Context: an optimization exercise on an open-source flow, tuned for small area. The choices shown serve that exercise and are no tape-out recipe.
RTL that was checked went through simulation tests only; none was proved equivalent to the original.
Not every run is shown, and edits may drop behaviour that the tests do not exercise.
For runs 4 to 6, only the layout was checked, not whether the RTL still works.

File: config.mk
export PLATFORM = sky130hd
export DESIGN_NAME = neural_pipeline_top
export DESIGN_NICKNAME = neural_pipeline_top
export VERILOG_FILES = /design/flow/design.v
export SDC_FILE = /design/flow/constraint.sdc
export NUM_CORES = 4
export LEC_CHECK = 0
export CAP_MARGIN = 20
export CORE_MARGIN = 2
export CORE_UTILIZATION = 40
export SLEW_MARGIN = 20
File: design.v
`timescale 1ns / 1ps
module iir_filter (
    input wire clk,
    input wire rst,
    input wire signed [15:0] x_in,
    output reg signed [15:0] y_out
);
    localparam signed [39:0] B0 =  3947;
    localparam signed [39:0] B1 = -7894;
    localparam signed [39:0] B2 =  3947;
    localparam signed [39:0] A2 = -7891; 
    localparam signed [39:0] A3 =  3801;
    reg signed [39:0] z1;
    reg signed [39:0] z2;
    wire signed [39:0] x_ext;
    wire signed [39:0] b0_x, b1_x, b2_x;
    wire signed [39:0] a2_y, a3_y;
    wire signed [39:0] y_acc;
    assign x_ext = {{24{x_in[15]}}, x_in};
    assign b0_x = x_ext * B0;
    assign b1_x = x_ext * B1;
    assign b2_x = x_ext * B2;
    assign y_acc = b0_x + z1;
    reg signed [15:0] y_comb;
    wire signed [39:0] y_scaled = y_acc >>> 12; 
    always @(*) begin
        if (y_scaled > 32767)      
            y_comb = 32767;
        else if (y_scaled < -32768) 
            y_comb = -32768;
        else                        
            y_comb = y_scaled[15:0];
    end
    wire signed [39:0] y_comb_ext = {{24{y_comb[15]}}, y_comb};
    assign a2_y = y_comb_ext * A2;
    assign a3_y = y_comb_ext * A3;
    always @(posedge clk) begin
        if (rst) begin
            y_out <= 0;
            z1 <= 0;
            z2 <= 0;
        end else begin
            y_out <= y_comb;
            z1 <= b1_x - a2_y + z2;
            z2 <= b2_x - a3_y;
        end
    end
endmodule
`timescale 1ns / 1ps
module threshold_estimator (
    input wire clk,
    input wire rst,
    input wire signed [15:0] data_in,
    output reg signed [15:0] threshold
);
    reg signed [15:0] abs_data;
    always @(*) begin
        if (data_in == -16'd32768) abs_data = 16'd32767;
        else abs_data = (data_in < 0) ? -data_in : data_in;
    end
    localparam K = 14; 
    reg signed [31:0] accumulator;
    always @(posedge clk) begin
        if (rst) begin
            accumulator <= 0;
            threshold <= 0;
        end else begin
            accumulator <= accumulator - (accumulator >>> K) + abs_data;
            threshold <= -(((accumulator >>> K) * 45) >>> 3);
        end
    end
endmodule
`timescale 1ns / 1ps
module spike_detect (
    input wire clk,
    input wire rst,
    input wire signed [15:0] data_in,
    input wire signed [15:0] threshold,
    output reg spike_out
);
    localparam integer LOCKOUT = 20;
    localparam signed [15:0] SATURATION_NEG = -16'd30000;
    reg [4:0] timer;
    always @(posedge clk) begin
        if (rst) begin
            spike_out <= 0;
            timer <= 0;
        end else begin
            spike_out <= 0;
            if (timer > 0) begin
                timer <= timer - 1;
            end else begin
                if ((data_in < threshold) && (data_in > SATURATION_NEG)) begin
                    spike_out <= 1;
                    timer <= LOCKOUT;
                end
            end
        end
    end
endmodule
`timescale 1ns / 1ps
module velocity_decoder (
    input wire clk,
    input wire rst,
    input wire bin_strobe,  
    input wire signed [15:0] bin_count,  
    output reg signed [15:0] velocity  
);
    localparam signed [15:0] M1 = 16'd3891;  
    localparam signed [15:0] M2 = 16'd819;  
    localparam signed [15:0] MAX_VEL = 16'd20480; 
    localparam signed [15:0] MIN_VEL = -16'd20480;
    reg signed [31:0] term1;  
    reg signed [31:0] term2;  
    reg signed [31:0] sum;  
    always @(posedge clk) begin
        if (rst) begin
            velocity <= 0;
        end else if (bin_strobe) begin
            term1 = velocity * M1; 
            term2 = (bin_count * M2) <<< 12;
            sum = term1 + term2;
            if ((sum >>> 12) > MAX_VEL) 
                velocity <= MAX_VEL;
            else if ((sum >>> 12) < MIN_VEL)
                velocity <= MIN_VEL;
            else
                velocity <= sum >>> 12;
        end
    end
endmodule
`timescale 1ns / 1ps
module neural_pipeline_top (
    input wire clk,
    input wire rst,
    input wire signed [15:0] raw_in,
    output wire signed [15:0] vel_out
);
    wire signed [15:0] filt_out;
    wire spike_pulse_raw;  
    reg spike_pulse_safe;  
    wire signed [15:0] auto_threshold;
    reg [17:0] warmup_cnt; 
    always @(posedge clk) begin
        if (rst) begin
            warmup_cnt <= 0;
            spike_pulse_safe <= 0;
        end else begin
            if (warmup_cnt < 150000) 
                warmup_cnt <= warmup_cnt + 1;
            if (warmup_cnt == 150000) 
                spike_pulse_safe <= spike_pulse_raw;
            else 
                spike_pulse_safe <= 0;
        end
    end
    reg [10:0] bin_timer;
    reg bin_strobe;
    reg signed [15:0] bin_accumulator;
    reg signed [15:0] current_bin_count;
    iir_filter u_filter (
        .clk(clk),
        .rst(rst),
        .x_in(raw_in),
        .y_out(filt_out)
    );
    threshold_estimator u_thresh_gen (
        .clk(clk),
        .rst(rst),
        .data_in(filt_out),
        .threshold(auto_threshold)
    );
    spike_detect u_detect (
        .clk(clk),
        .rst(rst),
        .data_in(filt_out),
        .threshold(auto_threshold), 
        .spike_out(spike_pulse_raw) 
    );
    always @(posedge clk) begin
        if (rst) begin
            bin_timer <= 0;
            bin_accumulator <= 0;
            current_bin_count <= 0;
            bin_strobe <= 0;
        end else begin
            bin_strobe <= 0;
            if (spike_pulse_safe)
                bin_accumulator <= bin_accumulator + 1;
            if (bin_timer == 1499) begin
                bin_timer <= 0;
                current_bin_count <= bin_accumulator;
                bin_accumulator <= 0;
                bin_strobe <= 1;
            end else begin
                bin_timer <= bin_timer + 1;
                bin_strobe <= 0;
            end
        end
    end
    velocity_decoder u_decoder (
        .clk(clk),
        .rst(rst),
        .bin_strobe(bin_strobe),
        .bin_count(current_bin_count),
        .velocity(vel_out)
    );
endmodule
File: constraint.sdc
create_clock -name core_clock -period 25.0 [get_ports {clk}]
set_input_delay 5.0000 -clock core_clock [delete_from_list [all_inputs] [get_ports {clk}]]
set_output_delay 5.0000 -clock core_clock [all_outputs]
set_load 0.01 [all_outputs]
File: run.sh
#!/bin/bash
# synth_recipe.tcl (not shown) runs the flow's synth.tcl, then flattens the netlist and writes it again
# the make line also repeats each setting of config.mk as NAME=value (left out here)
make -C /OpenROAD-flow-scripts/flow DESIGN_CONFIG=/design/flow/config.mk WORK_HOME=/design/flow/orfs CLKGATE_MAP_FILE= SYNTH_SCRIPT=/design/flow/synth_recipe.tcl finish
### Metal 3, run 1

Bar = 100 microns. Cells faint in the background.
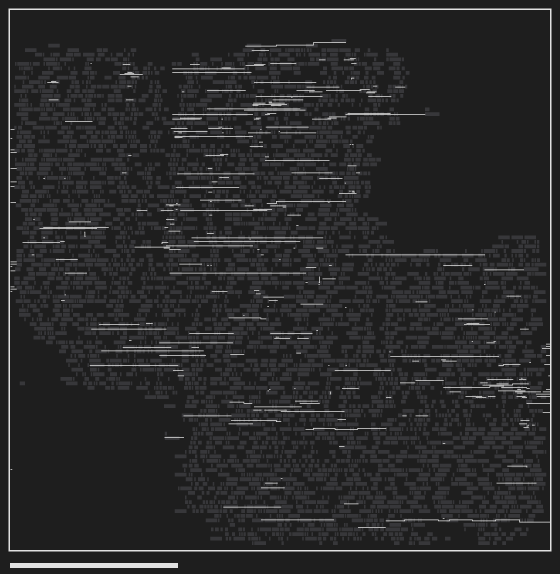
longest straight run: 82.8 microns
wire length on this layer: 3550 microns
share of all routed wire: 3.5%
via count: 29900
DRT Wirelength: 100000 microns
GR Layer Usage met3: 1.77%

### Cell outlines without signal wires, run 1

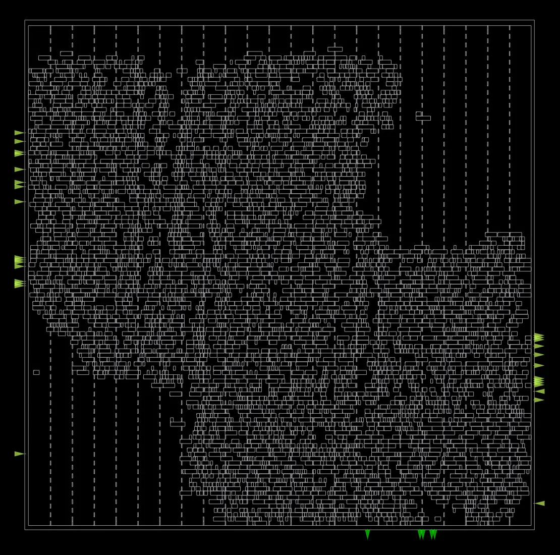
Non-Filler Instances: 5885
FILL cells: 9923
core box area: 100000 sq um
sequential share of cell area: 10.2%

==> impl_metrics.json, run 1 <==
{
  "yosysSeqAreaShare_pct": 10.9,
  "gr-usage-met2_pct": 33.3,
  "cts_resized": 0,
  "clockBufferDepth": 3,
  "place_area_sq_um": 42200,
  "top_regs": "u_filter.z1 x40, u_thresh_gen.accumulator x32, u_filter.z2 x30",
  "critPathMaxFanout": 24,
  "r2r-end": "u_filter.z1[29]$_SDFF_PP0_",
  "worstMarginPinSlew_ps": 1050,
  "wl_met1_microns": 48400,
  "crit_path_end": "u_filter.z1[29]$_SDFF_PP0_",
  "place.gp.congestion": 0.926,
  "worst_hold_slack_ps": 458,
  "htree_levels": 1,
  "finalCoreUtilization_pct": 43.1,
  "critical_path.top_delay_family": "adder cells",
  "grt_first_pass_wirelength_microns": 166000,
  "drt_pass1_iterations": 6,
  "dp.cells": 5834,
  "finalSetupViolCount": 0,
  "relSlewSlack_pct": 29.8,
  "vias_per_cell": 5.07,
  "synth.distinct_cells": 89,
  "cp_common_cell": "ha_1",
  "drive_above_1_share_pct": 2.16,
  "synth_cells": 4550,
  "cpPeakStageDelay_ps": 820,
  "finClkSkew_ps": 17.8,
  "r2r_start": "u_filter.z1[13]$_SDFF_PP0_",
  "grtUsageTotal_pct": 20.0,
  "setup_ws_ps": 2070,
  "synth_warnings": 5,
  "regArea_sq_um": 4380,
  "clock-sinks": 219,
  "ioPinCount": 34,
  "clk_latency_ps": 620,
  "ys_ff_latch": 219,
  "design.seq.count": 219,
  "path_depth": 61,
  "status": "no timing/DRC/antenna violations",
  "io_buffers": 33,
  "min_path_type": "register to register",
  "required_ps": 25500,
  "drtIter0Drc": 1697,
  "design_area_sq_um": 43100,
  "detail-route-antenna-nets": 0,
  "nNonClkBuffers": 48,
  "met1_usage_pct": 28.1,
  "hold_viol_final": 0,
  "synth_top_area_share_pct": 26.0,
  "top_register": "u_filter.z1",
  "yosys.area_share.adder_pct": 48.0,
  "flow.area_growth_from_synthesis_pct": 6.78,
  "yosys-top-cells-count": "inv_1, ha_1, fa_1",
  "rows": 116,
  "min_period_over_period_pct": 91.7,
  "ys_top_cells_by_area": "fa_1, ha_1, dfxtp_1",
  "grt_max_degree": 68,
  "die_w_microns": 322,
  "period_minus_slack_ps": 22930,
  "worstSetupPathType": "input port to register",
  "largest_reg_flops": 40,
  "path_clk_slew_ps": 60,
  "wl_per_cell_microns": 17.0,
  "initial_core_util_pct": 40.3,
  "final_cell_mix": "inv_1, ha_1, fa_1",
  "final-clk-cell-share_pct": 2.09,
  "setup_tns_ps": 0,
  "grt_busiest_layer": "met2",
  "multi_input_comb_cells": 3263,
  "numCtsBuffers": 30,
  "critPathLaunch": "raw_in[1]",
  "syn_avg_cell_area_sq_um": 8.88,
  "clock_buffers": 44,
  "rsz0062_at_grt": "false",
  "holdPathStages": 1,
  "antenna_found_initial": 2,
  "synth_top_flop_cell": "dfxtp_1",
  "inverters": 1006,
  "multi_input_area_share_pct": 74.2,
  "grt_overflow_total": 0
}
### Metal 1, run 1

Cells faint in the background.
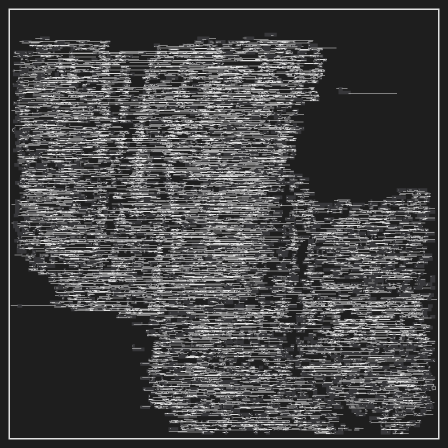
main direction: horizontal
wire length on this layer: 48.4 mm
share of all routed wire: 48%

### Clock wires, drivers and flops, run 1

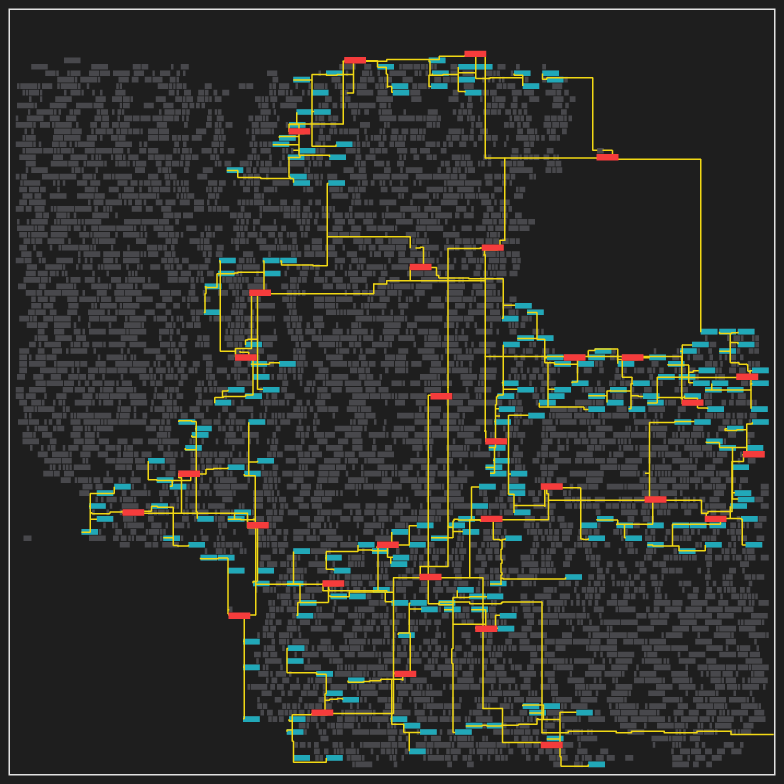
[clock wires] yellow | length: 4530 microns
[clock drivers] red | count: 30
[flip-flops] cyan | count: 219
routed clock nets: 31
flops lie: all over the die

### I/O nets highlighted, run 1

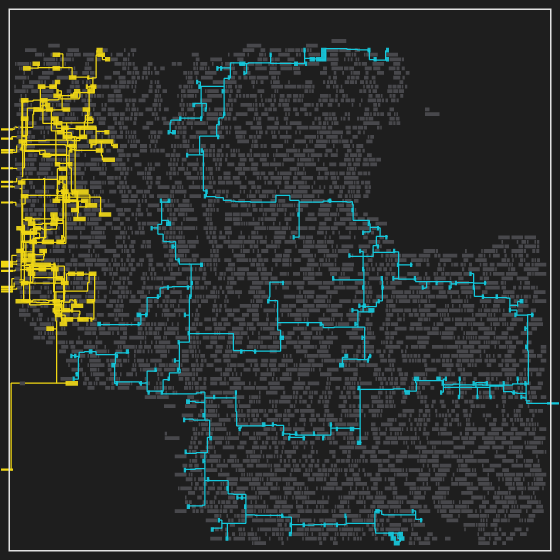

--- run 2 (changed files replaced; the others as in run 1) ---
==> design.v <==
`timescale 1ns / 1ps
module fa (input wire a, input wire b, input wire c, output wire s, output wire co);
    assign s = a ^ b ^ c;
    assign co = (a & b) | (a & c) | (b & c);
endmodule
module ha (input wire a, input wire b, output wire s, output wire co);
    assign s = a ^ b;
    assign co = a & b;
endmodule
module iir_filter (
    input wire clk,
    input wire rst,
    input wire signed [15:0] x_in,
    output reg signed [15:0] y_out,
    output reg signed [15:0] y2
);
    reg signed [15:0] x1, x2;
    wire n1;
    wire n2;
    wire n3;
    wire n4;
    wire n5;
    wire n6;
    wire n7;
    wire n8;
    wire n9;
    wire n10;
    wire n11;
    wire n12;
    wire n13;
    wire n14;
    wire n15;
    wire n16;
    wire n17;
    wire n18;
    wire n19;
    wire n20;
    wire n21;
    wire n22;
    wire n23;
    wire n24;
    wire n25;
    wire n26;
    wire n27;
    wire n28;
    wire n29;
    wire n30;
    wire n31;
    wire n32;
    wire n33;
    wire n34;
    wire n35;
    wire n36;
    wire n37;
    wire n38;
    wire n39;
    wire n40;
    wire n41;
    wire n42;
    wire n43;
    wire n44;
    wire n45;
    wire n46;
    wire n47;
    wire n48;
    wire n49;
    wire n50;
    wire n51;
    wire n52;
    wire n53;
    wire n54;
    wire n55;
    wire n56;
    wire n57;
    wire n58;
    wire n59;
    wire n60;
    wire n61;
    wire n62;
    wire n63;
    wire n64;
    wire n65;
    wire n66;
    wire n67;
    wire n68;
    wire n69;
    wire n70;
    wire n71;
    wire n72;
    wire n73;
    wire n74;
    wire n75;
    wire n76;
    wire n77;
    wire n78;
    wire n79;
    wire n80;
    wire n81;
    wire n82;
    wire n83;
    wire n84;
    wire n85;
    wire n86;
    wire n87;
    wire n88;
    wire n89;
    wire n90;
    wire n91;
    wire n92;
    wire n93;
    wire n94;
    wire n95;
    wire n96;
    wire n97;
    wire n98;
    wire n99;
    wire n100;
    wire n101;
    wire n102;
    wire n103;
    wire n104;
    wire n105;
    wire n106;
    wire n107;
    wire n108;
    wire n109;
    wire n110;
    wire n111;
    wire n112;
    wire n113;
    wire n114;
    wire n115;
    wire n116;
    wire n117;
    wire n118;
    wire n119;
    wire n120;
    wire n121;
    wire n122;
    wire n123;
    wire n124;
    wire n125;
    wire n126;
    wire n127;
    wire n128;
    wire n129;
    wire n130;
    wire n131;
    wire n132;
    wire n133;
    wire n134;
    wire n135;
    wire n136;
    wire n137;
    wire n138;
    wire n139;
    wire n140;
    wire n141;
    wire n142;
    wire n143;
    wire n144;
    wire n145;
    wire n146;
    wire n147;
    wire n148;
    wire n149;
    wire n150;
    wire n151;
    wire n152;
    wire n153;
    wire n154;
    wire n155;
    wire n156;
    wire n157;
    wire n158;
    wire n159;
    wire n160;
    wire n161;
    wire n162;
    wire n163;
    wire n164;
    wire n165;
    wire n166;
    wire n167;
    wire n168;
    wire n169;
    wire n170;
    wire n171;
    wire n172;
    wire n173;
    wire n174;
    wire n175;
    wire n176;
    wire n177;
    wire n178;
    wire n179;
    wire n180;
    wire n181;
    wire n182;
    wire n183;
    wire n184;
    wire n185;
    wire n186;
    wire n187;
    wire n188;
    wire n189;
    wire n190;
    wire n191;
    wire n192;
    wire n193;
    wire n194;
    wire n195;
    wire n196;
    wire n197;
    wire n198;
    wire n199;
    wire n200;
    wire n201;
    wire n202;
    wire n203;
    wire n204;
    wire n205;
    wire n206;
    wire n207;
    wire n208;
    wire n209;
    wire n210;
    wire n211;
    wire n212;
    wire n213;
    wire n214;
    wire n215;
    wire n216;
    wire n217;
    wire n218;
    wire n219;
    wire n220;
    wire n221;
    wire n222;
    wire n223;
    wire n224;
    wire n225;
    wire n226;
    wire n227;
    wire n228;
    wire n229;
    wire n230;
    wire n231;
    wire n232;
    wire n233;
    wire n234;
    wire n235;
    wire n236;
    wire n237;
    wire n238;
    wire n239;
    wire n240;
    wire n241;
    wire n242;
    wire n243;
    wire n244;
    wire n245;
    wire n246;
    wire n247;
    wire n248;
    wire n249;
    wire n250;
    wire n251;
    wire n252;
    wire n253;
    wire n254;
    wire n255;
    wire n256;
    wire n257;
    wire n258;
    wire n259;
    wire n260;
    wire n261;
    wire n262;
    wire n263;
    wire n264;
    wire n265;
    wire n266;
    wire n267;
    wire n268;
    wire n269;
    wire n270;
    wire n271;
    wire n272;
    wire n273;
    wire n274;
    wire n275;
    wire n276;
    wire n277;
    wire n278;
    wire n279;
    wire n280;
    wire n281;
    wire n282;
    wire n283;
    wire n284;
    wire n285;
    wire n286;
    wire n287;
    wire n288;
    wire n289;
    wire n290;
    wire n291;
    wire n292;
    wire n293;
    wire n294;
    wire n295;
    wire n296;
    wire n297;
    wire n298;
    wire n299;
    wire n300;
    wire n301;
    wire n302;
    wire n303;
    wire n304;
    wire n305;
    wire n306;
    wire n307;
    wire n308;
    wire n309;
    wire n310;
    wire n311;
    wire n312;
    wire n313;
    wire n314;
    wire n315;
    wire n316;
    wire n317;
    wire n318;
    wire n319;
    wire n320;
    wire n321;
    wire n322;
    wire n323;
    wire n324;
    wire n325;
    wire n326;
    wire n327;
    wire n328;
    wire n329;
    wire n330;
    wire n331;
    wire n332;
    wire n333;
    wire n334;
    wire n335;
    wire n336;
    wire n337;
    wire n338;
    wire n339;
    wire n340;
    wire n341;
    wire n342;
    wire n343;
    wire n344;
    wire n345;
    wire n346;
    wire n347;
    wire n348;
    wire n349;
    wire n350;
    wire n351;
    wire n352;
    wire n353;
    wire n354;
    wire n355;
    wire n356;
    wire n357;
    wire n358;
    wire n359;
    wire n360;
    wire n361;
    wire n362;
    wire n363;
    wire n364;
    wire n365;
    wire n366;
    wire n367;
    wire n368;
    wire n369;
    wire n370;
    wire n371;
    wire n372;
    wire n373;
    wire n374;
    wire n375;
    wire n376;
    wire n377;
    wire n378;
    wire n379;
    wire n380;
    wire n381;
    wire n382;
    wire n383;
    wire n384;
    wire n385;
    wire n386;
    wire n387;
    wire n388;
    wire n389;
    wire n390;
    wire n391;
    wire n392;
    wire n393;
    wire n394;
    wire n395;
    wire n396;
    wire n397;
    wire n398;
    wire n399;
    wire n400;
    wire n401;
    wire n402;
    wire n403;
    wire n404;
    wire n405;
    wire n406;
    wire n407;
    wire n408;
    wire n409;
    wire n410;
    wire n411;
    wire n412;
    wire n413;
    wire n414;
    wire n415;
    wire n416;
    wire n417;
    wire n418;
    wire n419;
    wire n420;
    wire n421;
    wire n422;
    wire n423;
    wire n424;
    wire n425;
    wire n426;
    wire n427;
    wire n428;
    wire n429;
    wire n430;
    ha n1_ha (.a(x2[0]), .b(x_in[0]), .s(n1), .co(n2));
    fa n3_fa (.a(~x1[0]), .b(x2[1]), .c(y_out[0]), .s(n3), .co(n4));
    fa n5_fa (.a(n3), .b(x_in[1]), .c(n2), .s(n5), .co(n6));
    ha n7_ha (.a(~y2[0]), .b(n5), .s(n7), .co(n8));
    fa n9_fa (.a(x2[2]), .b(y_out[1]), .c(n4), .s(n9), .co(n10));
    fa n11_fa (.a(x1[1]), .b(y2[1]), .c(~n9), .s(n11), .co(n12));
    fa n13_fa (.a(x_in[2]), .b(n6), .c(n8), .s(n13), .co(n14));
    assign n15 = ~(~n11 ^ n13);
    assign n16 = ~n11 | n13;
    fa n17_fa (.a(x2[3]), .b(y_out[2]), .c(n10), .s(n17), .co(n18));
    fa n19_fa (.a(x1[2]), .b(y2[2]), .c(n12), .s(n19), .co(n20));
    fa n21_fa (.a(n17), .b(~n19), .c(x_in[3]), .s(n21), .co(n22));
    fa n23_fa (.a(n21), .b(n14), .c(n16), .s(n23), .co(n24));
    fa n25_fa (.a(~x1[3]), .b(x2[4]), .c(y_out[3]), .s(n25), .co(n26));
    fa n27_fa (.a(~y2[3]), .b(n25), .c(n18), .s(n27), .co(n28));
    fa n29_fa (.a(n27), .b(x_in[4]), .c(n22), .s(n29), .co(n30));
    fa n31_fa (.a(~n20), .b(n29), .c(n24), .s(n31), .co(n32));
    fa n33_fa (.a(x2[5]), .b(y_out[4]), .c(n26), .s(n33), .co(n34));
    fa n35_fa (.a(x1[4]), .b(y2[4]), .c(~n33), .s(n35), .co(n36));
    fa n37_fa (.a(n28), .b(x_in[5]), .c(n30), .s(n37), .co(n38));
    fa n39_fa (.a(~n35), .b(n37), .c(n32), .s(n39), .co(n40));
    fa n41_fa (.a(x2[6]), .b(y_out[5]), .c(n34), .s(n41), .co(n42));
    fa n43_fa (.a(x1[5]), .b(y2[5]), .c(n36), .s(n43), .co(n44));
    fa n45_fa (.a(n41), .b(~n43), .c(x_in[6]), .s(n45), .co(n46));
    fa n47_fa (.a(n45), .b(n38), .c(n40), .s(n47), .co(n48));
    fa n49_fa (.a(~x1[6]), .b(x2[7]), .c(y_out[6]), .s(n49), .co(n50));
    fa n51_fa (.a(~y2[6]), .b(n49), .c(n42), .s(n51), .co(n52));
    fa n53_fa (.a(n51), .b(x_in[7]), .c(n46), .s(n53), .co(n54));
    fa n55_fa (.a(~n44), .b(n53), .c(n48), .s(n55), .co(n56));
    fa n57_fa (.a(x2[8]), .b(y_out[7]), .c(n50), .s(n57), .co(n58));
    fa n59_fa (.a(x1[7]), .b(y2[7]), .c(~n57), .s(n59), .co(n60));
    fa n61_fa (.a(n52), .b(x_in[8]), .c(n54), .s(n61), .co(n62));
    fa n63_fa (.a(~n59), .b(n61), .c(n56), .s(n63), .co(n64));
    fa n65_fa (.a(x2[9]), .b(y_out[8]), .c(n58), .s(n65), .co(n66));
    fa n67_fa (.a(x1[8]), .b(y2[8]), .c(n60), .s(n67), .co(n68));
    fa n69_fa (.a(n65), .b(~n67), .c(x_in[9]), .s(n69), .co(n70));
    fa n71_fa (.a(n69), .b(n62), .c(n64), .s(n71), .co(n72));
    fa n73_fa (.a(~x1[9]), .b(x2[10]), .c(y_out[9]), .s(n73), .co(n74));
    fa n75_fa (.a(~y2[9]), .b(n73), .c(n66), .s(n75), .co(n76));
    fa n77_fa (.a(n75), .b(x_in[10]), .c(n70), .s(n77), .co(n78));
    fa n79_fa (.a(~n68), .b(n77), .c(n72), .s(n79), .co(n80));
    fa n81_fa (.a(x2[11]), .b(y_out[10]), .c(n74), .s(n81), .co(n82));
    fa n83_fa (.a(x1[10]), .b(y2[10]), .c(~n81), .s(n83), .co(n84));
    fa n85_fa (.a(n76), .b(x_in[11]), .c(n78), .s(n85), .co(n86));
    fa n87_fa (.a(~n83), .b(n85), .c(n80), .s(n87), .co(n88));
    fa n89_fa (.a(x2[12]), .b(y_out[11]), .c(n82), .s(n89), .co(n90));
    fa n91_fa (.a(x1[11]), .b(y2[11]), .c(n84), .s(n91), .co(n92));
    fa n93_fa (.a(n89), .b(~n91), .c(x_in[12]), .s(n93), .co(n94));
    fa n95_fa (.a(n93), .b(n86), .c(n88), .s(n95), .co(n96));
    fa n97_fa (.a(~x1[12]), .b(x2[13]), .c(y_out[12]), .s(n97), .co(n98));
    fa n99_fa (.a(~y2[12]), .b(n97), .c(n90), .s(n99), .co(n100));
    fa n101_fa (.a(n99), .b(x_in[13]), .c(n94), .s(n101), .co(n102));
    fa n103_fa (.a(~n92), .b(n101), .c(n96), .s(n103), .co(n104));
    fa n105_fa (.a(x2[14]), .b(y_out[13]), .c(n98), .s(n105), .co(n106));
    fa n107_fa (.a(x1[13]), .b(y2[13]), .c(~n105), .s(n107), .co(n108));
    fa n109_fa (.a(n100), .b(x_in[14]), .c(n102), .s(n109), .co(n110));
    fa n111_fa (.a(~n107), .b(n109), .c(n104), .s(n111), .co(n112));
    fa n113_fa (.a(x1[14]), .b(x2[15]), .c(y2[14]), .s(n113), .co(n114));
    fa n115_fa (.a(y_out[14]), .b(~n113), .c(n106), .s(n115), .co(n116));
    fa n117_fa (.a(n108), .b(~n115), .c(x_in[15]), .s(n117), .co(n118));
    fa n119_fa (.a(~n117), .b(n110), .c(n112), .s(n119), .co(n120));
    fa n121_fa (.a(x1[15]), .b(~y_out[15]), .c(y2[15]), .s(n121), .co(n122));
    fa n123_fa (.a(~n114), .b(n121), .c(n116), .s(n123), .co(n124));
    fa n125_fa (.a(n123), .b(~n118), .c(n120), .s(n125), .co(n126));
    fa n127_fa (.a(n122), .b(n124), .c(n126), .s(n127), .co(n128));
    ha n129_ha (.a(y_out[0]), .b(y2[0]), .s(n129), .co(n130));
    fa n131_fa (.a(y_out[1]), .b(y2[1]), .c(n130), .s(n131), .co(n132));
    fa n133_fa (.a(y_out[2]), .b(y2[2]), .c(n132), .s(n133), .co(n134));
    fa n135_fa (.a(y_out[3]), .b(y2[3]), .c(n134), .s(n135), .co(n136));
    fa n137_fa (.a(y_out[4]), .b(y2[4]), .c(n136), .s(n137), .co(n138));
    fa n139_fa (.a(y_out[5]), .b(y2[5]), .c(n138), .s(n139), .co(n140));
    fa n141_fa (.a(y_out[6]), .b(y2[6]), .c(n140), .s(n141), .co(n142));
    fa n143_fa (.a(y_out[7]), .b(y2[7]), .c(n142), .s(n143), .co(n144));
    fa n145_fa (.a(y_out[8]), .b(y2[8]), .c(n144), .s(n145), .co(n146));
    fa n147_fa (.a(y_out[9]), .b(y2[9]), .c(n146), .s(n147), .co(n148));
    fa n149_fa (.a(y_out[10]), .b(y2[10]), .c(n148), .s(n149), .co(n150));
    fa n151_fa (.a(y_out[11]), .b(y2[11]), .c(n150), .s(n151), .co(n152));
    fa n153_fa (.a(y_out[12]), .b(y2[12]), .c(n152), .s(n153), .co(n154));
    fa n155_fa (.a(y_out[13]), .b(y2[13]), .c(n154), .s(n155), .co(n156));
    fa n157_fa (.a(y_out[14]), .b(y2[14]), .c(n156), .s(n157), .co(n158));
    fa n159_fa (.a(y_out[15]), .b(y2[15]), .c(~n158), .s(n159), .co(n160));
    assign n161 = ~(n129 ^ ~n1);
    assign n162 = n129 | ~n1;
    fa n163_fa (.a(n131), .b(n162), .c(~n7), .s(n163), .co(n164));
    fa n165_fa (.a(n129), .b(~n133), .c(n1), .s(n165), .co(n166));
    fa n167_fa (.a(n165), .b(~n164), .c(n15), .s(n167), .co(n168));
    fa n169_fa (.a(n131), .b(n166), .c(n7), .s(n169), .co(n170));
    fa n171_fa (.a(n169), .b(n168), .c(n23), .s(n171), .co(n172));
    assign n173 = ~(n135 ^ ~n171);
    assign n174 = n135 | ~n171;
    fa n175_fa (.a(n133), .b(~n137), .c(n1), .s(n175), .co(n176));
    fa n177_fa (.a(n175), .b(n170), .c(n15), .s(n177), .co(n178));
    fa n179_fa (.a(n177), .b(n31), .c(n172), .s(n179), .co(n180));
    assign n181 = ~(n174 ^ ~n179);
    assign n182 = n174 | ~n179;
    fa n183_fa (.a(n135), .b(n176), .c(n7), .s(n183), .co(n184));
    fa n185_fa (.a(n183), .b(n178), .c(n23), .s(n185), .co(n186));
    fa n187_fa (.a(n185), .b(n39), .c(n180), .s(n187), .co(n188));
    fa n189_fa (.a(n139), .b(n182), .c(~n187), .s(n189), .co(n190));
    fa n191_fa (.a(n137), .b(n184), .c(n15), .s(n191), .co(n192));
    fa n193_fa (.a(n191), .b(n31), .c(n186), .s(n193), .co(n194));
    fa n195_fa (.a(n193), .b(n47), .c(n188), .s(n195), .co(n196));
    fa n197_fa (.a(n141), .b(n190), .c(~n195), .s(n197), .co(n198));
    fa n199_fa (.a(n139), .b(~n143), .c(n1), .s(n199), .co(n200));
    fa n201_fa (.a(n199), .b(n192), .c(n23), .s(n201), .co(n202));
    fa n203_fa (.a(n201), .b(n39), .c(n194), .s(n203), .co(n204));
    fa n205_fa (.a(n203), .b(n55), .c(n196), .s(n205), .co(n206));
    assign n207 = ~(n198 ^ ~n205);
    assign n208 = n198 | ~n205;
    fa n209_fa (.a(n141), .b(n200), .c(n7), .s(n209), .co(n210));
    fa n211_fa (.a(n209), .b(n31), .c(n202), .s(n211), .co(n212));
    fa n213_fa (.a(n211), .b(n47), .c(n204), .s(n213), .co(n214));
    fa n215_fa (.a(n213), .b(n63), .c(n206), .s(n215), .co(n216));
    fa n217_fa (.a(n145), .b(n208), .c(~n215), .s(n217), .co(n218));
    fa n219_fa (.a(n143), .b(n210), .c(n15), .s(n219), .co(n220));
    fa n221_fa (.a(n219), .b(n39), .c(n212), .s(n221), .co(n222));
    fa n223_fa (.a(n221), .b(n55), .c(n214), .s(n223), .co(n224));
    fa n225_fa (.a(n223), .b(n71), .c(n216), .s(n225), .co(n226));
    fa n227_fa (.a(n147), .b(n218), .c(~n225), .s(n227), .co(n228));
    fa n229_fa (.a(n145), .b(n220), .c(n23), .s(n229), .co(n230));
    fa n231_fa (.a(n229), .b(n47), .c(n222), .s(n231), .co(n232));
    fa n233_fa (.a(n231), .b(n63), .c(n224), .s(n233), .co(n234));
    fa n235_fa (.a(n233), .b(n79), .c(n226), .s(n235), .co(n236));
    fa n237_fa (.a(n149), .b(n228), .c(~n235), .s(n237), .co(n238));
    fa n239_fa (.a(n147), .b(n31), .c(n230), .s(n239), .co(n240));
    fa n241_fa (.a(n239), .b(n55), .c(n232), .s(n241), .co(n242));
    fa n243_fa (.a(n241), .b(n71), .c(n234), .s(n243), .co(n244));
    fa n245_fa (.a(n243), .b(n87), .c(n236), .s(n245), .co(n246));
    fa n247_fa (.a(n151), .b(n238), .c(~n245), .s(n247), .co(n248));
    fa n249_fa (.a(y2[0]), .b(n153), .c(n1), .s(n249), .co(n250));
    fa n251_fa (.a(n149), .b(n39), .c(n240), .s(n251), .co(n252));
    fa n253_fa (.a(n251), .b(n63), .c(n242), .s(n253), .co(n254));
    fa n255_fa (.a(n253), .b(n79), .c(n244), .s(n255), .co(n256));
    fa n257_fa (.a(n255), .b(n95), .c(n246), .s(n257), .co(n258));
    fa n259_fa (.a(n249), .b(n248), .c(~n257), .s(n259), .co(n260));
    fa n261_fa (.a(y2[1]), .b(n155), .c(n250), .s(n261), .co(n262));
    fa n263_fa (.a(~n151), .b(n7), .c(n261), .s(n263), .co(n264));
    fa n265_fa (.a(~n263), .b(n47), .c(n252), .s(n265), .co(n266));
    fa n267_fa (.a(n265), .b(n71), .c(n254), .s(n267), .co(n268));
    fa n269_fa (.a(n267), .b(n87), .c(n256), .s(n269), .co(n270));
    fa n271_fa (.a(n269), .b(n103), .c(n258), .s(n271), .co(n272));
    ha n273_ha (.a(n260), .b(~n271), .s(n273), .co(n274));
    fa n275_fa (.a(y2[2]), .b(n157), .c(n262), .s(n275), .co(n276));
    fa n277_fa (.a(n264), .b(n275), .c(n15), .s(n277), .co(n278));
    fa n279_fa (.a(n153), .b(n55), .c(n266), .s(n279), .co(n280));
    fa n281_fa (.a(n279), .b(n79), .c(n268), .s(n281), .co(n282));
    fa n283_fa (.a(n281), .b(n95), .c(n270), .s(n283), .co(n284));
    fa n285_fa (.a(n283), .b(n111), .c(n272), .s(n285), .co(n286));
    fa n287_fa (.a(n277), .b(n274), .c(~n285), .s(n287), .co(n288));
    fa n289_fa (.a(~y2[3]), .b(n155), .c(n159), .s(n289), .co(n290));
    fa n291_fa (.a(n276), .b(n278), .c(n23), .s(n291), .co(n292));
    fa n293_fa (.a(n289), .b(n63), .c(n280), .s(n293), .co(n294));
    fa n295_fa (.a(n293), .b(n87), .c(n282), .s(n295), .co(n296));
    fa n297_fa (.a(n295), .b(n103), .c(n284), .s(n297), .co(n298));
    fa n299_fa (.a(n297), .b(n119), .c(n286), .s(n299), .co(n300));
    fa n301_fa (.a(n291), .b(n288), .c(~n299), .s(n301), .co(n302));
    fa n303_fa (.a(n157), .b(n160), .c(n290), .s(n303), .co(n304));
    fa n305_fa (.a(y2[4]), .b(n31), .c(n292), .s(n305), .co(n306));
    fa n307_fa (.a(n303), .b(n71), .c(n294), .s(n307), .co(n308));
    fa n309_fa (.a(n307), .b(n95), .c(n296), .s(n309), .co(n310));
    fa n311_fa (.a(n309), .b(n111), .c(n298), .s(n311), .co(n312));
    fa n313_fa (.a(n311), .b(n125), .c(n300), .s(n313), .co(n314));
    fa n315_fa (.a(n305), .b(n302), .c(~n313), .s(n315), .co(n316));
    fa n317_fa (.a(y2[5]), .b(n159), .c(~n304), .s(n317), .co(n318));
    fa n319_fa (.a(n317), .b(n39), .c(n306), .s(n319), .co(n320));
    fa n321_fa (.a(~n319), .b(n79), .c(n308), .s(n321), .co(n322));
    fa n323_fa (.a(n321), .b(n103), .c(n310), .s(n323), .co(n324));
    fa n325_fa (.a(n323), .b(n119), .c(n312), .s(n325), .co(n326));
    fa n327_fa (.a(n325), .b(n127), .c(n314), .s(n327), .co(n328));
    fa n329_fa (.a(n316), .b(~n327), .c(n315), .s(n329), .co(n330));
    fa n331_fa (.a(y2[6]), .b(n160), .c(n318), .s(n331), .co(n332));
    fa n333_fa (.a(n331), .b(n47), .c(n320), .s(n333), .co(n334));
    fa n335_fa (.a(~n333), .b(n87), .c(n322), .s(n335), .co(n336));
    fa n337_fa (.a(n335), .b(n111), .c(n324), .s(n337), .co(n338));
    fa n339_fa (.a(n337), .b(n125), .c(n326), .s(n339), .co(n340));
    fa n341_fa (.a(n128), .b(n330), .c(n329), .s(n341), .co(n342));
    fa n343_fa (.a(n339), .b(n328), .c(~n341), .s(n343), .co(n344));
    fa n345_fa (.a(y2[7]), .b(n332), .c(n55), .s(n345), .co(n346));
    fa n347_fa (.a(n334), .b(n345), .c(~n95), .s(n347), .co(n348));
    fa n349_fa (.a(n336), .b(n119), .c(n338), .s(n349), .co(n350));
    fa n351_fa (.a(n349), .b(n128), .c(n127), .s(n351), .co(n352));
    fa n353_fa (.a(~n347), .b(n340), .c(n351), .s(n353), .co(n354));
    fa n355_fa (.a(n353), .b(~n342), .c(n344), .s(n355), .co(n356));
    fa n357_fa (.a(y2[8]), .b(n63), .c(n346), .s(n357), .co(n358));
    fa n359_fa (.a(n357), .b(~n103), .c(n348), .s(n359), .co(n360));
    fa n361_fa (.a(n125), .b(n350), .c(n352), .s(n361), .co(n362));
    fa n363_fa (.a(n359), .b(n128), .c(~n354), .s(n363), .co(n364));
    fa n365_fa (.a(n361), .b(~n363), .c(n356), .s(n365), .co(n366));
    fa n367_fa (.a(y2[9]), .b(n71), .c(n358), .s(n367), .co(n368));
    fa n369_fa (.a(n367), .b(~n111), .c(n360), .s(n369), .co(n370));
    fa n371_fa (.a(n128), .b(n127), .c(n362), .s(n371), .co(n372));
    fa n373_fa (.a(n369), .b(n364), .c(~n371), .s(n373), .co(n374));
    fa n375_fa (.a(~n373), .b(n366), .c(n365), .s(n375), .co(n376));
    fa n377_fa (.a(y2[10]), .b(n79), .c(n368), .s(n377), .co(n378));
    fa n379_fa (.a(n377), .b(n370), .c(n128), .s(n379), .co(n380));
    fa n381_fa (.a(n119), .b(~n379), .c(n372), .s(n381), .co(n382));
    fa n383_fa (.a(~n374), .b(n381), .c(n376), .s(n383), .co(n384));
    fa n385_fa (.a(y2[11]), .b(n87), .c(n378), .s(n385), .co(n386));
    fa n387_fa (.a(~n385), .b(n125), .c(n128), .s(n387), .co(n388));
    fa n389_fa (.a(~n380), .b(n387), .c(n382), .s(n389), .co(n390));
    fa n391_fa (.a(n389), .b(n384), .c(n383), .s(n391), .co(n392));
    fa n393_fa (.a(y2[12]), .b(n95), .c(n386), .s(n393), .co(n394));
    fa n395_fa (.a(~n393), .b(n127), .c(n388), .s(n395), .co(n396));
    fa n397_fa (.a(n395), .b(n390), .c(n392), .s(n397), .co(n398));
    fa n399_fa (.a(y2[13]), .b(n103), .c(n394), .s(n399), .co(n400));
    fa n401_fa (.a(n399), .b(n128), .c(~n396), .s(n401), .co(n402));
    fa n403_fa (.a(~n401), .b(n398), .c(n397), .s(n403), .co(n404));
    fa n405_fa (.a(y2[14]), .b(n111), .c(n400), .s(n405), .co(n406));
    fa n407_fa (.a(n405), .b(~n128), .c(n402), .s(n407), .co(n408));
    fa n409_fa (.a(~n407), .b(n404), .c(n403), .s(n409), .co(n410));
    fa n411_fa (.a(~y2[15]), .b(n119), .c(n406), .s(n411), .co(n412));
    fa n413_fa (.a(n411), .b(n408), .c(~n410), .s(n413), .co(n414));
    fa n415_fa (.a(n125), .b(n412), .c(n414), .s(n415), .co(n416));
    fa n417_fa (.a(n127), .b(n416), .c(n415), .s(n417), .co(n418));
    fa n419_fa (.a(~n128), .b(n418), .c(n417), .s(n419), .co(n420));
    assign n421 = ~n315;
    assign n422 = ~n329;
    assign n423 = ~n343;
    assign n424 = ~n355;
    assign n425 = ~n375;
    assign n426 = ~n391;
    assign n427 = ~n409;
    assign n428 = ~n415;
    assign n429 = ~n417;
    assign n430 = ~n419;
    wire [30:12] ya;
    assign ya[12] = n259;
    assign ya[13] = n273;
    assign ya[14] = n287;
    assign ya[15] = n301;
    assign ya[16] = n421;
    assign ya[17] = n422;
    assign ya[18] = n423;
    assign ya[19] = n424;
    assign ya[20] = n365;
    assign ya[21] = n425;
    assign ya[22] = n383;
    assign ya[23] = n426;
    assign ya[24] = n397;
    assign ya[25] = n403;
    assign ya[26] = n427;
    assign ya[27] = n413;
    assign ya[28] = n428;
    assign ya[29] = n429;
    assign ya[30] = n430;
    wire ovf = (ya[30] != ya[27]) | (ya[29] != ya[27]) | (ya[28] != ya[27]);
    wire [15:0] y_comb = ovf ? {ya[30], {15{~ya[30]}}} : ya[27:12];
    always @(posedge clk) begin
        if (rst) begin
            y_out <= 0;
            y2 <= 0;
            x1 <= 0;
            x2 <= 0;
        end else begin
            y_out <= y_comb;
            y2 <= y_out;
            x1 <= x_in;
            x2 <= x1;
        end
    end
endmodule
`timescale 1ns / 1ps
module threshold_estimator (
    input wire clk,
    input wire rst,
    input wire signed [15:0] data_in,
    output wire signed [15:0] threshold
);
    reg [28:0] acc;
    wire s = data_in[15];
    wire [14:0] ax = data_in[14:0] ^ {15{s}};
    wire cin = s & (|data_in[14:0]);
    wire t1;
    wire t2;
    wire t3;
    wire t4;
    wire t5;
    wire t6;
    wire t7;
    wire t8;
    wire t9;
    wire t10;
    wire t11;
    wire t12;
    wire t13;
    wire t14;
    wire t15;
    wire t16;
    wire t17;
    wire t18;
    wire t19;
    wire t20;
    wire t21;
    wire t22;
    wire t23;
    wire t24;
    wire t25;
    wire t26;
    wire t27;
    wire t28;
    wire t29;
    wire t30;
    wire t31;
    wire t32;
    wire t33;
    wire t34;
    wire t35;
    wire t36;
    wire t37;
    wire t38;
    wire t39;
    wire t40;
    wire t41;
    wire t42;
    wire t43;
    wire t44;
    wire t45;
    wire t46;
    wire t47;
    wire t48;
    wire t49;
    wire t50;
    wire t51;
    wire t52;
    wire t53;
    wire t54;
    wire t55;
    wire t56;
    wire t57;
    wire t58;
    wire t59;
    wire t60;
    wire t61;
    wire t62;
    wire t63;
    wire t64;
    wire t65;
    wire t66;
    wire t67;
    wire t68;
    wire t69;
    wire t70;
    wire t71;
    wire t72;
    wire t73;
    wire t74;
    wire t75;
    wire t76;
    wire t77;
    wire t78;
    wire t79;
    wire t80;
    wire t81;
    wire t82;
    wire t83;
    wire t84;
    wire t85;
    wire t86;
    wire t87;
    wire t88;
    wire t89;
    wire t90;
    wire t91;
    wire t92;
    wire t93;
    wire t94;
    wire t95;
    wire t96;
    wire t97;
    wire t98;
    wire t99;
    wire t100;
    wire t101;
    wire t102;
    wire t103;
    wire t104;
    wire t105;
    wire t106;
    wire t107;
    wire t108;
    wire t109;
    wire t110;
    wire t111;
    wire t112;
    wire t113;
    wire t114;
    wire t115;
    wire t116;
    wire t117;
    wire t118;
    wire t119;
    wire t120;
    wire t121;
    wire t122;
    wire t123;
    wire t124;
    wire t125;
    wire t126;
    wire t127;
    wire t128;
    wire t129;
    wire t130;
    wire t131;
    wire t132;
    wire t133;
    wire t134;
    wire t135;
    wire t136;
    wire t137;
    wire t138;
    wire t139;
    wire t140;
    wire t141;
    wire t142;
    wire t143;
    wire t144;
    wire t145;
    wire t146;
    wire t147;
    wire t148;
    wire t149;
    wire t150;
    wire t151;
    wire t152;
    wire t153;
    wire t154;
    wire t155;
    wire t156;
    wire t157;
    wire t158;
    wire t159;
    wire t160;
    wire t161;
    wire t162;
    wire t163;
    wire t164;
    wire t165;
    wire t166;
    wire t167;
    wire t168;
    wire t169;
    wire t170;
    wire t171;
    wire t172;
    wire t173;
    wire t174;
    wire t175;
    wire t176;
    wire t177;
    wire t178;
    wire t179;
    wire t180;
    wire t181;
    wire t182;
    wire t183;
    wire t184;
    wire t185;
    wire t186;
    wire t187;
    wire t188;
    wire t189;
    wire t190;
    fa t1_fa (.a(acc[0]), .b(ax[0]), .c(cin), .s(t1), .co(t2));
    assign t3 = ~(~acc[14] ^ t1);
    assign t4 = ~acc[14] | t1;
    fa t5_fa (.a(acc[1]), .b(ax[1]), .c(t2), .s(t5), .co(t6));
    fa t7_fa (.a(~acc[15]), .b(t4), .c(t5), .s(t7), .co(t8));
    fa t9_fa (.a(acc[2]), .b(~acc[16]), .c(ax[2]), .s(t9), .co(t10));
    fa t11_fa (.a(t9), .b(t6), .c(t8), .s(t11), .co(t12));
    fa t13_fa (.a(acc[3]), .b(ax[3]), .c(t10), .s(t13), .co(t14));
    fa t15_fa (.a(~acc[17]), .b(t13), .c(t12), .s(t15), .co(t16));
    fa t17_fa (.a(acc[4]), .b(ax[4]), .c(t14), .s(t17), .co(t18));
    fa t19_fa (.a(~acc[18]), .b(t17), .c(t16), .s(t19), .co(t20));
    fa t21_fa (.a(acc[5]), .b(~acc[19]), .c(ax[5]), .s(t21), .co(t22));
    fa t23_fa (.a(t21), .b(t18), .c(t20), .s(t23), .co(t24));
    fa t25_fa (.a(acc[6]), .b(ax[6]), .c(t22), .s(t25), .co(t26));
    fa t27_fa (.a(~acc[20]), .b(t25), .c(t24), .s(t27), .co(t28));
    fa t29_fa (.a(acc[7]), .b(ax[7]), .c(t26), .s(t29), .co(t30));
    fa t31_fa (.a(~acc[21]), .b(t29), .c(t28), .s(t31), .co(t32));
    fa t33_fa (.a(acc[8]), .b(~acc[22]), .c(ax[8]), .s(t33), .co(t34));
    fa t35_fa (.a(t33), .b(t30), .c(t32), .s(t35), .co(t36));
    fa t37_fa (.a(acc[9]), .b(ax[9]), .c(t34), .s(t37), .co(t38));
    fa t39_fa (.a(~acc[23]), .b(t37), .c(t36), .s(t39), .co(t40));
    fa t41_fa (.a(acc[10]), .b(ax[10]), .c(t38), .s(t41), .co(t42));
    fa t43_fa (.a(~acc[24]), .b(t41), .c(t40), .s(t43), .co(t44));
    fa t45_fa (.a(acc[11]), .b(~acc[25]), .c(ax[11]), .s(t45), .co(t46));
    fa t47_fa (.a(t45), .b(t42), .c(t44), .s(t47), .co(t48));
    fa t49_fa (.a(acc[12]), .b(ax[12]), .c(t46), .s(t49), .co(t50));
    fa t51_fa (.a(~acc[26]), .b(t49), .c(t48), .s(t51), .co(t52));
    fa t53_fa (.a(acc[13]), .b(ax[13]), .c(t50), .s(t53), .co(t54));
    fa t55_fa (.a(~acc[27]), .b(t53), .c(t52), .s(t55), .co(t56));
    fa t57_fa (.a(acc[14]), .b(~acc[28]), .c(ax[14]), .s(t57), .co(t58));
    fa t59_fa (.a(t57), .b(t54), .c(t56), .s(t59), .co(t60));
    fa t61_fa (.a(acc[15]), .b(t58), .c(t60), .s(t61), .co(t62));
    fa t63_fa (.a(acc[16]), .b(t62), .c(t61), .s(t63), .co(t64));
    fa t65_fa (.a(acc[17]), .b(t64), .c(t63), .s(t65), .co(t66));
    fa t67_fa (.a(acc[18]), .b(t66), .c(t65), .s(t67), .co(t68));
    fa t69_fa (.a(acc[19]), .b(t68), .c(t67), .s(t69), .co(t70));
    fa t71_fa (.a(acc[20]), .b(t70), .c(t69), .s(t71), .co(t72));
    fa t73_fa (.a(acc[21]), .b(t72), .c(t71), .s(t73), .co(t74));
    fa t75_fa (.a(acc[22]), .b(t74), .c(t73), .s(t75), .co(t76));
    fa t77_fa (.a(acc[23]), .b(t76), .c(t75), .s(t77), .co(t78));
    fa t79_fa (.a(acc[24]), .b(t78), .c(t77), .s(t79), .co(t80));
    fa t81_fa (.a(acc[25]), .b(t80), .c(t79), .s(t81), .co(t82));
    fa t83_fa (.a(acc[26]), .b(t82), .c(t81), .s(t83), .co(t84));
    fa t85_fa (.a(acc[27]), .b(t84), .c(t83), .s(t85), .co(t86));
    fa t87_fa (.a(acc[28]), .b(t86), .c(t85), .s(t87), .co(t88));
    assign t89 = ~t61;
    assign t90 = ~t63;
    assign t91 = ~t65;
    assign t92 = ~t67;
    assign t93 = ~t69;
    assign t94 = ~t71;
    assign t95 = ~t73;
    assign t96 = ~t75;
    assign t97 = ~t77;
    assign t98 = ~t79;
    assign t99 = ~t81;
    assign t100 = ~t83;
    assign t101 = ~t85;
    assign t102 = ~t87;
    ha t103_ha (.a(acc[16]), .b(acc[14]), .s(t103), .co(t104));
    fa t105_fa (.a(acc[17]), .b(acc[15]), .c(t104), .s(t105), .co(t106));
    fa t107_fa (.a(acc[18]), .b(acc[16]), .c(t106), .s(t107), .co(t108));
    fa t109_fa (.a(acc[19]), .b(acc[17]), .c(t108), .s(t109), .co(t110));
    fa t111_fa (.a(acc[20]), .b(acc[18]), .c(t110), .s(t111), .co(t112));
    fa t113_fa (.a(acc[21]), .b(acc[19]), .c(t112), .s(t113), .co(t114));
    fa t115_fa (.a(acc[22]), .b(acc[20]), .c(t114), .s(t115), .co(t116));
    fa t117_fa (.a(acc[23]), .b(acc[21]), .c(t116), .s(t117), .co(t118));
    fa t119_fa (.a(acc[24]), .b(acc[22]), .c(t118), .s(t119), .co(t120));
    fa t121_fa (.a(acc[25]), .b(acc[23]), .c(t120), .s(t121), .co(t122));
    fa t123_fa (.a(acc[26]), .b(acc[24]), .c(t122), .s(t123), .co(t124));
    fa t125_fa (.a(acc[27]), .b(acc[25]), .c(t124), .s(t125), .co(t126));
    fa t127_fa (.a(acc[28]), .b(acc[26]), .c(t126), .s(t127), .co(t128));
    ha t129_ha (.a(acc[27]), .b(t128), .s(t129), .co(t130));
    ha t131_ha (.a(acc[28]), .b(t130), .s(t131), .co(t132));
    ha t133_ha (.a(~acc[14]), .b(~t105), .s(t133), .co(t134));
    fa t135_fa (.a(acc[15]), .b(~t134), .c(t107), .s(t135), .co(t136));
    fa t137_fa (.a(t103), .b(t109), .c(t136), .s(t137), .co(t138));
    ha t139_ha (.a(~t135), .b(~t137), .s(t139), .co(t140));
    fa t141_fa (.a(t105), .b(t111), .c(t138), .s(t141), .co(t142));
    ha t143_ha (.a(t140), .b(~t141), .s(t143), .co(t144));
    fa t145_fa (.a(t107), .b(t113), .c(t142), .s(t145), .co(t146));
    ha t147_ha (.a(t144), .b(~t145), .s(t147), .co(t148));
    fa t149_fa (.a(t109), .b(t115), .c(t146), .s(t149), .co(t150));
    ha t151_ha (.a(t148), .b(~t149), .s(t151), .co(t152));
    fa t153_fa (.a(t111), .b(t117), .c(t150), .s(t153), .co(t154));
    ha t155_ha (.a(t152), .b(~t153), .s(t155), .co(t156));
    fa t157_fa (.a(t113), .b(t119), .c(t154), .s(t157), .co(t158));
    ha t159_ha (.a(t156), .b(~t157), .s(t159), .co(t160));
    fa t161_fa (.a(t115), .b(t121), .c(t158), .s(t161), .co(t162));
    ha t163_ha (.a(t160), .b(~t161), .s(t163), .co(t164));
    fa t165_fa (.a(t117), .b(t123), .c(t162), .s(t165), .co(t166));
    ha t167_ha (.a(t164), .b(~t165), .s(t167), .co(t168));
    fa t169_fa (.a(t119), .b(t125), .c(t166), .s(t169), .co(t170));
    ha t171_ha (.a(t168), .b(~t169), .s(t171), .co(t172));
    fa t173_fa (.a(t121), .b(t127), .c(t170), .s(t173), .co(t174));
    ha t175_ha (.a(t172), .b(~t173), .s(t175), .co(t176));
    fa t177_fa (.a(t123), .b(t129), .c(t174), .s(t177), .co(t178));
    ha t179_ha (.a(t176), .b(~t177), .s(t179), .co(t180));
    fa t181_fa (.a(t125), .b(t131), .c(t178), .s(t181), .co(t182));
    ha t183_ha (.a(t180), .b(~t181), .s(t183), .co(t184));
    fa t185_fa (.a(t127), .b(t132), .c(t182), .s(t185), .co(t186));
    ha t187_ha (.a(t184), .b(~t185), .s(t187), .co(t188));
    fa t189_fa (.a(t129), .b(t186), .c(~t188), .s(t189), .co(t190));
    wire [28:0] acc_nx;
    assign acc_nx[0] = t3;
    assign acc_nx[1] = t7;
    assign acc_nx[2] = t11;
    assign acc_nx[3] = t15;
    assign acc_nx[4] = t19;
    assign acc_nx[5] = t23;
    assign acc_nx[6] = t27;
    assign acc_nx[7] = t31;
    assign acc_nx[8] = t35;
    assign acc_nx[9] = t39;
    assign acc_nx[10] = t43;
    assign acc_nx[11] = t47;
    assign acc_nx[12] = t51;
    assign acc_nx[13] = t55;
    assign acc_nx[14] = t59;
    assign acc_nx[15] = t89;
    assign acc_nx[16] = t90;
    assign acc_nx[17] = t91;
    assign acc_nx[18] = t92;
    assign acc_nx[19] = t93;
    assign acc_nx[20] = t94;
    assign acc_nx[21] = t95;
    assign acc_nx[22] = t96;
    assign acc_nx[23] = t97;
    assign acc_nx[24] = t98;
    assign acc_nx[25] = t99;
    assign acc_nx[26] = t100;
    assign acc_nx[27] = t101;
    assign acc_nx[28] = t102;
    wire [15:0] thr;
    assign thr[0] = t133;
    assign thr[1] = t135;
    assign thr[2] = t139;
    assign thr[3] = t143;
    assign thr[4] = t147;
    assign thr[5] = t151;
    assign thr[6] = t155;
    assign thr[7] = t159;
    assign thr[8] = t163;
    assign thr[9] = t167;
    assign thr[10] = t171;
    assign thr[11] = t175;
    assign thr[12] = t179;
    assign thr[13] = t183;
    assign thr[14] = t187;
    assign thr[15] = t189;
    assign threshold = thr;
    always @(posedge clk) begin
        if (rst)
            acc <= 0;
        else
            acc <= acc_nx;
    end
endmodule
`timescale 1ns / 1ps
module spike_detect (
    input wire clk,
    input wire rst,
    input wire signed [15:0] data_in,
    input wire signed [15:0] threshold,
    output wire spike_out
);
    reg [4:0] timer;
    wire [15:0] ya = {~data_in[15], data_in[14:0]};
    wire [15:0] tb = {~threshold[15], threshold[14:0]};
    wire [16:0] lc;
    assign lc[0] = 1'b0;
    genvar i;
    generate for (i = 0; i < 16; i = i + 1) begin : g_lt
        assign lc[i+1] = (tb[i] & ~ya[i]) | (tb[i] & lc[i]) | (~ya[i] & lc[i]);
    end endgenerate
    wire below = lc[16];
    wire above = (data_in > -16'sd30000);
    wire idle = (timer == 5'd0);
    assign spike_out = (timer == 5'd20);
    always @(posedge clk) begin
        if (rst)
            timer <= 0;
        else if (!idle)
            timer <= timer - 5'd1;
        else if (below && above)
            timer <= 5'd20;
    end
endmodule
`timescale 1ns / 1ps
module velocity_decoder (
    input wire clk,
    input wire rst,
    input wire upd,        
    input wire mult,       
    input wire kbit,       
    input wire add,        
    output reg [14:0] velocity
);
    reg [16:0] S;
    wire [16:0] bop = mult ? (kbit ? {2'b00, velocity} : 17'd0) : (add ? 17'd819 : 17'd0);
    wire v1;
    wire v2;
    wire v3;
    wire v4;
    wire v5;
    wire v6;
    wire v7;
    wire v8;
    wire v9;
    wire v10;
    wire v11;
    wire v12;
    wire v13;
    wire v14;
    wire v15;
    wire v16;
    wire v17;
    wire v18;
    wire v19;
    wire v20;
    wire v21;
    wire v22;
    wire v23;
    wire v24;
    wire v25;
    wire v26;
    wire v27;
    wire v28;
    wire v29;
    wire v30;
    wire v31;
    wire v32;
    wire v33;
    wire v34;
    ha v1_ha (.a(S[0]), .b(bop[0]), .s(v1), .co(v2));
    fa v3_fa (.a(S[1]), .b(bop[1]), .c(v2), .s(v3), .co(v4));
    fa v5_fa (.a(S[2]), .b(bop[2]), .c(v4), .s(v5), .co(v6));
    fa v7_fa (.a(S[3]), .b(bop[3]), .c(v6), .s(v7), .co(v8));
    fa v9_fa (.a(S[4]), .b(bop[4]), .c(v8), .s(v9), .co(v10));
    fa v11_fa (.a(S[5]), .b(bop[5]), .c(v10), .s(v11), .co(v12));
    fa v13_fa (.a(S[6]), .b(bop[6]), .c(v12), .s(v13), .co(v14));
    fa v15_fa (.a(S[7]), .b(bop[7]), .c(v14), .s(v15), .co(v16));
    fa v17_fa (.a(S[8]), .b(bop[8]), .c(v16), .s(v17), .co(v18));
    fa v19_fa (.a(S[9]), .b(bop[9]), .c(v18), .s(v19), .co(v20));
    fa v21_fa (.a(S[10]), .b(bop[10]), .c(v20), .s(v21), .co(v22));
    fa v23_fa (.a(S[11]), .b(bop[11]), .c(v22), .s(v23), .co(v24));
    fa v25_fa (.a(S[12]), .b(bop[12]), .c(v24), .s(v25), .co(v26));
    fa v27_fa (.a(S[13]), .b(bop[13]), .c(v26), .s(v27), .co(v28));
    fa v29_fa (.a(S[14]), .b(bop[14]), .c(v28), .s(v29), .co(v30));
    fa v31_fa (.a(S[15]), .b(bop[15]), .c(v30), .s(v31), .co(v32));
    fa v33_fa (.a(S[16]), .b(bop[16]), .c(v32), .s(v33), .co(v34));
    wire [16:0] ssum;
    assign ssum[0] = v1;
    assign ssum[1] = v3;
    assign ssum[2] = v5;
    assign ssum[3] = v7;
    assign ssum[4] = v9;
    assign ssum[5] = v11;
    assign ssum[6] = v13;
    assign ssum[7] = v15;
    assign ssum[8] = v17;
    assign ssum[9] = v19;
    assign ssum[10] = v21;
    assign ssum[11] = v23;
    assign ssum[12] = v25;
    assign ssum[13] = v27;
    assign ssum[14] = v29;
    assign ssum[15] = v31;
    assign ssum[16] = v33;
    wire over = (S > 17'd20480);
    always @(posedge clk) begin
        if (rst || upd)
            S <= 0;
        else if (mult)
            S <= {1'b0, ssum[16:1]};
        else
            S <= ssum;
        if (rst)
            velocity <= 0;
        else if (upd)
            velocity <= over ? 15'd20480 : S[14:0];
    end
endmodule
`timescale 1ns / 1ps
module neural_pipeline_top (
    input wire clk,
    input wire rst,
    input wire signed [15:0] raw_in,
    output wire signed [15:0] vel_out
);
    wire signed [15:0] filt_out;    
    wire signed [15:0] filt_d;      
    wire signed [15:0] auto_threshold;
    wire spike;                     
    iir_filter u_filter (
        .clk(clk), .rst(rst), .x_in(raw_in), .y_out(filt_out), .y2(filt_d)
    );
    threshold_estimator u_thresh_gen (
        .clk(clk), .rst(rst), .data_in(filt_d), .threshold(auto_threshold)
    );
    spike_detect u_detect (
        .clk(clk), .rst(rst), .data_in(filt_out), .threshold(auto_threshold),
        .spike_out(spike)
    );
    reg [10:0] u;
    wire [11:0] uc;
    assign uc[0] = 1'b1;
    genvar i;
    generate for (i = 0; i < 11; i = i + 1) begin : g_inc
        assign uc[i+1] = uc[i] & u[i];
    end endgenerate
    wire [10:0] u_inc = u ^ uc[10:0];
    wire u_last = (u == 11'd1499);
    wire u_zero = (u == 11'd0);         
    wire u_one = (u == 11'd1);          
    reg [6:0] w;
    wire done = (w == 7'd22);
    wire [6:0] w_nx = {w[5:0], ~(w[6] ^ w[5])};
    always @(posedge clk) begin
        if (rst) begin
            u <= 11'd1;
            w <= 7'd0;
        end else begin
            u <= u_last ? 11'd0 : u_inc;
            if (u_zero && !done)
                w <= w_nx;
        end
    end
    wire sp = done & spike;
    wire pwin = (u[10:4] == 7'd0);                
    wire mult = pwin & (u[3] | u[2]);             
    wire kbit = ~u[1] | (u[3] & u[2]);            
    reg pending;
    wire add = ~pwin & ~u_last & (sp | pending);  
    always @(posedge clk) begin
        if (rst)
            pending <= 1'b0;
        else
            pending <= pwin & (pending | sp);
    end
    wire [14:0] vel;
    velocity_decoder u_decoder (
        .clk(clk), .rst(rst), .upd(u_one), .mult(mult), .kbit(kbit), .add(add),
        .velocity(vel)
    );
    assign vel_out = {1'b0, vel};
endmodule
==> config.mk <==
export PLATFORM = sky130hd
export DESIGN_NAME = neural_pipeline_top
export DESIGN_NICKNAME = neural_pipeline_top
export VERILOG_FILES = /design/flow/design.v
export SDC_FILE = /design/flow/constraint.sdc
export NUM_CORES = 4
export LEC_CHECK = 0
export CAP_MARGIN = 20
export CORE_MARGIN = 2
export CORE_UTILIZATION = 40
export SLEW_MARGIN = 20
export SYNTH_HIERARCHICAL = 1
### I/O nets highlighted, run 2

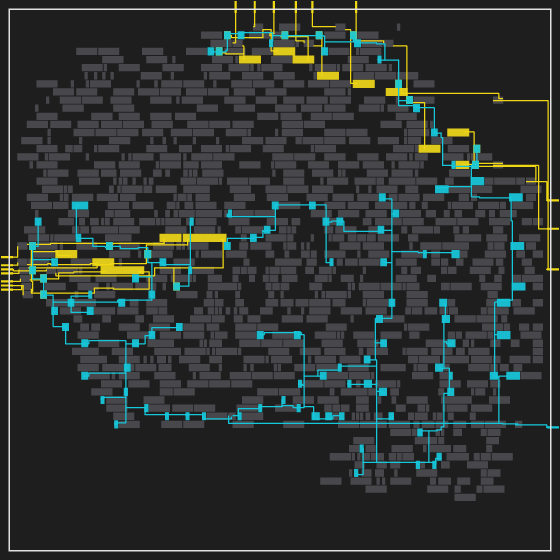
| port | color | bits | direction | edge | end cells | wire |
|---|---|---|---|---|---|---|
| `raw_in` | yellow | 16 | input | 7 left, 6 top, 3 right | 32 | 814 microns |
| `rst` | cyan | 1 | input | right | 109 | 1260 microns |
number of buffers added on ports: 32
I/O pins: 34

==> run 2 against run 1 <==
  * Clock skew shrank 7.9 ps
  * Hold slack improved by 20 ps
  * Utilization up 1.2 points
  * Flip-flop and latch count fell by 70
  * Largest cell class unchanged
==> impl_metrics.json, run 2 <==
{
  "synth_warnings": 11,
  "sh_seq_area_pct": 21.9,
  "multi_input_area_share_pct": 63.8,
  "final-clk-cell-share_pct": 4.13,
  "period_minus_slack_ps": 21910,
  "nNonClkBuffers": 35,
  "r2r_start": "u_filter.y_out[0]$_SDFF_PP0_",
  "top_regs": "u_thresh_gen.acc x29, u_decoder.S x17",
  "largest_reg_flops": 29,
  "clock_buffers": 19,
  "final_cell_mix": "fa_1, dfxtp_1, inv_1",
  "worst_hold_slack_ps": 478,
  "inverters": 147,
  "die_w_microns": 181,
  "synth.distinct_cells": 74,
  "status": "no timing/DRC/antenna violations",
  "critPathLaunch": "raw_in[0]",
  "use_met3_pct": 2.90,
  "critPathMaxFanout": 18,
  "finalWirelength_microns": 25100,
  "synth_top_area_share_pct": 45.8,
  "gr-usage-met2_pct": 27.9,
  "required_ps": 25330,
  "clock-sinks": 149,
  "crit_path_end": "u_filter.y_out[7]$_SDFF_PP0_",
  "synth_cells": 1000,
  "wl_per_cell_microns": 17.7,
  "finalSetupViolCount": 0,
  "initial_core_util_pct": 40.8,
  "drtIter0Drc": 340,
  "yosysSeqAreaShare_pct": 23.8,
  "path_clk_slew_ps": 60,
  "ys_ff_latch": 149,
  "detail-route-antenna-nets": 0,
  "dp.cells": 1387,
  "drive_above_1_share_pct": 8.22,
  "grtUsageTotal_pct": 16.8,
  "ys_top_cells_by_area": "fa_1, dfxtp_1, inv_1",
  "multi_input_comb_cells": 660,
  "yosys.area_share.adder_pct": 49.8,
  "hold_viol_final": 0,
  "grt_busiest_layer": "met2",
  "r2r-end": "u_filter.y_out[7]$_SDFF_PP0_",
  "regArea_sq_um": 2980,
  "place_area_sq_um": 13100,
  "clk_latency_ps": 430,
  "yosys-top-cells-count": "fa_1, dfxtp_1, inv_1",
  "setup_tns_ps": 0,
  "min_period_over_period_pct": 87.6,
  "grt_overflow_total": 0,
  "setup_ws_ps": 3090,
  "cp_common_cell": "fa_1",
  "synth_top_flop_cell": "dfxtp_1",
  "critical_path.top_delay_family": "adder cells",
  "antenna_found_initial": 0,
  "vias": 6934,
  "design.seq.count": 149,
  "fp.coreArea_sq_um": 30700,
  "cts_resized": 0,
  "htree_levels": 4,
  "design_area_sq_um": 13600,
  "rsz0062_at_grt": "false",
  "fillCellCount": 2871,
  "worstSetupPathType": "input port to register"
}
### Cell outlines without signal wires, run 2

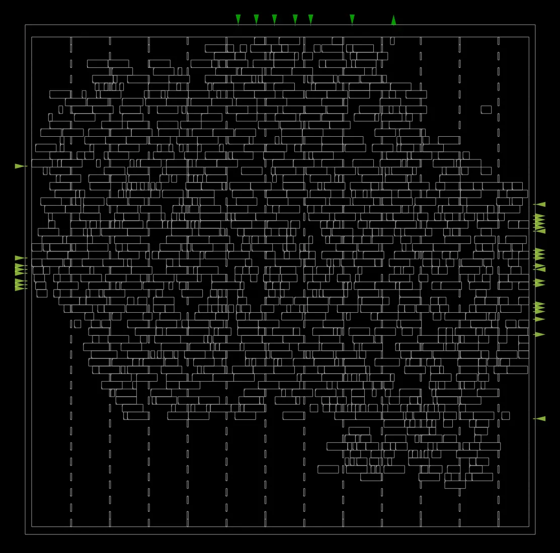
row cnt: 64
Tap Cells: 396
final core utilization: 44.3%
Non-Filler Instances: 1418

### Clock wires, drivers and flops, run 2

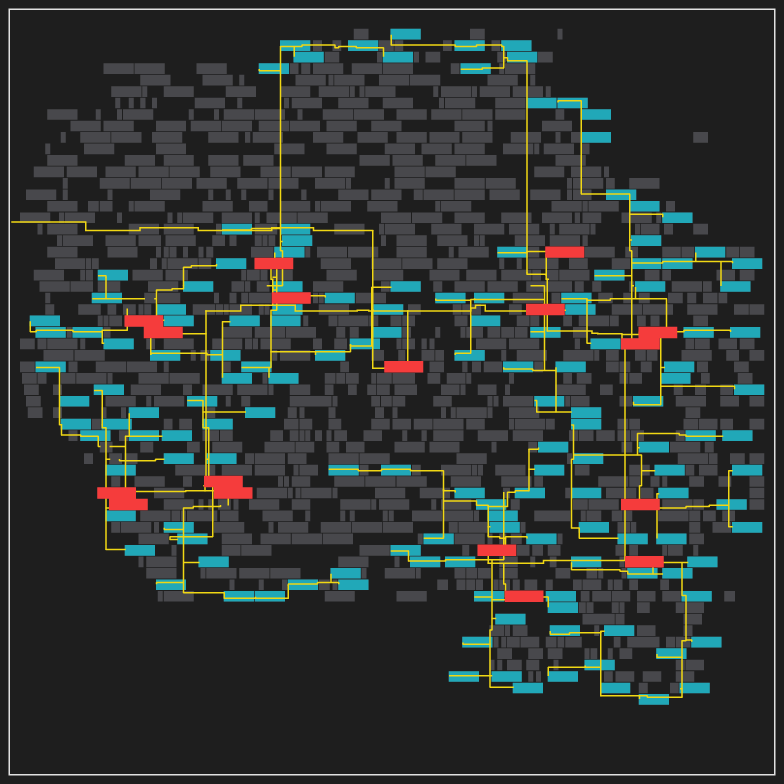

==> run 3: too many edits to list; what changed since run 2 <==
design.v: 1256 -> 1272 lines; modules unchanged: 2
  neural_pipeline_top: edited, 63 -> 1259 lines
  removed: iir_filter, threshold_estimator, spike_detect, velocity_decoder
### Clock wires, drivers and flops, run 3

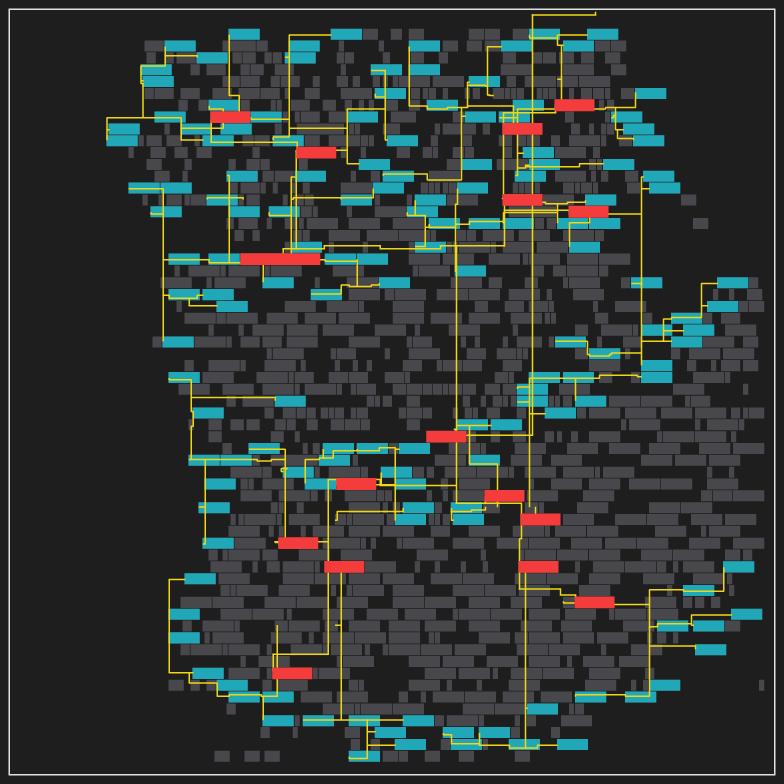
[flip-flops] cyan | count: 149
[clock drivers] red | count: 17
[clock wires] yellow | length: 2100 microns
routed clock nets: 18

### Metal 3, run 3

Bar = 50 microns. Cells faint in the background.
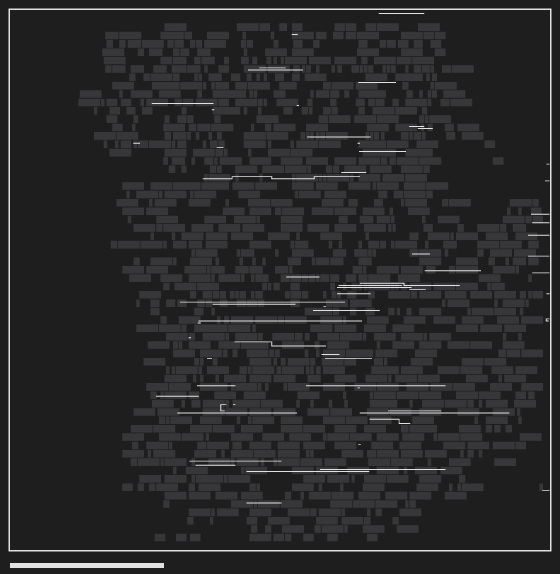
wire length on this layer: 882 microns
longest straight run: 53.4 microns

==> run 3 against run 2 <==
  * Critical path type unchanged
  * Hold slack got worse by 11 ps
  * Non-clock buffer count increased by 1
  * Critical endpoint is now y1[7]$_SDFF_PP0_
  * Clock skew decreased by 1.4 ps
  * Design area decreased by 3.5%
  * Critical path depth increased by 1
  * Die area decreased by 6.1%
  * Highest routed layer unchanged
==> impl_metrics.json, run 3 <==
{
  "final_cell_mix": "fa_1, dfxtp_1, inv_1",
  "setup_tns_ps": 0,
  "fp.coreArea_sq_um": 28900,
  "r2r_start": "y1[0]$_SDFF_PP0_",
  "drtIter0Drc": 355,
  "taps": 384,
  "status": "no timing/DRC/antenna violations",
  "synth.distinct_cells": 52,
  "detail-route-antenna-nets": 0,
  "rsz0062_at_grt": "false",
  "finalCoreUtilization_pct": 45.5,
  "top_register": "acc",
  "vias": 6664,
  "critPathMaxFanout": 16,
  "use_met3_pct": 2.92,
  "io_buffers": 32,
  "sh_seq_area_pct": 22.7,
  "yosys-top-cells-count": "fa_1, dfxtp_1, inv_1",
  "initial_core_util_pct": 40.8,
  "wl_met1_microns": 10700,
  "design.seq.count": 149,
  "met1_usage_pct": 24.1,
  "fillCellCount": 2651,
  "critPathLaunch": "raw_in[0]",
  "setup_ws_ps": 3110,
  "yosysSeqAreaShare_pct": 25.3,
  "wl_per_cell_microns": 16.9,
  "finalSetupViolCount": 0,
  "drive_above_1_share_pct": 4.70,
  "design_area_sq_um": 13100,
  "gr-usage-met2_pct": 27.7,
  "synth_warnings": 7,
  "ys_ff_latch": 149,
  "path_clk_slew_ps": 60,
  "min_period_over_period_pct": 87.6,
  "finClkSkew_ps": 8.59,
  "holdPathStages": 2,
  "worst_hold_slack_ps": 467,
  "vias_per_cell": 4.82,
  "antenna_found_initial": 0,
  "place_area_sq_um": 12500,
  "multi_input_area_share_pct": 62.4,
  "grt_busiest_layer": "met2",
  "finalWirelength_microns": 23300,
  "drt_pass1_iterations": 4,
  "r2r-end": "y1[7]$_SDFF_PP0_",
  "required_ps": 25350,
  "nNonClkBuffers": 36,
  "flow.area_growth_from_synthesis_pct": 11.6,
  "min_path_type": "register to register",
  "multi_input_comb_cells": 649,
  "clock-sinks": 149,
  "largest_reg_flops": 29,
  "cts_resized": 0,
  "period_minus_slack_ps": 21890,
  "cp_common_cell": "fa_1",
  "clk_latency_ps": 430,
  "ys_top_cells_by_area": "fa_1, dfxtp_1, inv_1",
  "final-clk-cell-share_pct": 4.74,
  "crit_path_end": "y1[7]$_SDFF_PP0_",
  "synth_top_flop_cell": "dfxtp_1",
  "place.gp.congestion": 0.874,
  "ioPinCount": 34,
  "regArea_sq_um": 2980,
  "dp.cells": 1352,
  "clockBufferDepth": 2,
  "yosys.area_share.adder_pct": 53.3,
  "path_depth": 46,
  "htree_levels": 4
}
### Metal 1, run 3

Cells faint in the background.
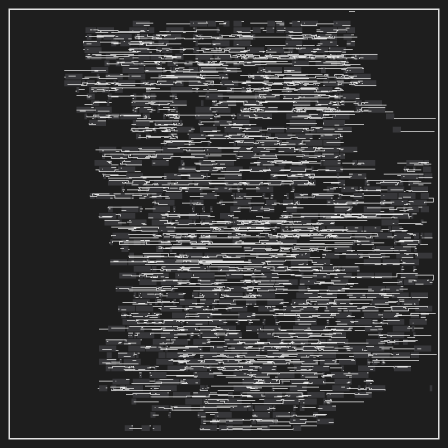

## Run 4: large edit since run 3, in outline
design.v: 1272 -> 1492 lines; modules unchanged: 2
  mj: new, 3 lines
  neural_pipeline_top: edited, 1259 -> 1476 lines
==> module mj as of run 4 <==
module mj (input wire a, input wire b, input wire c, output wire y);
    assign y = (a & b) | (a & c) | (b & c);
endmodule
--- a/config.mk
+++ b/config.mk
@@ -9,4 +9,5 @@
 export CORE_MARGIN = 2
 export CORE_UTILIZATION = 40
+export CTS_BUF_LIST = sky130_fd_sc_hd__clkbuf_2 sky130_fd_sc_hd__clkbuf_4 sky130_fd_sc_hd__clkbuf_8
 export SLEW_MARGIN = 20
 export SYNTH_HIERARCHICAL = 1
### Metal 1, run 4

Cells faint in the background.
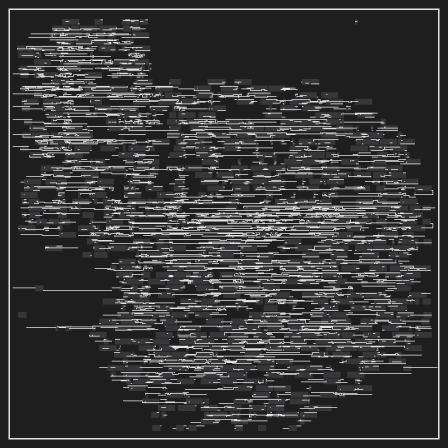
wire length on this layer: 10400 microns
main direction: horizontal
share of all routed wire: 45%
longest straight run: 45.1 microns

==> run 4 against run 3 <==
  * Design area decreased by 2.4%
  * Critical path depth unchanged
  * Hold slack got worse by 2.3 ps
  * Global-route usage decreased by 0.11 points
  * First-iteration DRC count decreased by 9.0%
  * Flip-flop and latch count unchanged
  * Wire length decreased by 1.0%
  * Die area decreased by 0.80%
  * Synthesized cell count increased by 0.31%
==> impl_metrics.json, run 4 <==
{
  "status": "no timing/DRC/antenna violations",
  "synth_top_family_by_area": "adder cells",
  "final-clk-cell-share_pct": 3.34,
  "gr-usage-met2_pct": 28.3,
  "htree_levels": 4,
  "grtUsageTotal_pct": 17.1,
  "final_cell_mix": "fa_1, dfxtp_1, inv_1",
  "detail-route-antenna-nets": 0,
  "hp-start": "x1[6]$_SDFF_PP0_",
  "met1_usage_pct": 23.3,
  "synth_xor_area_share_pct": 1.88,
  "die-area_sq_um": 30600,
  "cts_tree": "built",
  "ctsHoldBuffers": 0,
  "taps": 384,
  "yosysSeqAreaShare_pct": 25.5,
  "cp_common_cell": "fa_1",
  "worstMarginPinSlew_ps": 1080,
  "netlist_area_sq_um": 11700,
  "clk_latency_ps": 480,
  "hold_viol_final": 0,
  "relSlewSlack_pct": 27.3,
  "regArea_sq_um": 2980,
  "place.gp.congestion": 0.896,
  "path_depth": 46,
  "pre_cts_ws_ps": 3410,
  "setup_ws_ps": 3960,
  "synth_compound_area_share_pct": 4.90,
  "vias": 6590,
  "initial_core_util_pct": 40.7,
  "multiInputGateArea_sq_um": 8120,
  "numCtsBuffers": 17,
  "yosys-top-cells-count": "fa_1, dfxtp_1, inv_1",
  "vias_per_cell": 4.76,
  "maxSlewViolCount": 0,
  "sh_seq_area_pct": 23.3,
  "yosys.area.top_type": "fa_1",
  "grt_busiest_layer": "met2",
  "antenna_found_initial": 0,
  "nNonClkBuffers": 36,
  "top_register": "acc",
  "fin_cells": 1385,
  "min_period_over_period_pct": 84.2,
  "post-cts-setup-buffers": 0,
  "cpPeakStageDelay_ps": 610,
  "required_ps": 25400,
  "synth_top_flop_cell": "dfxtp_1",
  "place_area_sq_um": 12400,
  "wl_met3_microns": 704,
  "hpwl_microns": 18900,
  "wl_per_cell_microns": 16.7,
  "die_y_microns": 175,
  "drtIter0Drc": 323,
  "crit_path_end": "y1[5]$_SDFF_PP0_",
  "fmax_ghz": 0.0475,
  "min_to": "x2[6]$_SDFF_PP0_",
  "synth_cells": 958,
  "path_clk_slew_ps": 110,
  "critPathMaxFanout": 15,
  "ioPinCount": 34,
  "final_common_cell": "fa_1",
  "r2r-end": "y1[5]$_SDFF_PP0_",
  "endpoint_kind": "register",
  "clockBufferDepth": 2,
  "ys_ff_latch": 149,
  "maxCapViolCount": 0,
  "cts_root_buf": "clkbuf_8",
  "clock_buffers": 17,
  "grt_overflow_total": 0,
  "finalCoreUtilization_pct": 44.7,
  "n_antenna_cell": 0,
  "top_regs": "acc x29, S x17",
  "synthArstFlopShare_pct": 0,
  "largest_reg_flops": 29,
  "drc": 0,
  "ys_top_cells_by_area": "fa_1, dfxtp_1, ha_1",
  "yosysMostFrequentCell": "fa_1",
  "drt_pass1_iterations": 6,
  "finalSetupViolCount": 0,
  "highest_layer": "met4",
  "syn_avg_cell_area_sq_um": 12.2,
  "synth_warnings": 7,
  "r2r_setup_slack_ps": 6360,
  "cts_resized": 0,
  "yosys.area_share.adder_pct": 52.3,
  "fp.coreArea_sq_um": 28700,
  "largest_class": "multi-input gates",
  "cpMaxStageDelayCell": "fa_1",
  "wl_met1_microns": 10400,
  "rsz0062_at_grt": "false",
  "grt_pass1_vias": 7453,
  "finalWirelength_microns": 23100,
  "min_path_type": "register to register",
  "drive_above_1_share_pct": 5.39,
  "dp.cells": 1353,
  "synth.distinct_cells": 56,
  "clock-sinks": 149,
  "synth_mux_area_share_pct": 0.600,
  "io_buffers": 32,
  "worstSetupPathType": "input port to register",
  "met2WireLength_microns": 11800,
  "flow.area_growth_from_synthesis_pct": 9.85,
  "critPathLaunch": "raw_in[0]",
  "rows": 62,
  "worstRegToRegCells": 47,
  "path_buf_inv": 6,
  "design_area_sq_um": 12800,
  "multi_input_area_share_pct": 63.3,
  "grt_first_pass_wirelength_microns": 39700,
  "worst_hold_slack_ps": 464,
  "r2r_start": "y1[0]$_SDFF_PP0_",
  "holdPathStages": 2,
  "nets": 1319,
  "inverters": 126,
  "finClkSkew_ps": 21.9,
  "design.seq.count": 149,
  "fillCellCount": 2678,
  "setup_tns_ps": 0,
  "synth_edf_count": 0,
  "synth-simple-area-share_pct": 9.71,
  "grt_max_degree": 72,
  "period_minus_slack_ps": 21040,
  "critical_path.top_delay_family": "adder cells",
  "multi_input_comb_cells": 658,
  "buffer_area_share_pct": 2.71,
  "cp-start-kind": "input port",
  "synth_top_area_share_pct": 47.1,
  "crit_arrival_ps": 21440,
  "use_met3_pct": 3.18,
  "die_w_microns": 175
}
### I/O nets highlighted, run 4

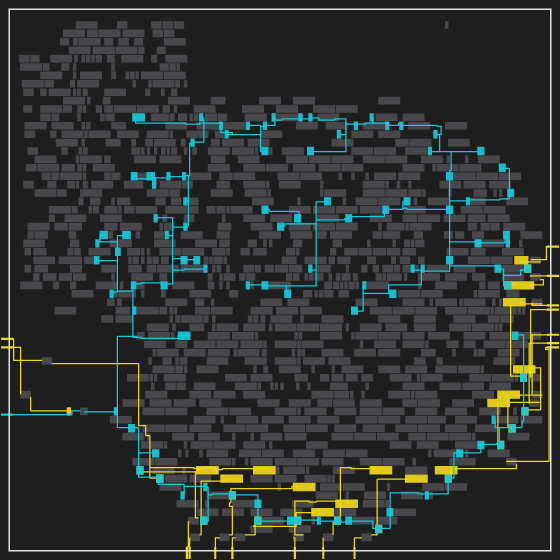
| port | color | bits | direction | edge | end cells | wire |
|---|---|---|---|---|---|---|
| `rst` | cyan | 1 | input | left | 99 | 1040 microns |
| `raw_in` | yellow | 16 | input | 7 right, 7 bottom, 2 left | 31 | 736 microns |

### Cell outlines without signal wires, run 4

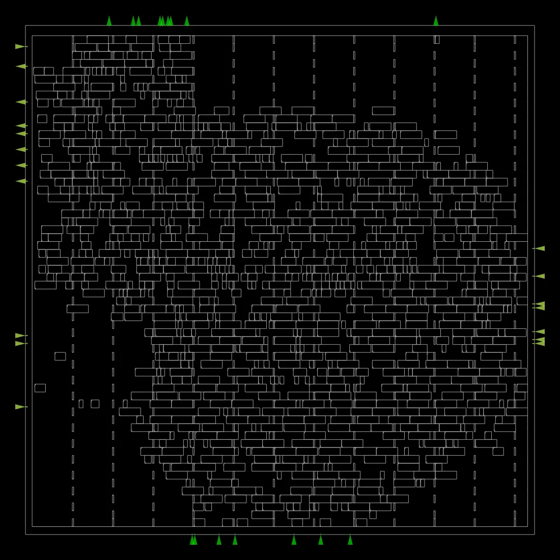

==> inputs of run 5 (changes only) <==
--- a/config.mk
+++ b/config.mk
@@ -8,6 +8,7 @@
 export CAP_MARGIN = 20
 export CORE_MARGIN = 2
 export CORE_UTILIZATION = 40
-export CTS_BUF_LIST = sky130_fd_sc_hd__clkbuf_2 sky130_fd_sc_hd__clkbuf_4 sky130_fd_sc_hd__clkbuf_8
+export CTS_BUF_LIST = sky130_fd_sc_hd__clkbuf_16
+export CTS_CLUSTER_SIZE = 30
 export SLEW_MARGIN = 20
 export SYNTH_HIERARCHICAL = 1
### Cell outlines without signal wires, run 5

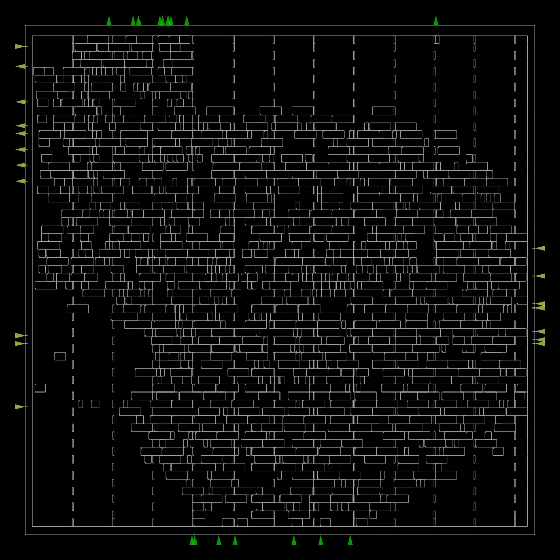
Non-Filler Instances: 1385
core box area: 28700 sq um

### I/O nets highlighted, run 5

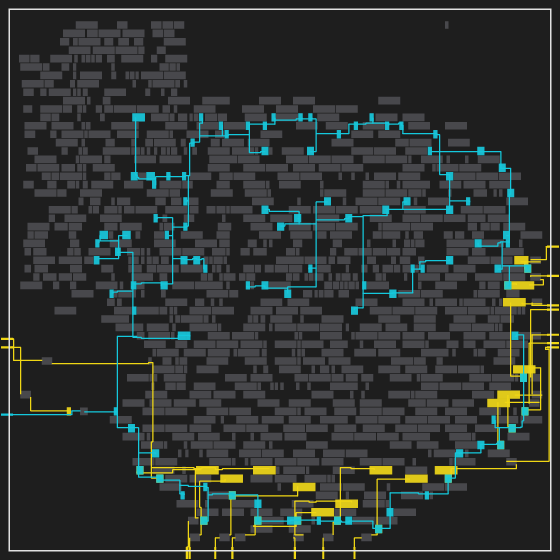
| port | color | bits | direction | edge | end cells | wire |
|---|---|---|---|---|---|---|
| `raw_in` | yellow | 16 | input | 7 right, 7 bottom, 2 left | 31 | 738 microns |
| `rst` | cyan | 1 | input | left | 99 | 1020 microns |

==> run 5 against run 4 <==
  * Still clean on timing, DRC and antenna
  * Non-clock buffer count unchanged
  * Via count is essentially flat
  * Setup slack worse by 61 ps
  * Global-route usage about the same
  * Clock-buffer cell count did not move
  * Critical path type unchanged
  * Largest cell class unchanged
==> impl_metrics.json, run 5 <==
{
  "status": "no timing/DRC/antenna violations",
  "synth_mux_area_share_pct": 0.600,
  "dp.cells": 1353,
  "min_path_type": "register to register",
  "synth_warnings": 7,
  "die-area_sq_um": 30600,
  "drtIter0Drc": 340,
  "min_to": "x2[6]$_SDFF_PP0_",
  "taps": 384,
  "synth_cells": 958,
  "ys_top_cells_by_area": "fa_1, dfxtp_1, ha_1",
  "final_common_cell": "fa_1",
  "yosysSeqAreaShare_pct": 25.5,
  "rows": 62,
  "initial_core_util_pct": 40.7,
  "netlist_area_sq_um": 11700,
  "flow.area_growth_from_synthesis_pct": 11.5,
  "io_buffers": 32,
  "hpwl_microns": 18900,
  "period_minus_slack_ps": 21100,
  "grt_max_degree": 72,
  "met2WireLength_microns": 11700,
  "ys_ff_latch": 149,
  "cts_root_buf": "clkbuf_16",
  "place.gp.congestion": 0.896,
  "grt_busiest_layer": "met2",
  "numCtsBuffers": 17,
  "finalWirelength_microns": 23100,
  "grt_first_pass_wirelength_microns": 39800,
  "wl_met1_microns": 10300,
  "maxCapViolCount": 0,
  "highest_layer": "met4",
  "inverters": 126,
  "multi_input_area_share_pct": 62.3,
  "setup_ws_ps": 3900,
  "critPathMaxFanout": 15,
  "htree_levels": 4,
  "worst_hold_slack_ps": 470,
  "drt_pass1_iterations": 4,
  "grt_overflow_total": 0,
  "required_ps": 25360,
  "top_register": "acc",
  "holdPathStages": 2,
  "synth_edf_count": 0,
  "maxSlewViolCount": 0,
  "r2r_setup_slack_ps": 6370,
  "yosys.area.top_type": "fa_1",
  "cpMaxStageDelayCell": "fa_1",
  "antenna_found_initial": 0,
  "fmax_ghz": 0.0474,
  "use_met3_pct": 3.24,
  "setup_tns_ps": 0,
  "vias_per_cell": 4.75,
  "regArea_sq_um": 2980,
  "cp-start-kind": "input port",
  "design.seq.count": 149,
  "syn_avg_cell_area_sq_um": 12.2,
  "rsz0062_at_grt": "false",
  "detail-route-antenna-nets": 0,
  "yosysMostFrequentCell": "fa_1",
  "ctsHoldBuffers": 0,
  "clock_buffers": 17,
  "wl_met3_microns": 791,
  "final_cell_mix": "fa_1, dfxtp_1, inv_1",
  "synthArstFlopShare_pct": 0,
  "critPathLaunch": "raw_in[0]",
  "synth.distinct_cells": 56,
  "nNonClkBuffers": 36,
  "yosys-top-cells-count": "fa_1, dfxtp_1, inv_1",
  "synth_xor_area_share_pct": 1.88,
  "clk_latency_ps": 450,
  "top_regs": "acc x29, S x17",
  "largest_reg_flops": 29,
  "sh_seq_area_pct": 22.9,
  "path_buf_inv": 6,
  "critical_path.top_delay_family": "adder cells",
  "buffer_area_share_pct": 2.67,
  "cts_tree": "built",
  "worstMarginPinSlew_ps": 1070,
  "die_w_microns": 175,
  "gr-usage-met2_pct": 28.3,
  "worstSetupPathType": "input port to register",
  "post-cts-setup-buffers": 0,
  "drc": 0,
  "synth_compound_area_share_pct": 4.90,
  "worstRegToRegCells": 47,
  "r2r_start": "y2[0]$_SDFF_PP0_",
  "ioPinCount": 34,
  "clock-sinks": 149,
  "multi_input_comb_cells": 658,
  "multiInputGateArea_sq_um": 8120,
  "die_y_microns": 175,
  "relSlewSlack_pct": 28.0,
  "synth_top_family_by_area": "adder cells",
  "cpPeakStageDelay_ps": 620,
  "grt_pass1_vias": 7461,
  "yosys.area_share.adder_pct": 52.3,
  "synth-simple-area-share_pct": 9.71,
  "vias": 6584,
  "hp-start": "x1[6]$_SDFF_PP0_",
  "finalSetupViolCount": 0,
  "cp_common_cell": "fa_1",
  "finClkSkew_ps": 13.4,
  "synth_top_area_share_pct": 47.1,
  "met1_usage_pct": 23.3,
  "drive_above_1_share_pct": 5.39,
  "synth_top_flop_cell": "dfxtp_1",
  "cts_resized": 0,
  "design_area_sq_um": 13000,
  "clockBufferDepth": 2,
  "pre_cts_ws_ps": 3410,
  "path_clk_slew_ps": 70,
  "place_area_sq_um": 12400,
  "n_antenna_cell": 0,
  "path_depth": 46,
  "endpoint_kind": "register",
  "hold_viol_final": 0,
  "largest_class": "multi-input gates",
  "r2r-end": "y1[5]$_SDFF_PP0_",
  "final-clk-cell-share_pct": 4.76,
  "grtUsageTotal_pct": 17.0,
  "crit_arrival_ps": 21470,
  "wl_per_cell_microns": 16.7,
  "min_period_over_period_pct": 84.4
}
### Metal 3, run 5

Bar = 50 microns. Cells faint in the background.
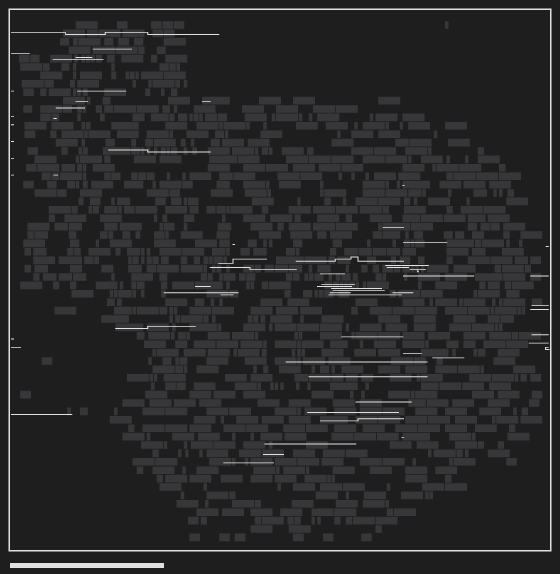

==> inputs of run 6 (changes only) <==
--- a/config.mk
+++ b/config.mk
@@ -8,7 +8,7 @@
 export CAP_MARGIN = 20
 export CORE_MARGIN = 2
 export CORE_UTILIZATION = 40
-export CTS_BUF_LIST = sky130_fd_sc_hd__clkbuf_16
-export CTS_CLUSTER_SIZE = 30
+export CTS_BUF_LIST = sky130_fd_sc_hd__clkbuf_8
+export CTS_CLUSTER_SIZE = 20
 export SLEW_MARGIN = 20
 export SYNTH_HIERARCHICAL = 1
### Metal 3, run 6

Bar = 50 microns. Cells faint in the background.
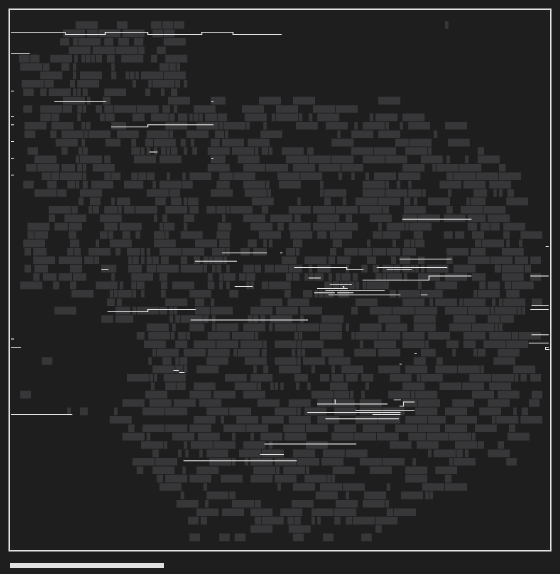
nets with wire on the layer: 44
wire length on this layer: 705 microns
share of all routed wire: 3.1%
GR Layer Usage met3: 3.18%
via count: 6590
DRT Wirelength: 23100 microns

==> run 6 against run 5 <==
  * Flip-flop and latch count is the same
  * Utilization shrank 0.67 points
  * Maximum frequency grew 0.29%
  * Synthesized area is the same
  * Global-route usage is essentially flat
  * Non-clock buffer count is the same
  * Synthesized cell count is the same
  * Clock-buffer cell count is the same
  * Via count is essentially flat
  * Critical endpoint unchanged
==> impl_metrics.json, run 6 <==
{
  "hp-start": "x1[6]$_SDFF_PP0_",
  "fmax_ghz": 0.0475,
  "maxSlewViolCount": 0,
  "fp.coreArea_sq_um": 28700,
  "hpwl_microns": 18900,
  "detail-route-antenna-nets": 0,
  "cts_tree": "built",
  "ctsHoldBuffers": 0,
  "dp.cells": 1353,
  "grt_overflow_total": 0,
  "multiInputGateArea_sq_um": 8120,
  "gr-usage-met2_pct": 28.3,
  "clock_buffers": 17,
  "ys_top_cells_by_area": "fa_1, dfxtp_1, ha_1",
  "status": "no timing/DRC/antenna violations",
  "netlist_area_sq_um": 11700,
  "numCtsBuffers": 17,
  "met1_usage_pct": 23.3,
  "relSlewSlack_pct": 27.3,
  "nNonClkBuffers": 36,
  "htree_levels": 4,
  "worst_hold_slack_ps": 464,
  "min_to": "x2[6]$_SDFF_PP0_",
  "cpPeakStageDelay_ps": 610,
  "pre_cts_ws_ps": 3410,
  "place.gp.congestion": 0.896,
  "design_area_sq_um": 12800,
  "worstSetupPathType": "input port to register",
  "met2WireLength_microns": 11800,
  "cp-start-kind": "input port",
  "flow.area_growth_from_synthesis_pct": 9.85,
  "initial_core_util_pct": 40.7,
  "grt_max_degree": 72,
  "sh_seq_area_pct": 23.3,
  "synth_top_flop_cell": "dfxtp_1",
  "setup_ws_ps": 3960,
  "taps": 384,
  "drc": 0,
  "top_regs": "acc x29, S x17",
  "holdPathStages": 2,
  "setup_tns_ps": 0,
  "cts_root_buf": "clkbuf_8",
  "ioPinCount": 34,
  "wl_met3_microns": 704,
  "worstRegToRegCells": 47,
  "die_w_microns": 175,
  "die-area_sq_um": 30600,
  "synth_compound_area_share_pct": 4.90,
  "synthArstFlopShare_pct": 0,
  "r2r_setup_slack_ps": 6360,
  "endpoint_kind": "register",
  "grt_busiest_layer": "met2",
  "top_register": "acc",
  "cts_resized": 0,
  "drive_above_1_share_pct": 5.39,
  "synth_xor_area_share_pct": 1.88,
  "highest_layer": "met4",
  "yosys.area_share.adder_pct": 52.3,
  "crit_path_end": "y1[5]$_SDFF_PP0_",
  "multi_input_area_share_pct": 63.3,
  "largest_reg_flops": 29,
  "synth_warnings": 7,
  "synth_top_family_by_area": "adder cells",
  "finalCoreUtilization_pct": 44.7,
  "die_y_microns": 175,
  "synth.distinct_cells": 56,
  "maxCapViolCount": 0,
  "critical_path.top_delay_family": "adder cells",
  "buffer_area_share_pct": 2.71,
  "rsz0062_at_grt": "false",
  "fin_cells": 1385,
  "io_buffers": 32,
  "path_depth": 46,
  "clk_latency_ps": 480,
  "final_cell_mix": "fa_1, dfxtp_1, inv_1",
  "synth-simple-area-share_pct": 9.71,
  "yosysSeqAreaShare_pct": 25.5,
  "hold_viol_final": 0,
  "finalSetupViolCount": 0,
  "min_period_over_period_pct": 84.2
}
### Clock wires, drivers and flops, run 6

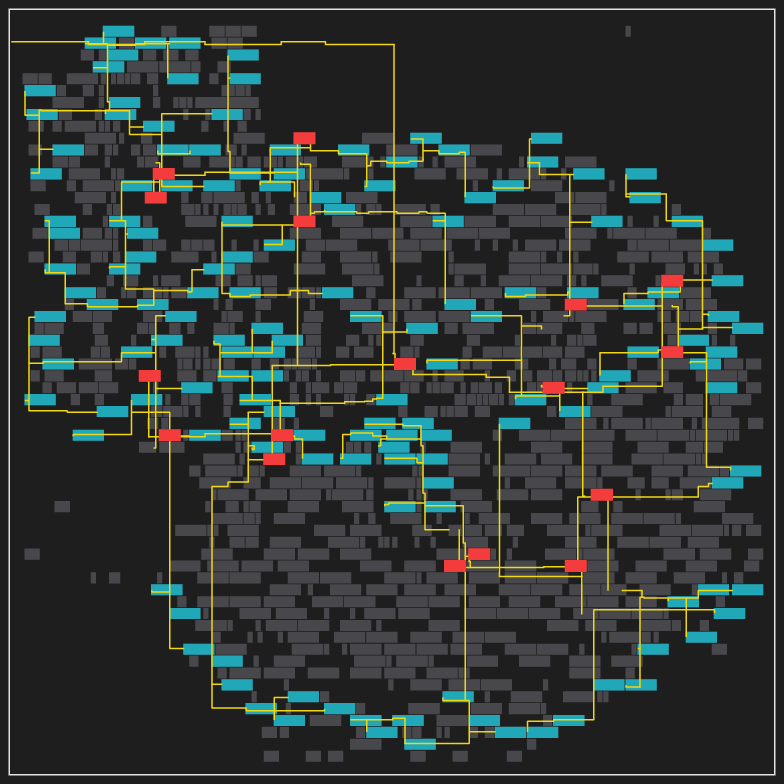
[flip-flops] cyan | count: 149
[clock wires] yellow | length: 2390 microns
[clock drivers] red | count: 17
routed clock nets: 18
flops lie: all over the die

==> inputs of run 7 (changes only) <==
--- a/design.v
+++ b/design.v
@@ -1026,7 +1026,13 @@
     wire t219;
     wire t220;
     wire t221;
-    wire acc_14_n = ~acc[14];
+    wire t222;
+    wire t223;
+    wire t224;
+    wire t225;
+    wire t226;
+    wire t227;
+    wire t228;
     wire acc_15_n = ~acc[15];
     wire acc_16_n = ~acc[16];
     wire acc_17_n = ~acc[17];
@@ -1041,22 +1047,6 @@
     wire acc_26_n = ~acc[26];
     wire acc_27_n = ~acc[27];
     wire acc_28_n = ~acc[28];
-    wire t120_n = ~t120;
-    wire t149_n = ~t149;
-    wire t150_n = ~t150;
-    wire t152_n = ~t152;
-    wire t156_n = ~t156;
-    wire t160_n = ~t160;
-    wire t164_n = ~t164;
-    wire t168_n = ~t168;
-    wire t172_n = ~t172;
-    wire t176_n = ~t176;
-    wire t180_n = ~t180;
-    wire t184_n = ~t184;
-    wire t188_n = ~t188;
-    wire t192_n = ~t192;
-    wire t196_n = ~t196;
-    wire t200_n = ~t200;
     fa t1_fa (.a(acc[0]), .b(ax[0]), .c(cin), .s(t1), .co(t2));
     assign t3 = ~(~acc[14] ^ t1);
     assign t4 = ~acc[14] | t1;
@@ -1146,51 +1136,55 @@
     fa t142_fa (.a(acc[28]), .b(acc[26]), .c(t141), .s(t142), .co(t143));
     ha t144_ha (.a(acc[27]), .b(t143), .s(t144), .co(t145));
     ha t146_ha (.a(acc[28]), .b(t145), .s(t146), .co(t147));
-    ha t148_ha (.a(acc_14_n), .b(t120_n), .s(t148), .co(t149));
-    fa t150_fa (.a(acc[15]), .b(t149_n), .c(t122), .s(t150), .co(t151));
+    ha t148_ha (.a(acc[14]), .b(t120), .s(t148), .co(t149));
+    fa t150_fa (.a(acc[15]), .b(t149), .c(t122), .s(t150), .co(t151));
     fa t152_fa (.a(t118), .b(t124), .c(t151), .s(t152), .co(t153));
-    ha t154_ha (.a(t150_n), .b(t152_n), .s(t154), .co(t155));
-    fa t156_fa (.a(t120), .b(t126), .c(t153), .s(t156), .co(t157));
-    ha t158_ha (.a(t155), .b(t156_n), .s(t158), .co(t159));
-    fa t160_fa (.a(t122), .b(t128), .c(t157), .s(t160), .co(t161));
-    ha t162_ha (.a(t159), .b(t160_n), .s(t162), .co(t163));
-    fa t164_fa (.a(t124), .b(t130), .c(t161), .s(t164), .co(t165));
-    ha t166_ha (.a(t163), .b(t164_n), .s(t166), .co(t167));
-    fa t168_fa (.a(t126), .b(t132), .c(t165), .s(t168), .co(t169));
-    ha t170_ha (.a(t167), .b(t168_n), .s(t170), .co(t171));
-    fa t172_fa (.a(t128), .b(t134), .c(t169), .s(t172), .co(t173));
-    ha t174_ha (.a(t171), .b(t172_n), .s(t174), .co(t175));
-    fa t176_fa (.a(t130), .b(t136), .c(t173), .s(t176), .co(t177));
-    ha t178_ha (.a(t175), .b(t176_n), .s(t178), .co(t179));
-    fa t180_fa (.a(t132), .b(t138), .c(t177), .s(t180), .co(t181));
-    ha t182_ha (.a(t179), .b(t180_n), .s(t182), .co(t183));
-    fa t184_fa (.a(t134), .b(t140), .c(t181), .s(t184), .co(t185));
-    ha t186_ha (.a(t183), .b(t184_n), .s(t186), .co(t187));
-    fa t188_fa (.a(t136), .b(t142), .c(t185), .s(t188), .co(t189));
-    ha t190_ha (.a(t187), .b(t188_n), .s(t190), .co(t191));
-    fa t192_fa (.a(t138), .b(t144), .c(t189), .s(t192), .co(t193));
-    ha t194_ha (.a(t191), .b(t192_n), .s(t194), .co(t195));
-    fa t196_fa (.a(t140), .b(t146), .c(t193), .s(t196), .co(t197));
-    ha t198_ha (.a(t195), .b(t196_n), .s(t198), .co(t199));
-    fa t200_fa (.a(t142), .b(t147), .c(t197), .s(t200), .co(t201));
-    ha t202_ha (.a(t199), .b(t200_n), .s(t202), .co(t203));
-    assign t204 = t144 ^ t201 ^ ~t203;
-    assign t206 = t148;
-    assign t207 = t150;
-    assign t208 = t154;
-    assign t209 = t158;
-    assign t210 = t162;
-    assign t211 = t166;
-    assign t212 = t170;
-    assign t213 = t174;
-    assign t214 = t178;
-    assign t215 = t182;
-    assign t216 = t186;
-    assign t217 = t190;
-    assign t218 = t194;
-    assign t219 = t198;
-    assign t220 = t202;
-    assign t221 = t204;
+    fa t154_fa (.a(t120), .b(t126), .c(t153), .s(t154), .co(t155));
+    fa t156_fa (.a(t122), .b(t128), .c(t155), .s(t156), .co(t157));
+    fa t158_fa (.a(t124), .b(t130), .c(t157), .s(t158), .co(t159));
+    fa t160_fa (.a(t126), .b(t132), .c(t159), .s(t160), .co(t161));
+    fa t162_fa (.a(t128), .b(t134), .c(t161), .s(t162), .co(t163));
+    fa t164_fa (.a(t130), .b(t136), .c(t163), .s(t164), .co(t165));
+    fa t166_fa (.a(t132), .b(t138), .c(t165), .s(t166), .co(t167));
+    fa t168_fa (.a(t134), .b(t140), .c(t167), .s(t168), .co(t169));
+    fa t170_fa (.a(t136), .b(t142), .c(t169), .s(t170), .co(t171));
+    fa t172_fa (.a(t138), .b(t144), .c(t171), .s(t172), .co(t173));
+    fa t174_fa (.a(t140), .b(t146), .c(t173), .s(t174), .co(t175));
+    fa t176_fa (.a(t142), .b(t147), .c(t175), .s(t176), .co(t177));
+    assign t178 = t144 ^ t177;
+    assign t180 = t148;
+    assign t181 = t150;
+    assign t182 = t152;
+    assign t183 = t154;
+    assign t184 = t156;
+    assign t185 = t158;
+    assign t186 = t160;
+    assign t187 = t162;
+    assign t188 = t164;
+    assign t189 = t166;
+    assign t190 = t168;
+    assign t191 = t170;
+    assign t192 = t172;
+    assign t193 = t174;
+    assign t194 = t176;
+    assign t195 = t178;
+    assign t197 = y1[0] & m[0];
+    mj t199_mj (.a(y1[1]), .b(m[1]), .c(t197), .y(t199));
+    mj t201_mj (.a(y1[2]), .b(m[2]), .c(t199), .y(t201));
+    mj t203_mj (.a(y1[3]), .b(m[3]), .c(t201), .y(t203));
+    mj t205_mj (.a(y1[4]), .b(m[4]), .c(t203), .y(t205));
+    mj t207_mj (.a(y1[5]), .b(m[5]), .c(t205), .y(t207));
+    mj t209_mj (.a(y1[6]), .b(m[6]), .c(t207), .y(t209));
+    mj t211_mj (.a(y1[7]), .b(m[7]), .c(t209), .y(t211));
+    mj t213_mj (.a(y1[8]), .b(m[8]), .c(t211), .y(t213));
+    mj t215_mj (.a(y1[9]), .b(m[9]), .c(t213), .y(t215));
+    mj t217_mj (.a(y1[10]), .b(m[10]), .c(t215), .y(t217));
+    mj t219_mj (.a(y1[11]), .b(m[11]), .c(t217), .y(t219));
+    mj t221_mj (.a(y1[12]), .b(m[12]), .c(t219), .y(t221));
+    mj t223_mj (.a(y1[13]), .b(m[13]), .c(t221), .y(t223));
+    mj t225_mj (.a(y1[14]), .b(m[14]), .c(t223), .y(t225));
+    mj t227_mj (.a(y1[15]), .b(m[15]), .c(t225), .y(t227));
+    assign t228 = t227;
     wire [28:0] acc_nx;
     assign acc_nx[0] = t89;
     assign acc_nx[1] = t90;
@@ -1221,23 +1215,24 @@
     assign acc_nx[26] = t115;
     assign acc_nx[27] = t116;
     assign acc_nx[28] = t117;
-    wire [15:0] thr;
-    assign thr[0] = t206;
-    assign thr[1] = t207;
-    assign thr[2] = t208;
-    assign thr[3] = t209;
-    assign thr[4] = t210;
-    assign thr[5] = t211;
-    assign thr[6] = t212;
-    assign thr[7] = t213;
-    assign thr[8] = t214;
-    assign thr[9] = t215;
-    assign thr[10] = t216;
-    assign thr[11] = t217;
-    assign thr[12] = t218;
-    assign thr[13] = t219;
-    assign thr[14] = t220;
-    assign thr[15] = t221;
+    wire [15:0] m;
+    assign m[0] = t180;
+    assign m[1] = t181;
+    assign m[2] = t182;
+    assign m[3] = t183;
+    assign m[4] = t184;
+    assign m[5] = t185;
+    assign m[6] = t186;
+    assign m[7] = t187;
+    assign m[8] = t188;
+    assign m[9] = t189;
+    assign m[10] = t190;
+    assign m[11] = t191;
+    assign m[12] = t192;
+    assign m[13] = t193;
+    assign m[14] = t194;
+    assign m[15] = t195;
+    wire c16 = t228;
     always @(posedge clk) begin
         if (rst)
             acc <= 0;
@@ -1312,14 +1307,8 @@
     assign m33 = S[16] | m32;
     wire above = m16;
     wire over = m33;
-    wire [15:0] ya_ = {~y1[15], y1[14:0]};
-    wire [15:0] tb_ = {~thr[15], thr[14:0]};
-    wire [16:0] lc;
-    assign lc[0] = 1'b0;
-    generate for (i = 0; i < 16; i = i + 1) begin : g_lt
-        assign lc[i+1] = (tb_[i] & ~ya_[i]) | (tb_[i] & lc[i]) | (~ya_[i] & lc[i]);
-    end endgenerate
-    wire below = lc[16];
+    wire mz = ~|m[14:0];
+    wire below = m[15] ? (~mz & ~(y1[15] ^ c16)) : (y1[15] & ~c16);
     reg [4:0] timer;
     wire idle = (timer == 5'd0);
     wire spike = (timer == 5'd20);
==> flow/run.sh (new file) <==
#!/bin/bash
# Standard ORFS layout (standard.sh, standard synthesis included) with
# two changes: port buffers use the smallest buffer cell, and clock tree
# synthesis uses clkbuf_8 without dummy loads.
set -euo pipefail
export BUFFER_PORTS_ARGS="-buffer_cell sky130_fd_sc_hd__buf_1"
export CTS_ARGS="-sink_clustering_enable -repair_clock_nets -dont_use_dummy_load -buf_list sky130_fd_sc_hd__clkbuf_8"
bash standard.sh > standard.log 2>&1
==> standard.sh (new file) <==
#!/bin/bash
# synth_recipe.tcl (not shown) runs the flow's synth.tcl, then flattens the netlist and writes it again
# the make line also repeats each setting of config.mk as NAME=value (left out here)
make -C /OpenROAD-flow-scripts/flow DESIGN_CONFIG=/design/flow/config.mk WORK_HOME=/design/flow/orfs CLKGATE_MAP_FILE= SYNTH_SCRIPT=/design/flow/synth_recipe.tcl "${@:-finish}"
--- a/config.mk
+++ b/config.mk
@@ -8,7 +8,5 @@
 export CAP_MARGIN = 20
 export CORE_MARGIN = 2
 export CORE_UTILIZATION = 40
-export CTS_BUF_LIST = sky130_fd_sc_hd__clkbuf_8
-export CTS_CLUSTER_SIZE = 20
 export SLEW_MARGIN = 20
 export SYNTH_HIERARCHICAL = 1
removed: run.sh
### Metal 1, run 7

Cells faint in the background.
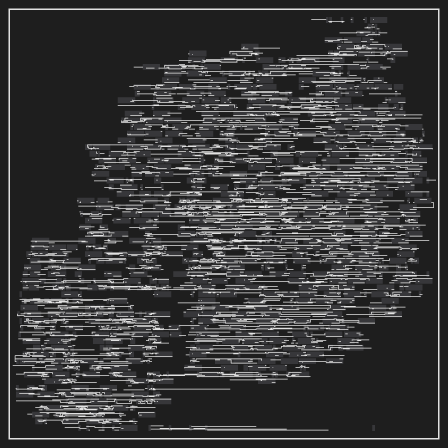
longest straight run: 49.7 microns
wire length on this layer: 10900 microns
nets with wire on the layer: 1175

### Clock wires, drivers and flops, run 7

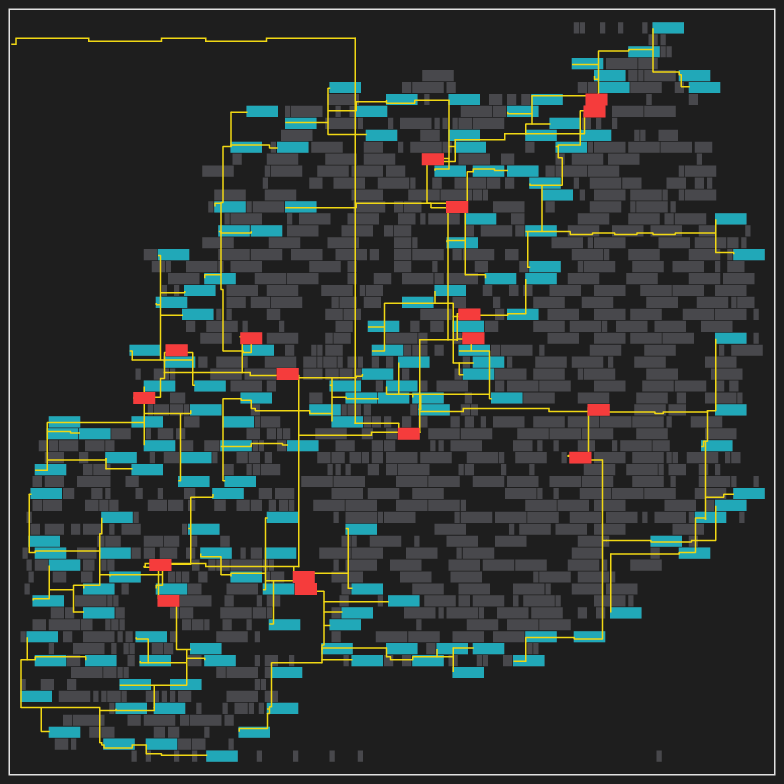
[clock wires] yellow | length: 2170 microns
[clock drivers] red | count: 17
[flip-flops] cyan | count: 149
routed clock nets: 18
flops lie: all over the die
Clock Skew: 41.6 ps
worst skew pair latency: 470 ps

==> run 7 against run 6 <==
  * Register-to-register slack worse by 300 ps
  * Critical path depth decreased by 1
  * Sequential share of layout area grew 1.0 points
  * Clock-buffer cell count unchanged
  * Die area shrank 0.90%
  * Utilization is 1.8 points lower
  * Clock skew is 20 ps higher
  * Via count shrank 3.0%
  * Critical path type unchanged
  * Critical endpoint is now y1[7]$_SDFF_PP0_
  * Largest cell class unchanged
==> impl_metrics.json, run 7 <==
{
  "drtIter0Drc": 333,
  "min_path_type": "register to register",
  "nets": 1261,
  "antenna_found_initial": 0,
  "top_register": "acc",
  "r2r_setup_slack_ps": 6060,
  "gr-usage-met2_pct": 28.0,
  "cts_resized": 0,
  "fin_cells": 1324,
  "multiInputGateArea_sq_um": 8060,
  "status": "no timing/DRC/antenna violations",
  "yosys.area_share.adder_pct": 52.7,
  "taps": 384,
  "buffer_area_share_pct": 1.25,
  "cp-start-kind": "input port",
  "top_regs": "acc x29, S x17",
  "clock-sinks": 149,
  "period_minus_slack_ps": 21050,
  "synth_top_area_share_pct": 47.6,
  "yosys-top-cells-count": "fa_1, dfxtp_1, inv_1",
  "final-clk-cell-share_pct": 1.90,
  "worstSetupPathType": "input port to register",
  "place.gp.congestion": 0.869,
  "synth_top_flop_cell": "dfxtp_1",
  "grt_first_pass_wirelength_microns": 40000,
  "yosys.area.top_type": "fa_1",
  "worstMarginPinSlew_ps": 1090,
  "synth.distinct_cells": 57,
  "r2r_start": "y1[0]$_SDFF_PP0_",
  "cpMaxStageDelayCell": "fa_1",
  "regArea_sq_um": 2980,
  "final_cell_mix": "fa_1, dfxtp_1, inv_1",
  "crit_arrival_ps": 21330,
  "multi_input_area_share_pct": 65.6,
  "syn_avg_cell_area_sq_um": 12.7,
  "largest_reg_flops": 29,
  "synth_mux_area_share_pct": 0.606,
  "maxCapViolCount": 0,
  "initial_core_util_pct": 40.4,
  "design.seq.count": 149,
  "synth_cells": 913,
  "clock_buffers": 17,
  "synth_warnings": 7,
  "flow.area_growth_from_synthesis_pct": 6.22,
  "hp-start": "x1[12]$_SDFF_PP0_",
  "die_y_microns": 174,
  "wl_met3_microns": 777,
  "path_buf_inv": 6,
  "holdPathStages": 2,
  "setup_ws_ps": 3950,
  "synth-simple-area-share_pct": 9.73,
  "die-area_sq_um": 30300,
  "pre_cts_ws_ps": 3510,
  "wl_per_cell_microns": 17.8,
  "grt_max_degree": 81,
  "use_met3_pct": 2.95,
  "io_buffers": 32,
  "vias": 6391,
  "finalWirelength_microns": 23600,
  "vias_per_cell": 4.83,
  "cp_common_cell": "fa_1",
  "drive_above_1_share_pct": 7.66,
  "n_antenna_cell": 0,
  "min_period_over_period_pct": 84.2,
  "finalSetupViolCount": 0,
  "drc": 0,
  "r2r-end": "y1[7]$_SDFF_PP0_",
  "detail-route-antenna-nets": 0,
  "multi_input_comb_cells": 638,
  "setup_tns_ps": 0,
  "design_area_sq_um": 12300,
  "yosysSeqAreaShare_pct": 25.8,
  "finalCoreUtilization_pct": 42.9,
  "hpwl_microns": 19100,
  "rsz0062_at_grt": "false",
  "grt_busiest_layer": "met2",
  "cts_tree": "built",
  "final_common_cell": "fa_1",
  "required_ps": 25280,
  "drt_pass1_iterations": 4,
  "ioPinCount": 34,
  "dp.cells": 1307,
  "netlist_area_sq_um": 11600,
  "ys_ff_latch": 149,
  "ctsHoldBuffers": 0,
  "yosysMostFrequentCell": "fa_1",
  "endpoint_kind": "register",
  "largest_class": "multi-input gates",
  "synth_xor_area_share_pct": 1.82,
  "wl_met1_microns": 10900,
  "critPathMaxFanout": 15,
  "place_area_sq_um": 12100,
  "cpPeakStageDelay_ps": 610,
  "met1_usage_pct": 24.0,
  "met2WireLength_microns": 11400,
  "ys_top_cells_by_area": "fa_1, dfxtp_1, inv_1",
  "sh_seq_area_pct": 24.3,
  "inverters": 100,
  "nNonClkBuffers": 36,
  "worst_hold_slack_ps": 466,
  "fmax_ghz": 0.0475,
  "hold_viol_final": 0,
  "synth_compound_area_share_pct": 4.75,
  "clockBufferDepth": 2,
  "maxSlewViolCount": 0,
  "highest_layer": "met4",
  "grt_pass1_vias": 7300,
  "relSlewSlack_pct": 26.7,
  "critPathLaunch": "raw_in[0]",
  "synthArstFlopShare_pct": 0,
  "path_depth": 45,
  "grt_overflow_total": 0,
  "crit_path_end": "y1[7]$_SDFF_PP0_",
  "rows": 62,
  "path_clk_slew_ps": 60,
  "min_to": "x2[12]$_SDFF_PP0_",
  "worstRegToRegCells": 46,
  "synth_top_family_by_area": "adder cells",
  "critical_path.top_delay_family": "adder cells",
  "post-cts-setup-buffers": 0,
  "fp.coreArea_sq_um": 28600,
  "die_w_microns": 174
}

-- what the ideal ports hide --
How much do the figures lean on ideal ports? The routed layouts below were timed once more, with nothing changed but the port constraints. Step 1, drivers: a clkbuf_16 drives clk and a buf_2 each remaining input, both assumed. Step 2 also shifts input and output timing later by t, the mid clock arrival at the registers, as if the neighbouring blocks saw the same clock. Slacks: no drivers / after step 1 / after step 2; pairs: no drivers / after step 1.
run | t, ns | setup slack, ns | latest minus earliest clock arrival (ns)
run 1 | 0.681 | 2.069 / 2.102 / 1.421 | 0.018 / 0.018
run 2 | 0.472 | 3.092 / 3.112 / 2.640 | 0.012 / 0.012
run 3 | 0.474 | 3.108 / 3.132 / 2.657 | 0.009 / 0.009
run 4 | 0.514 | 3.958 / 3.977 / 3.463 | 0.022 / 0.022
run 5 | 0.488 | 3.897 / 3.922 / 3.434 | 0.014 / 0.014
run 6 | 0.514 | 3.958 / 3.977 / 3.463 | 0.022 / 0.022
run 7 | 0.495 | 3.945 / 3.972 / 3.476 | 0.043 / 0.043
After both steps every run listed still meets setup and hold. The setup slack of run 1, which loses most, moves by +0.033 ns with the drivers and by -0.648 ns with both steps.
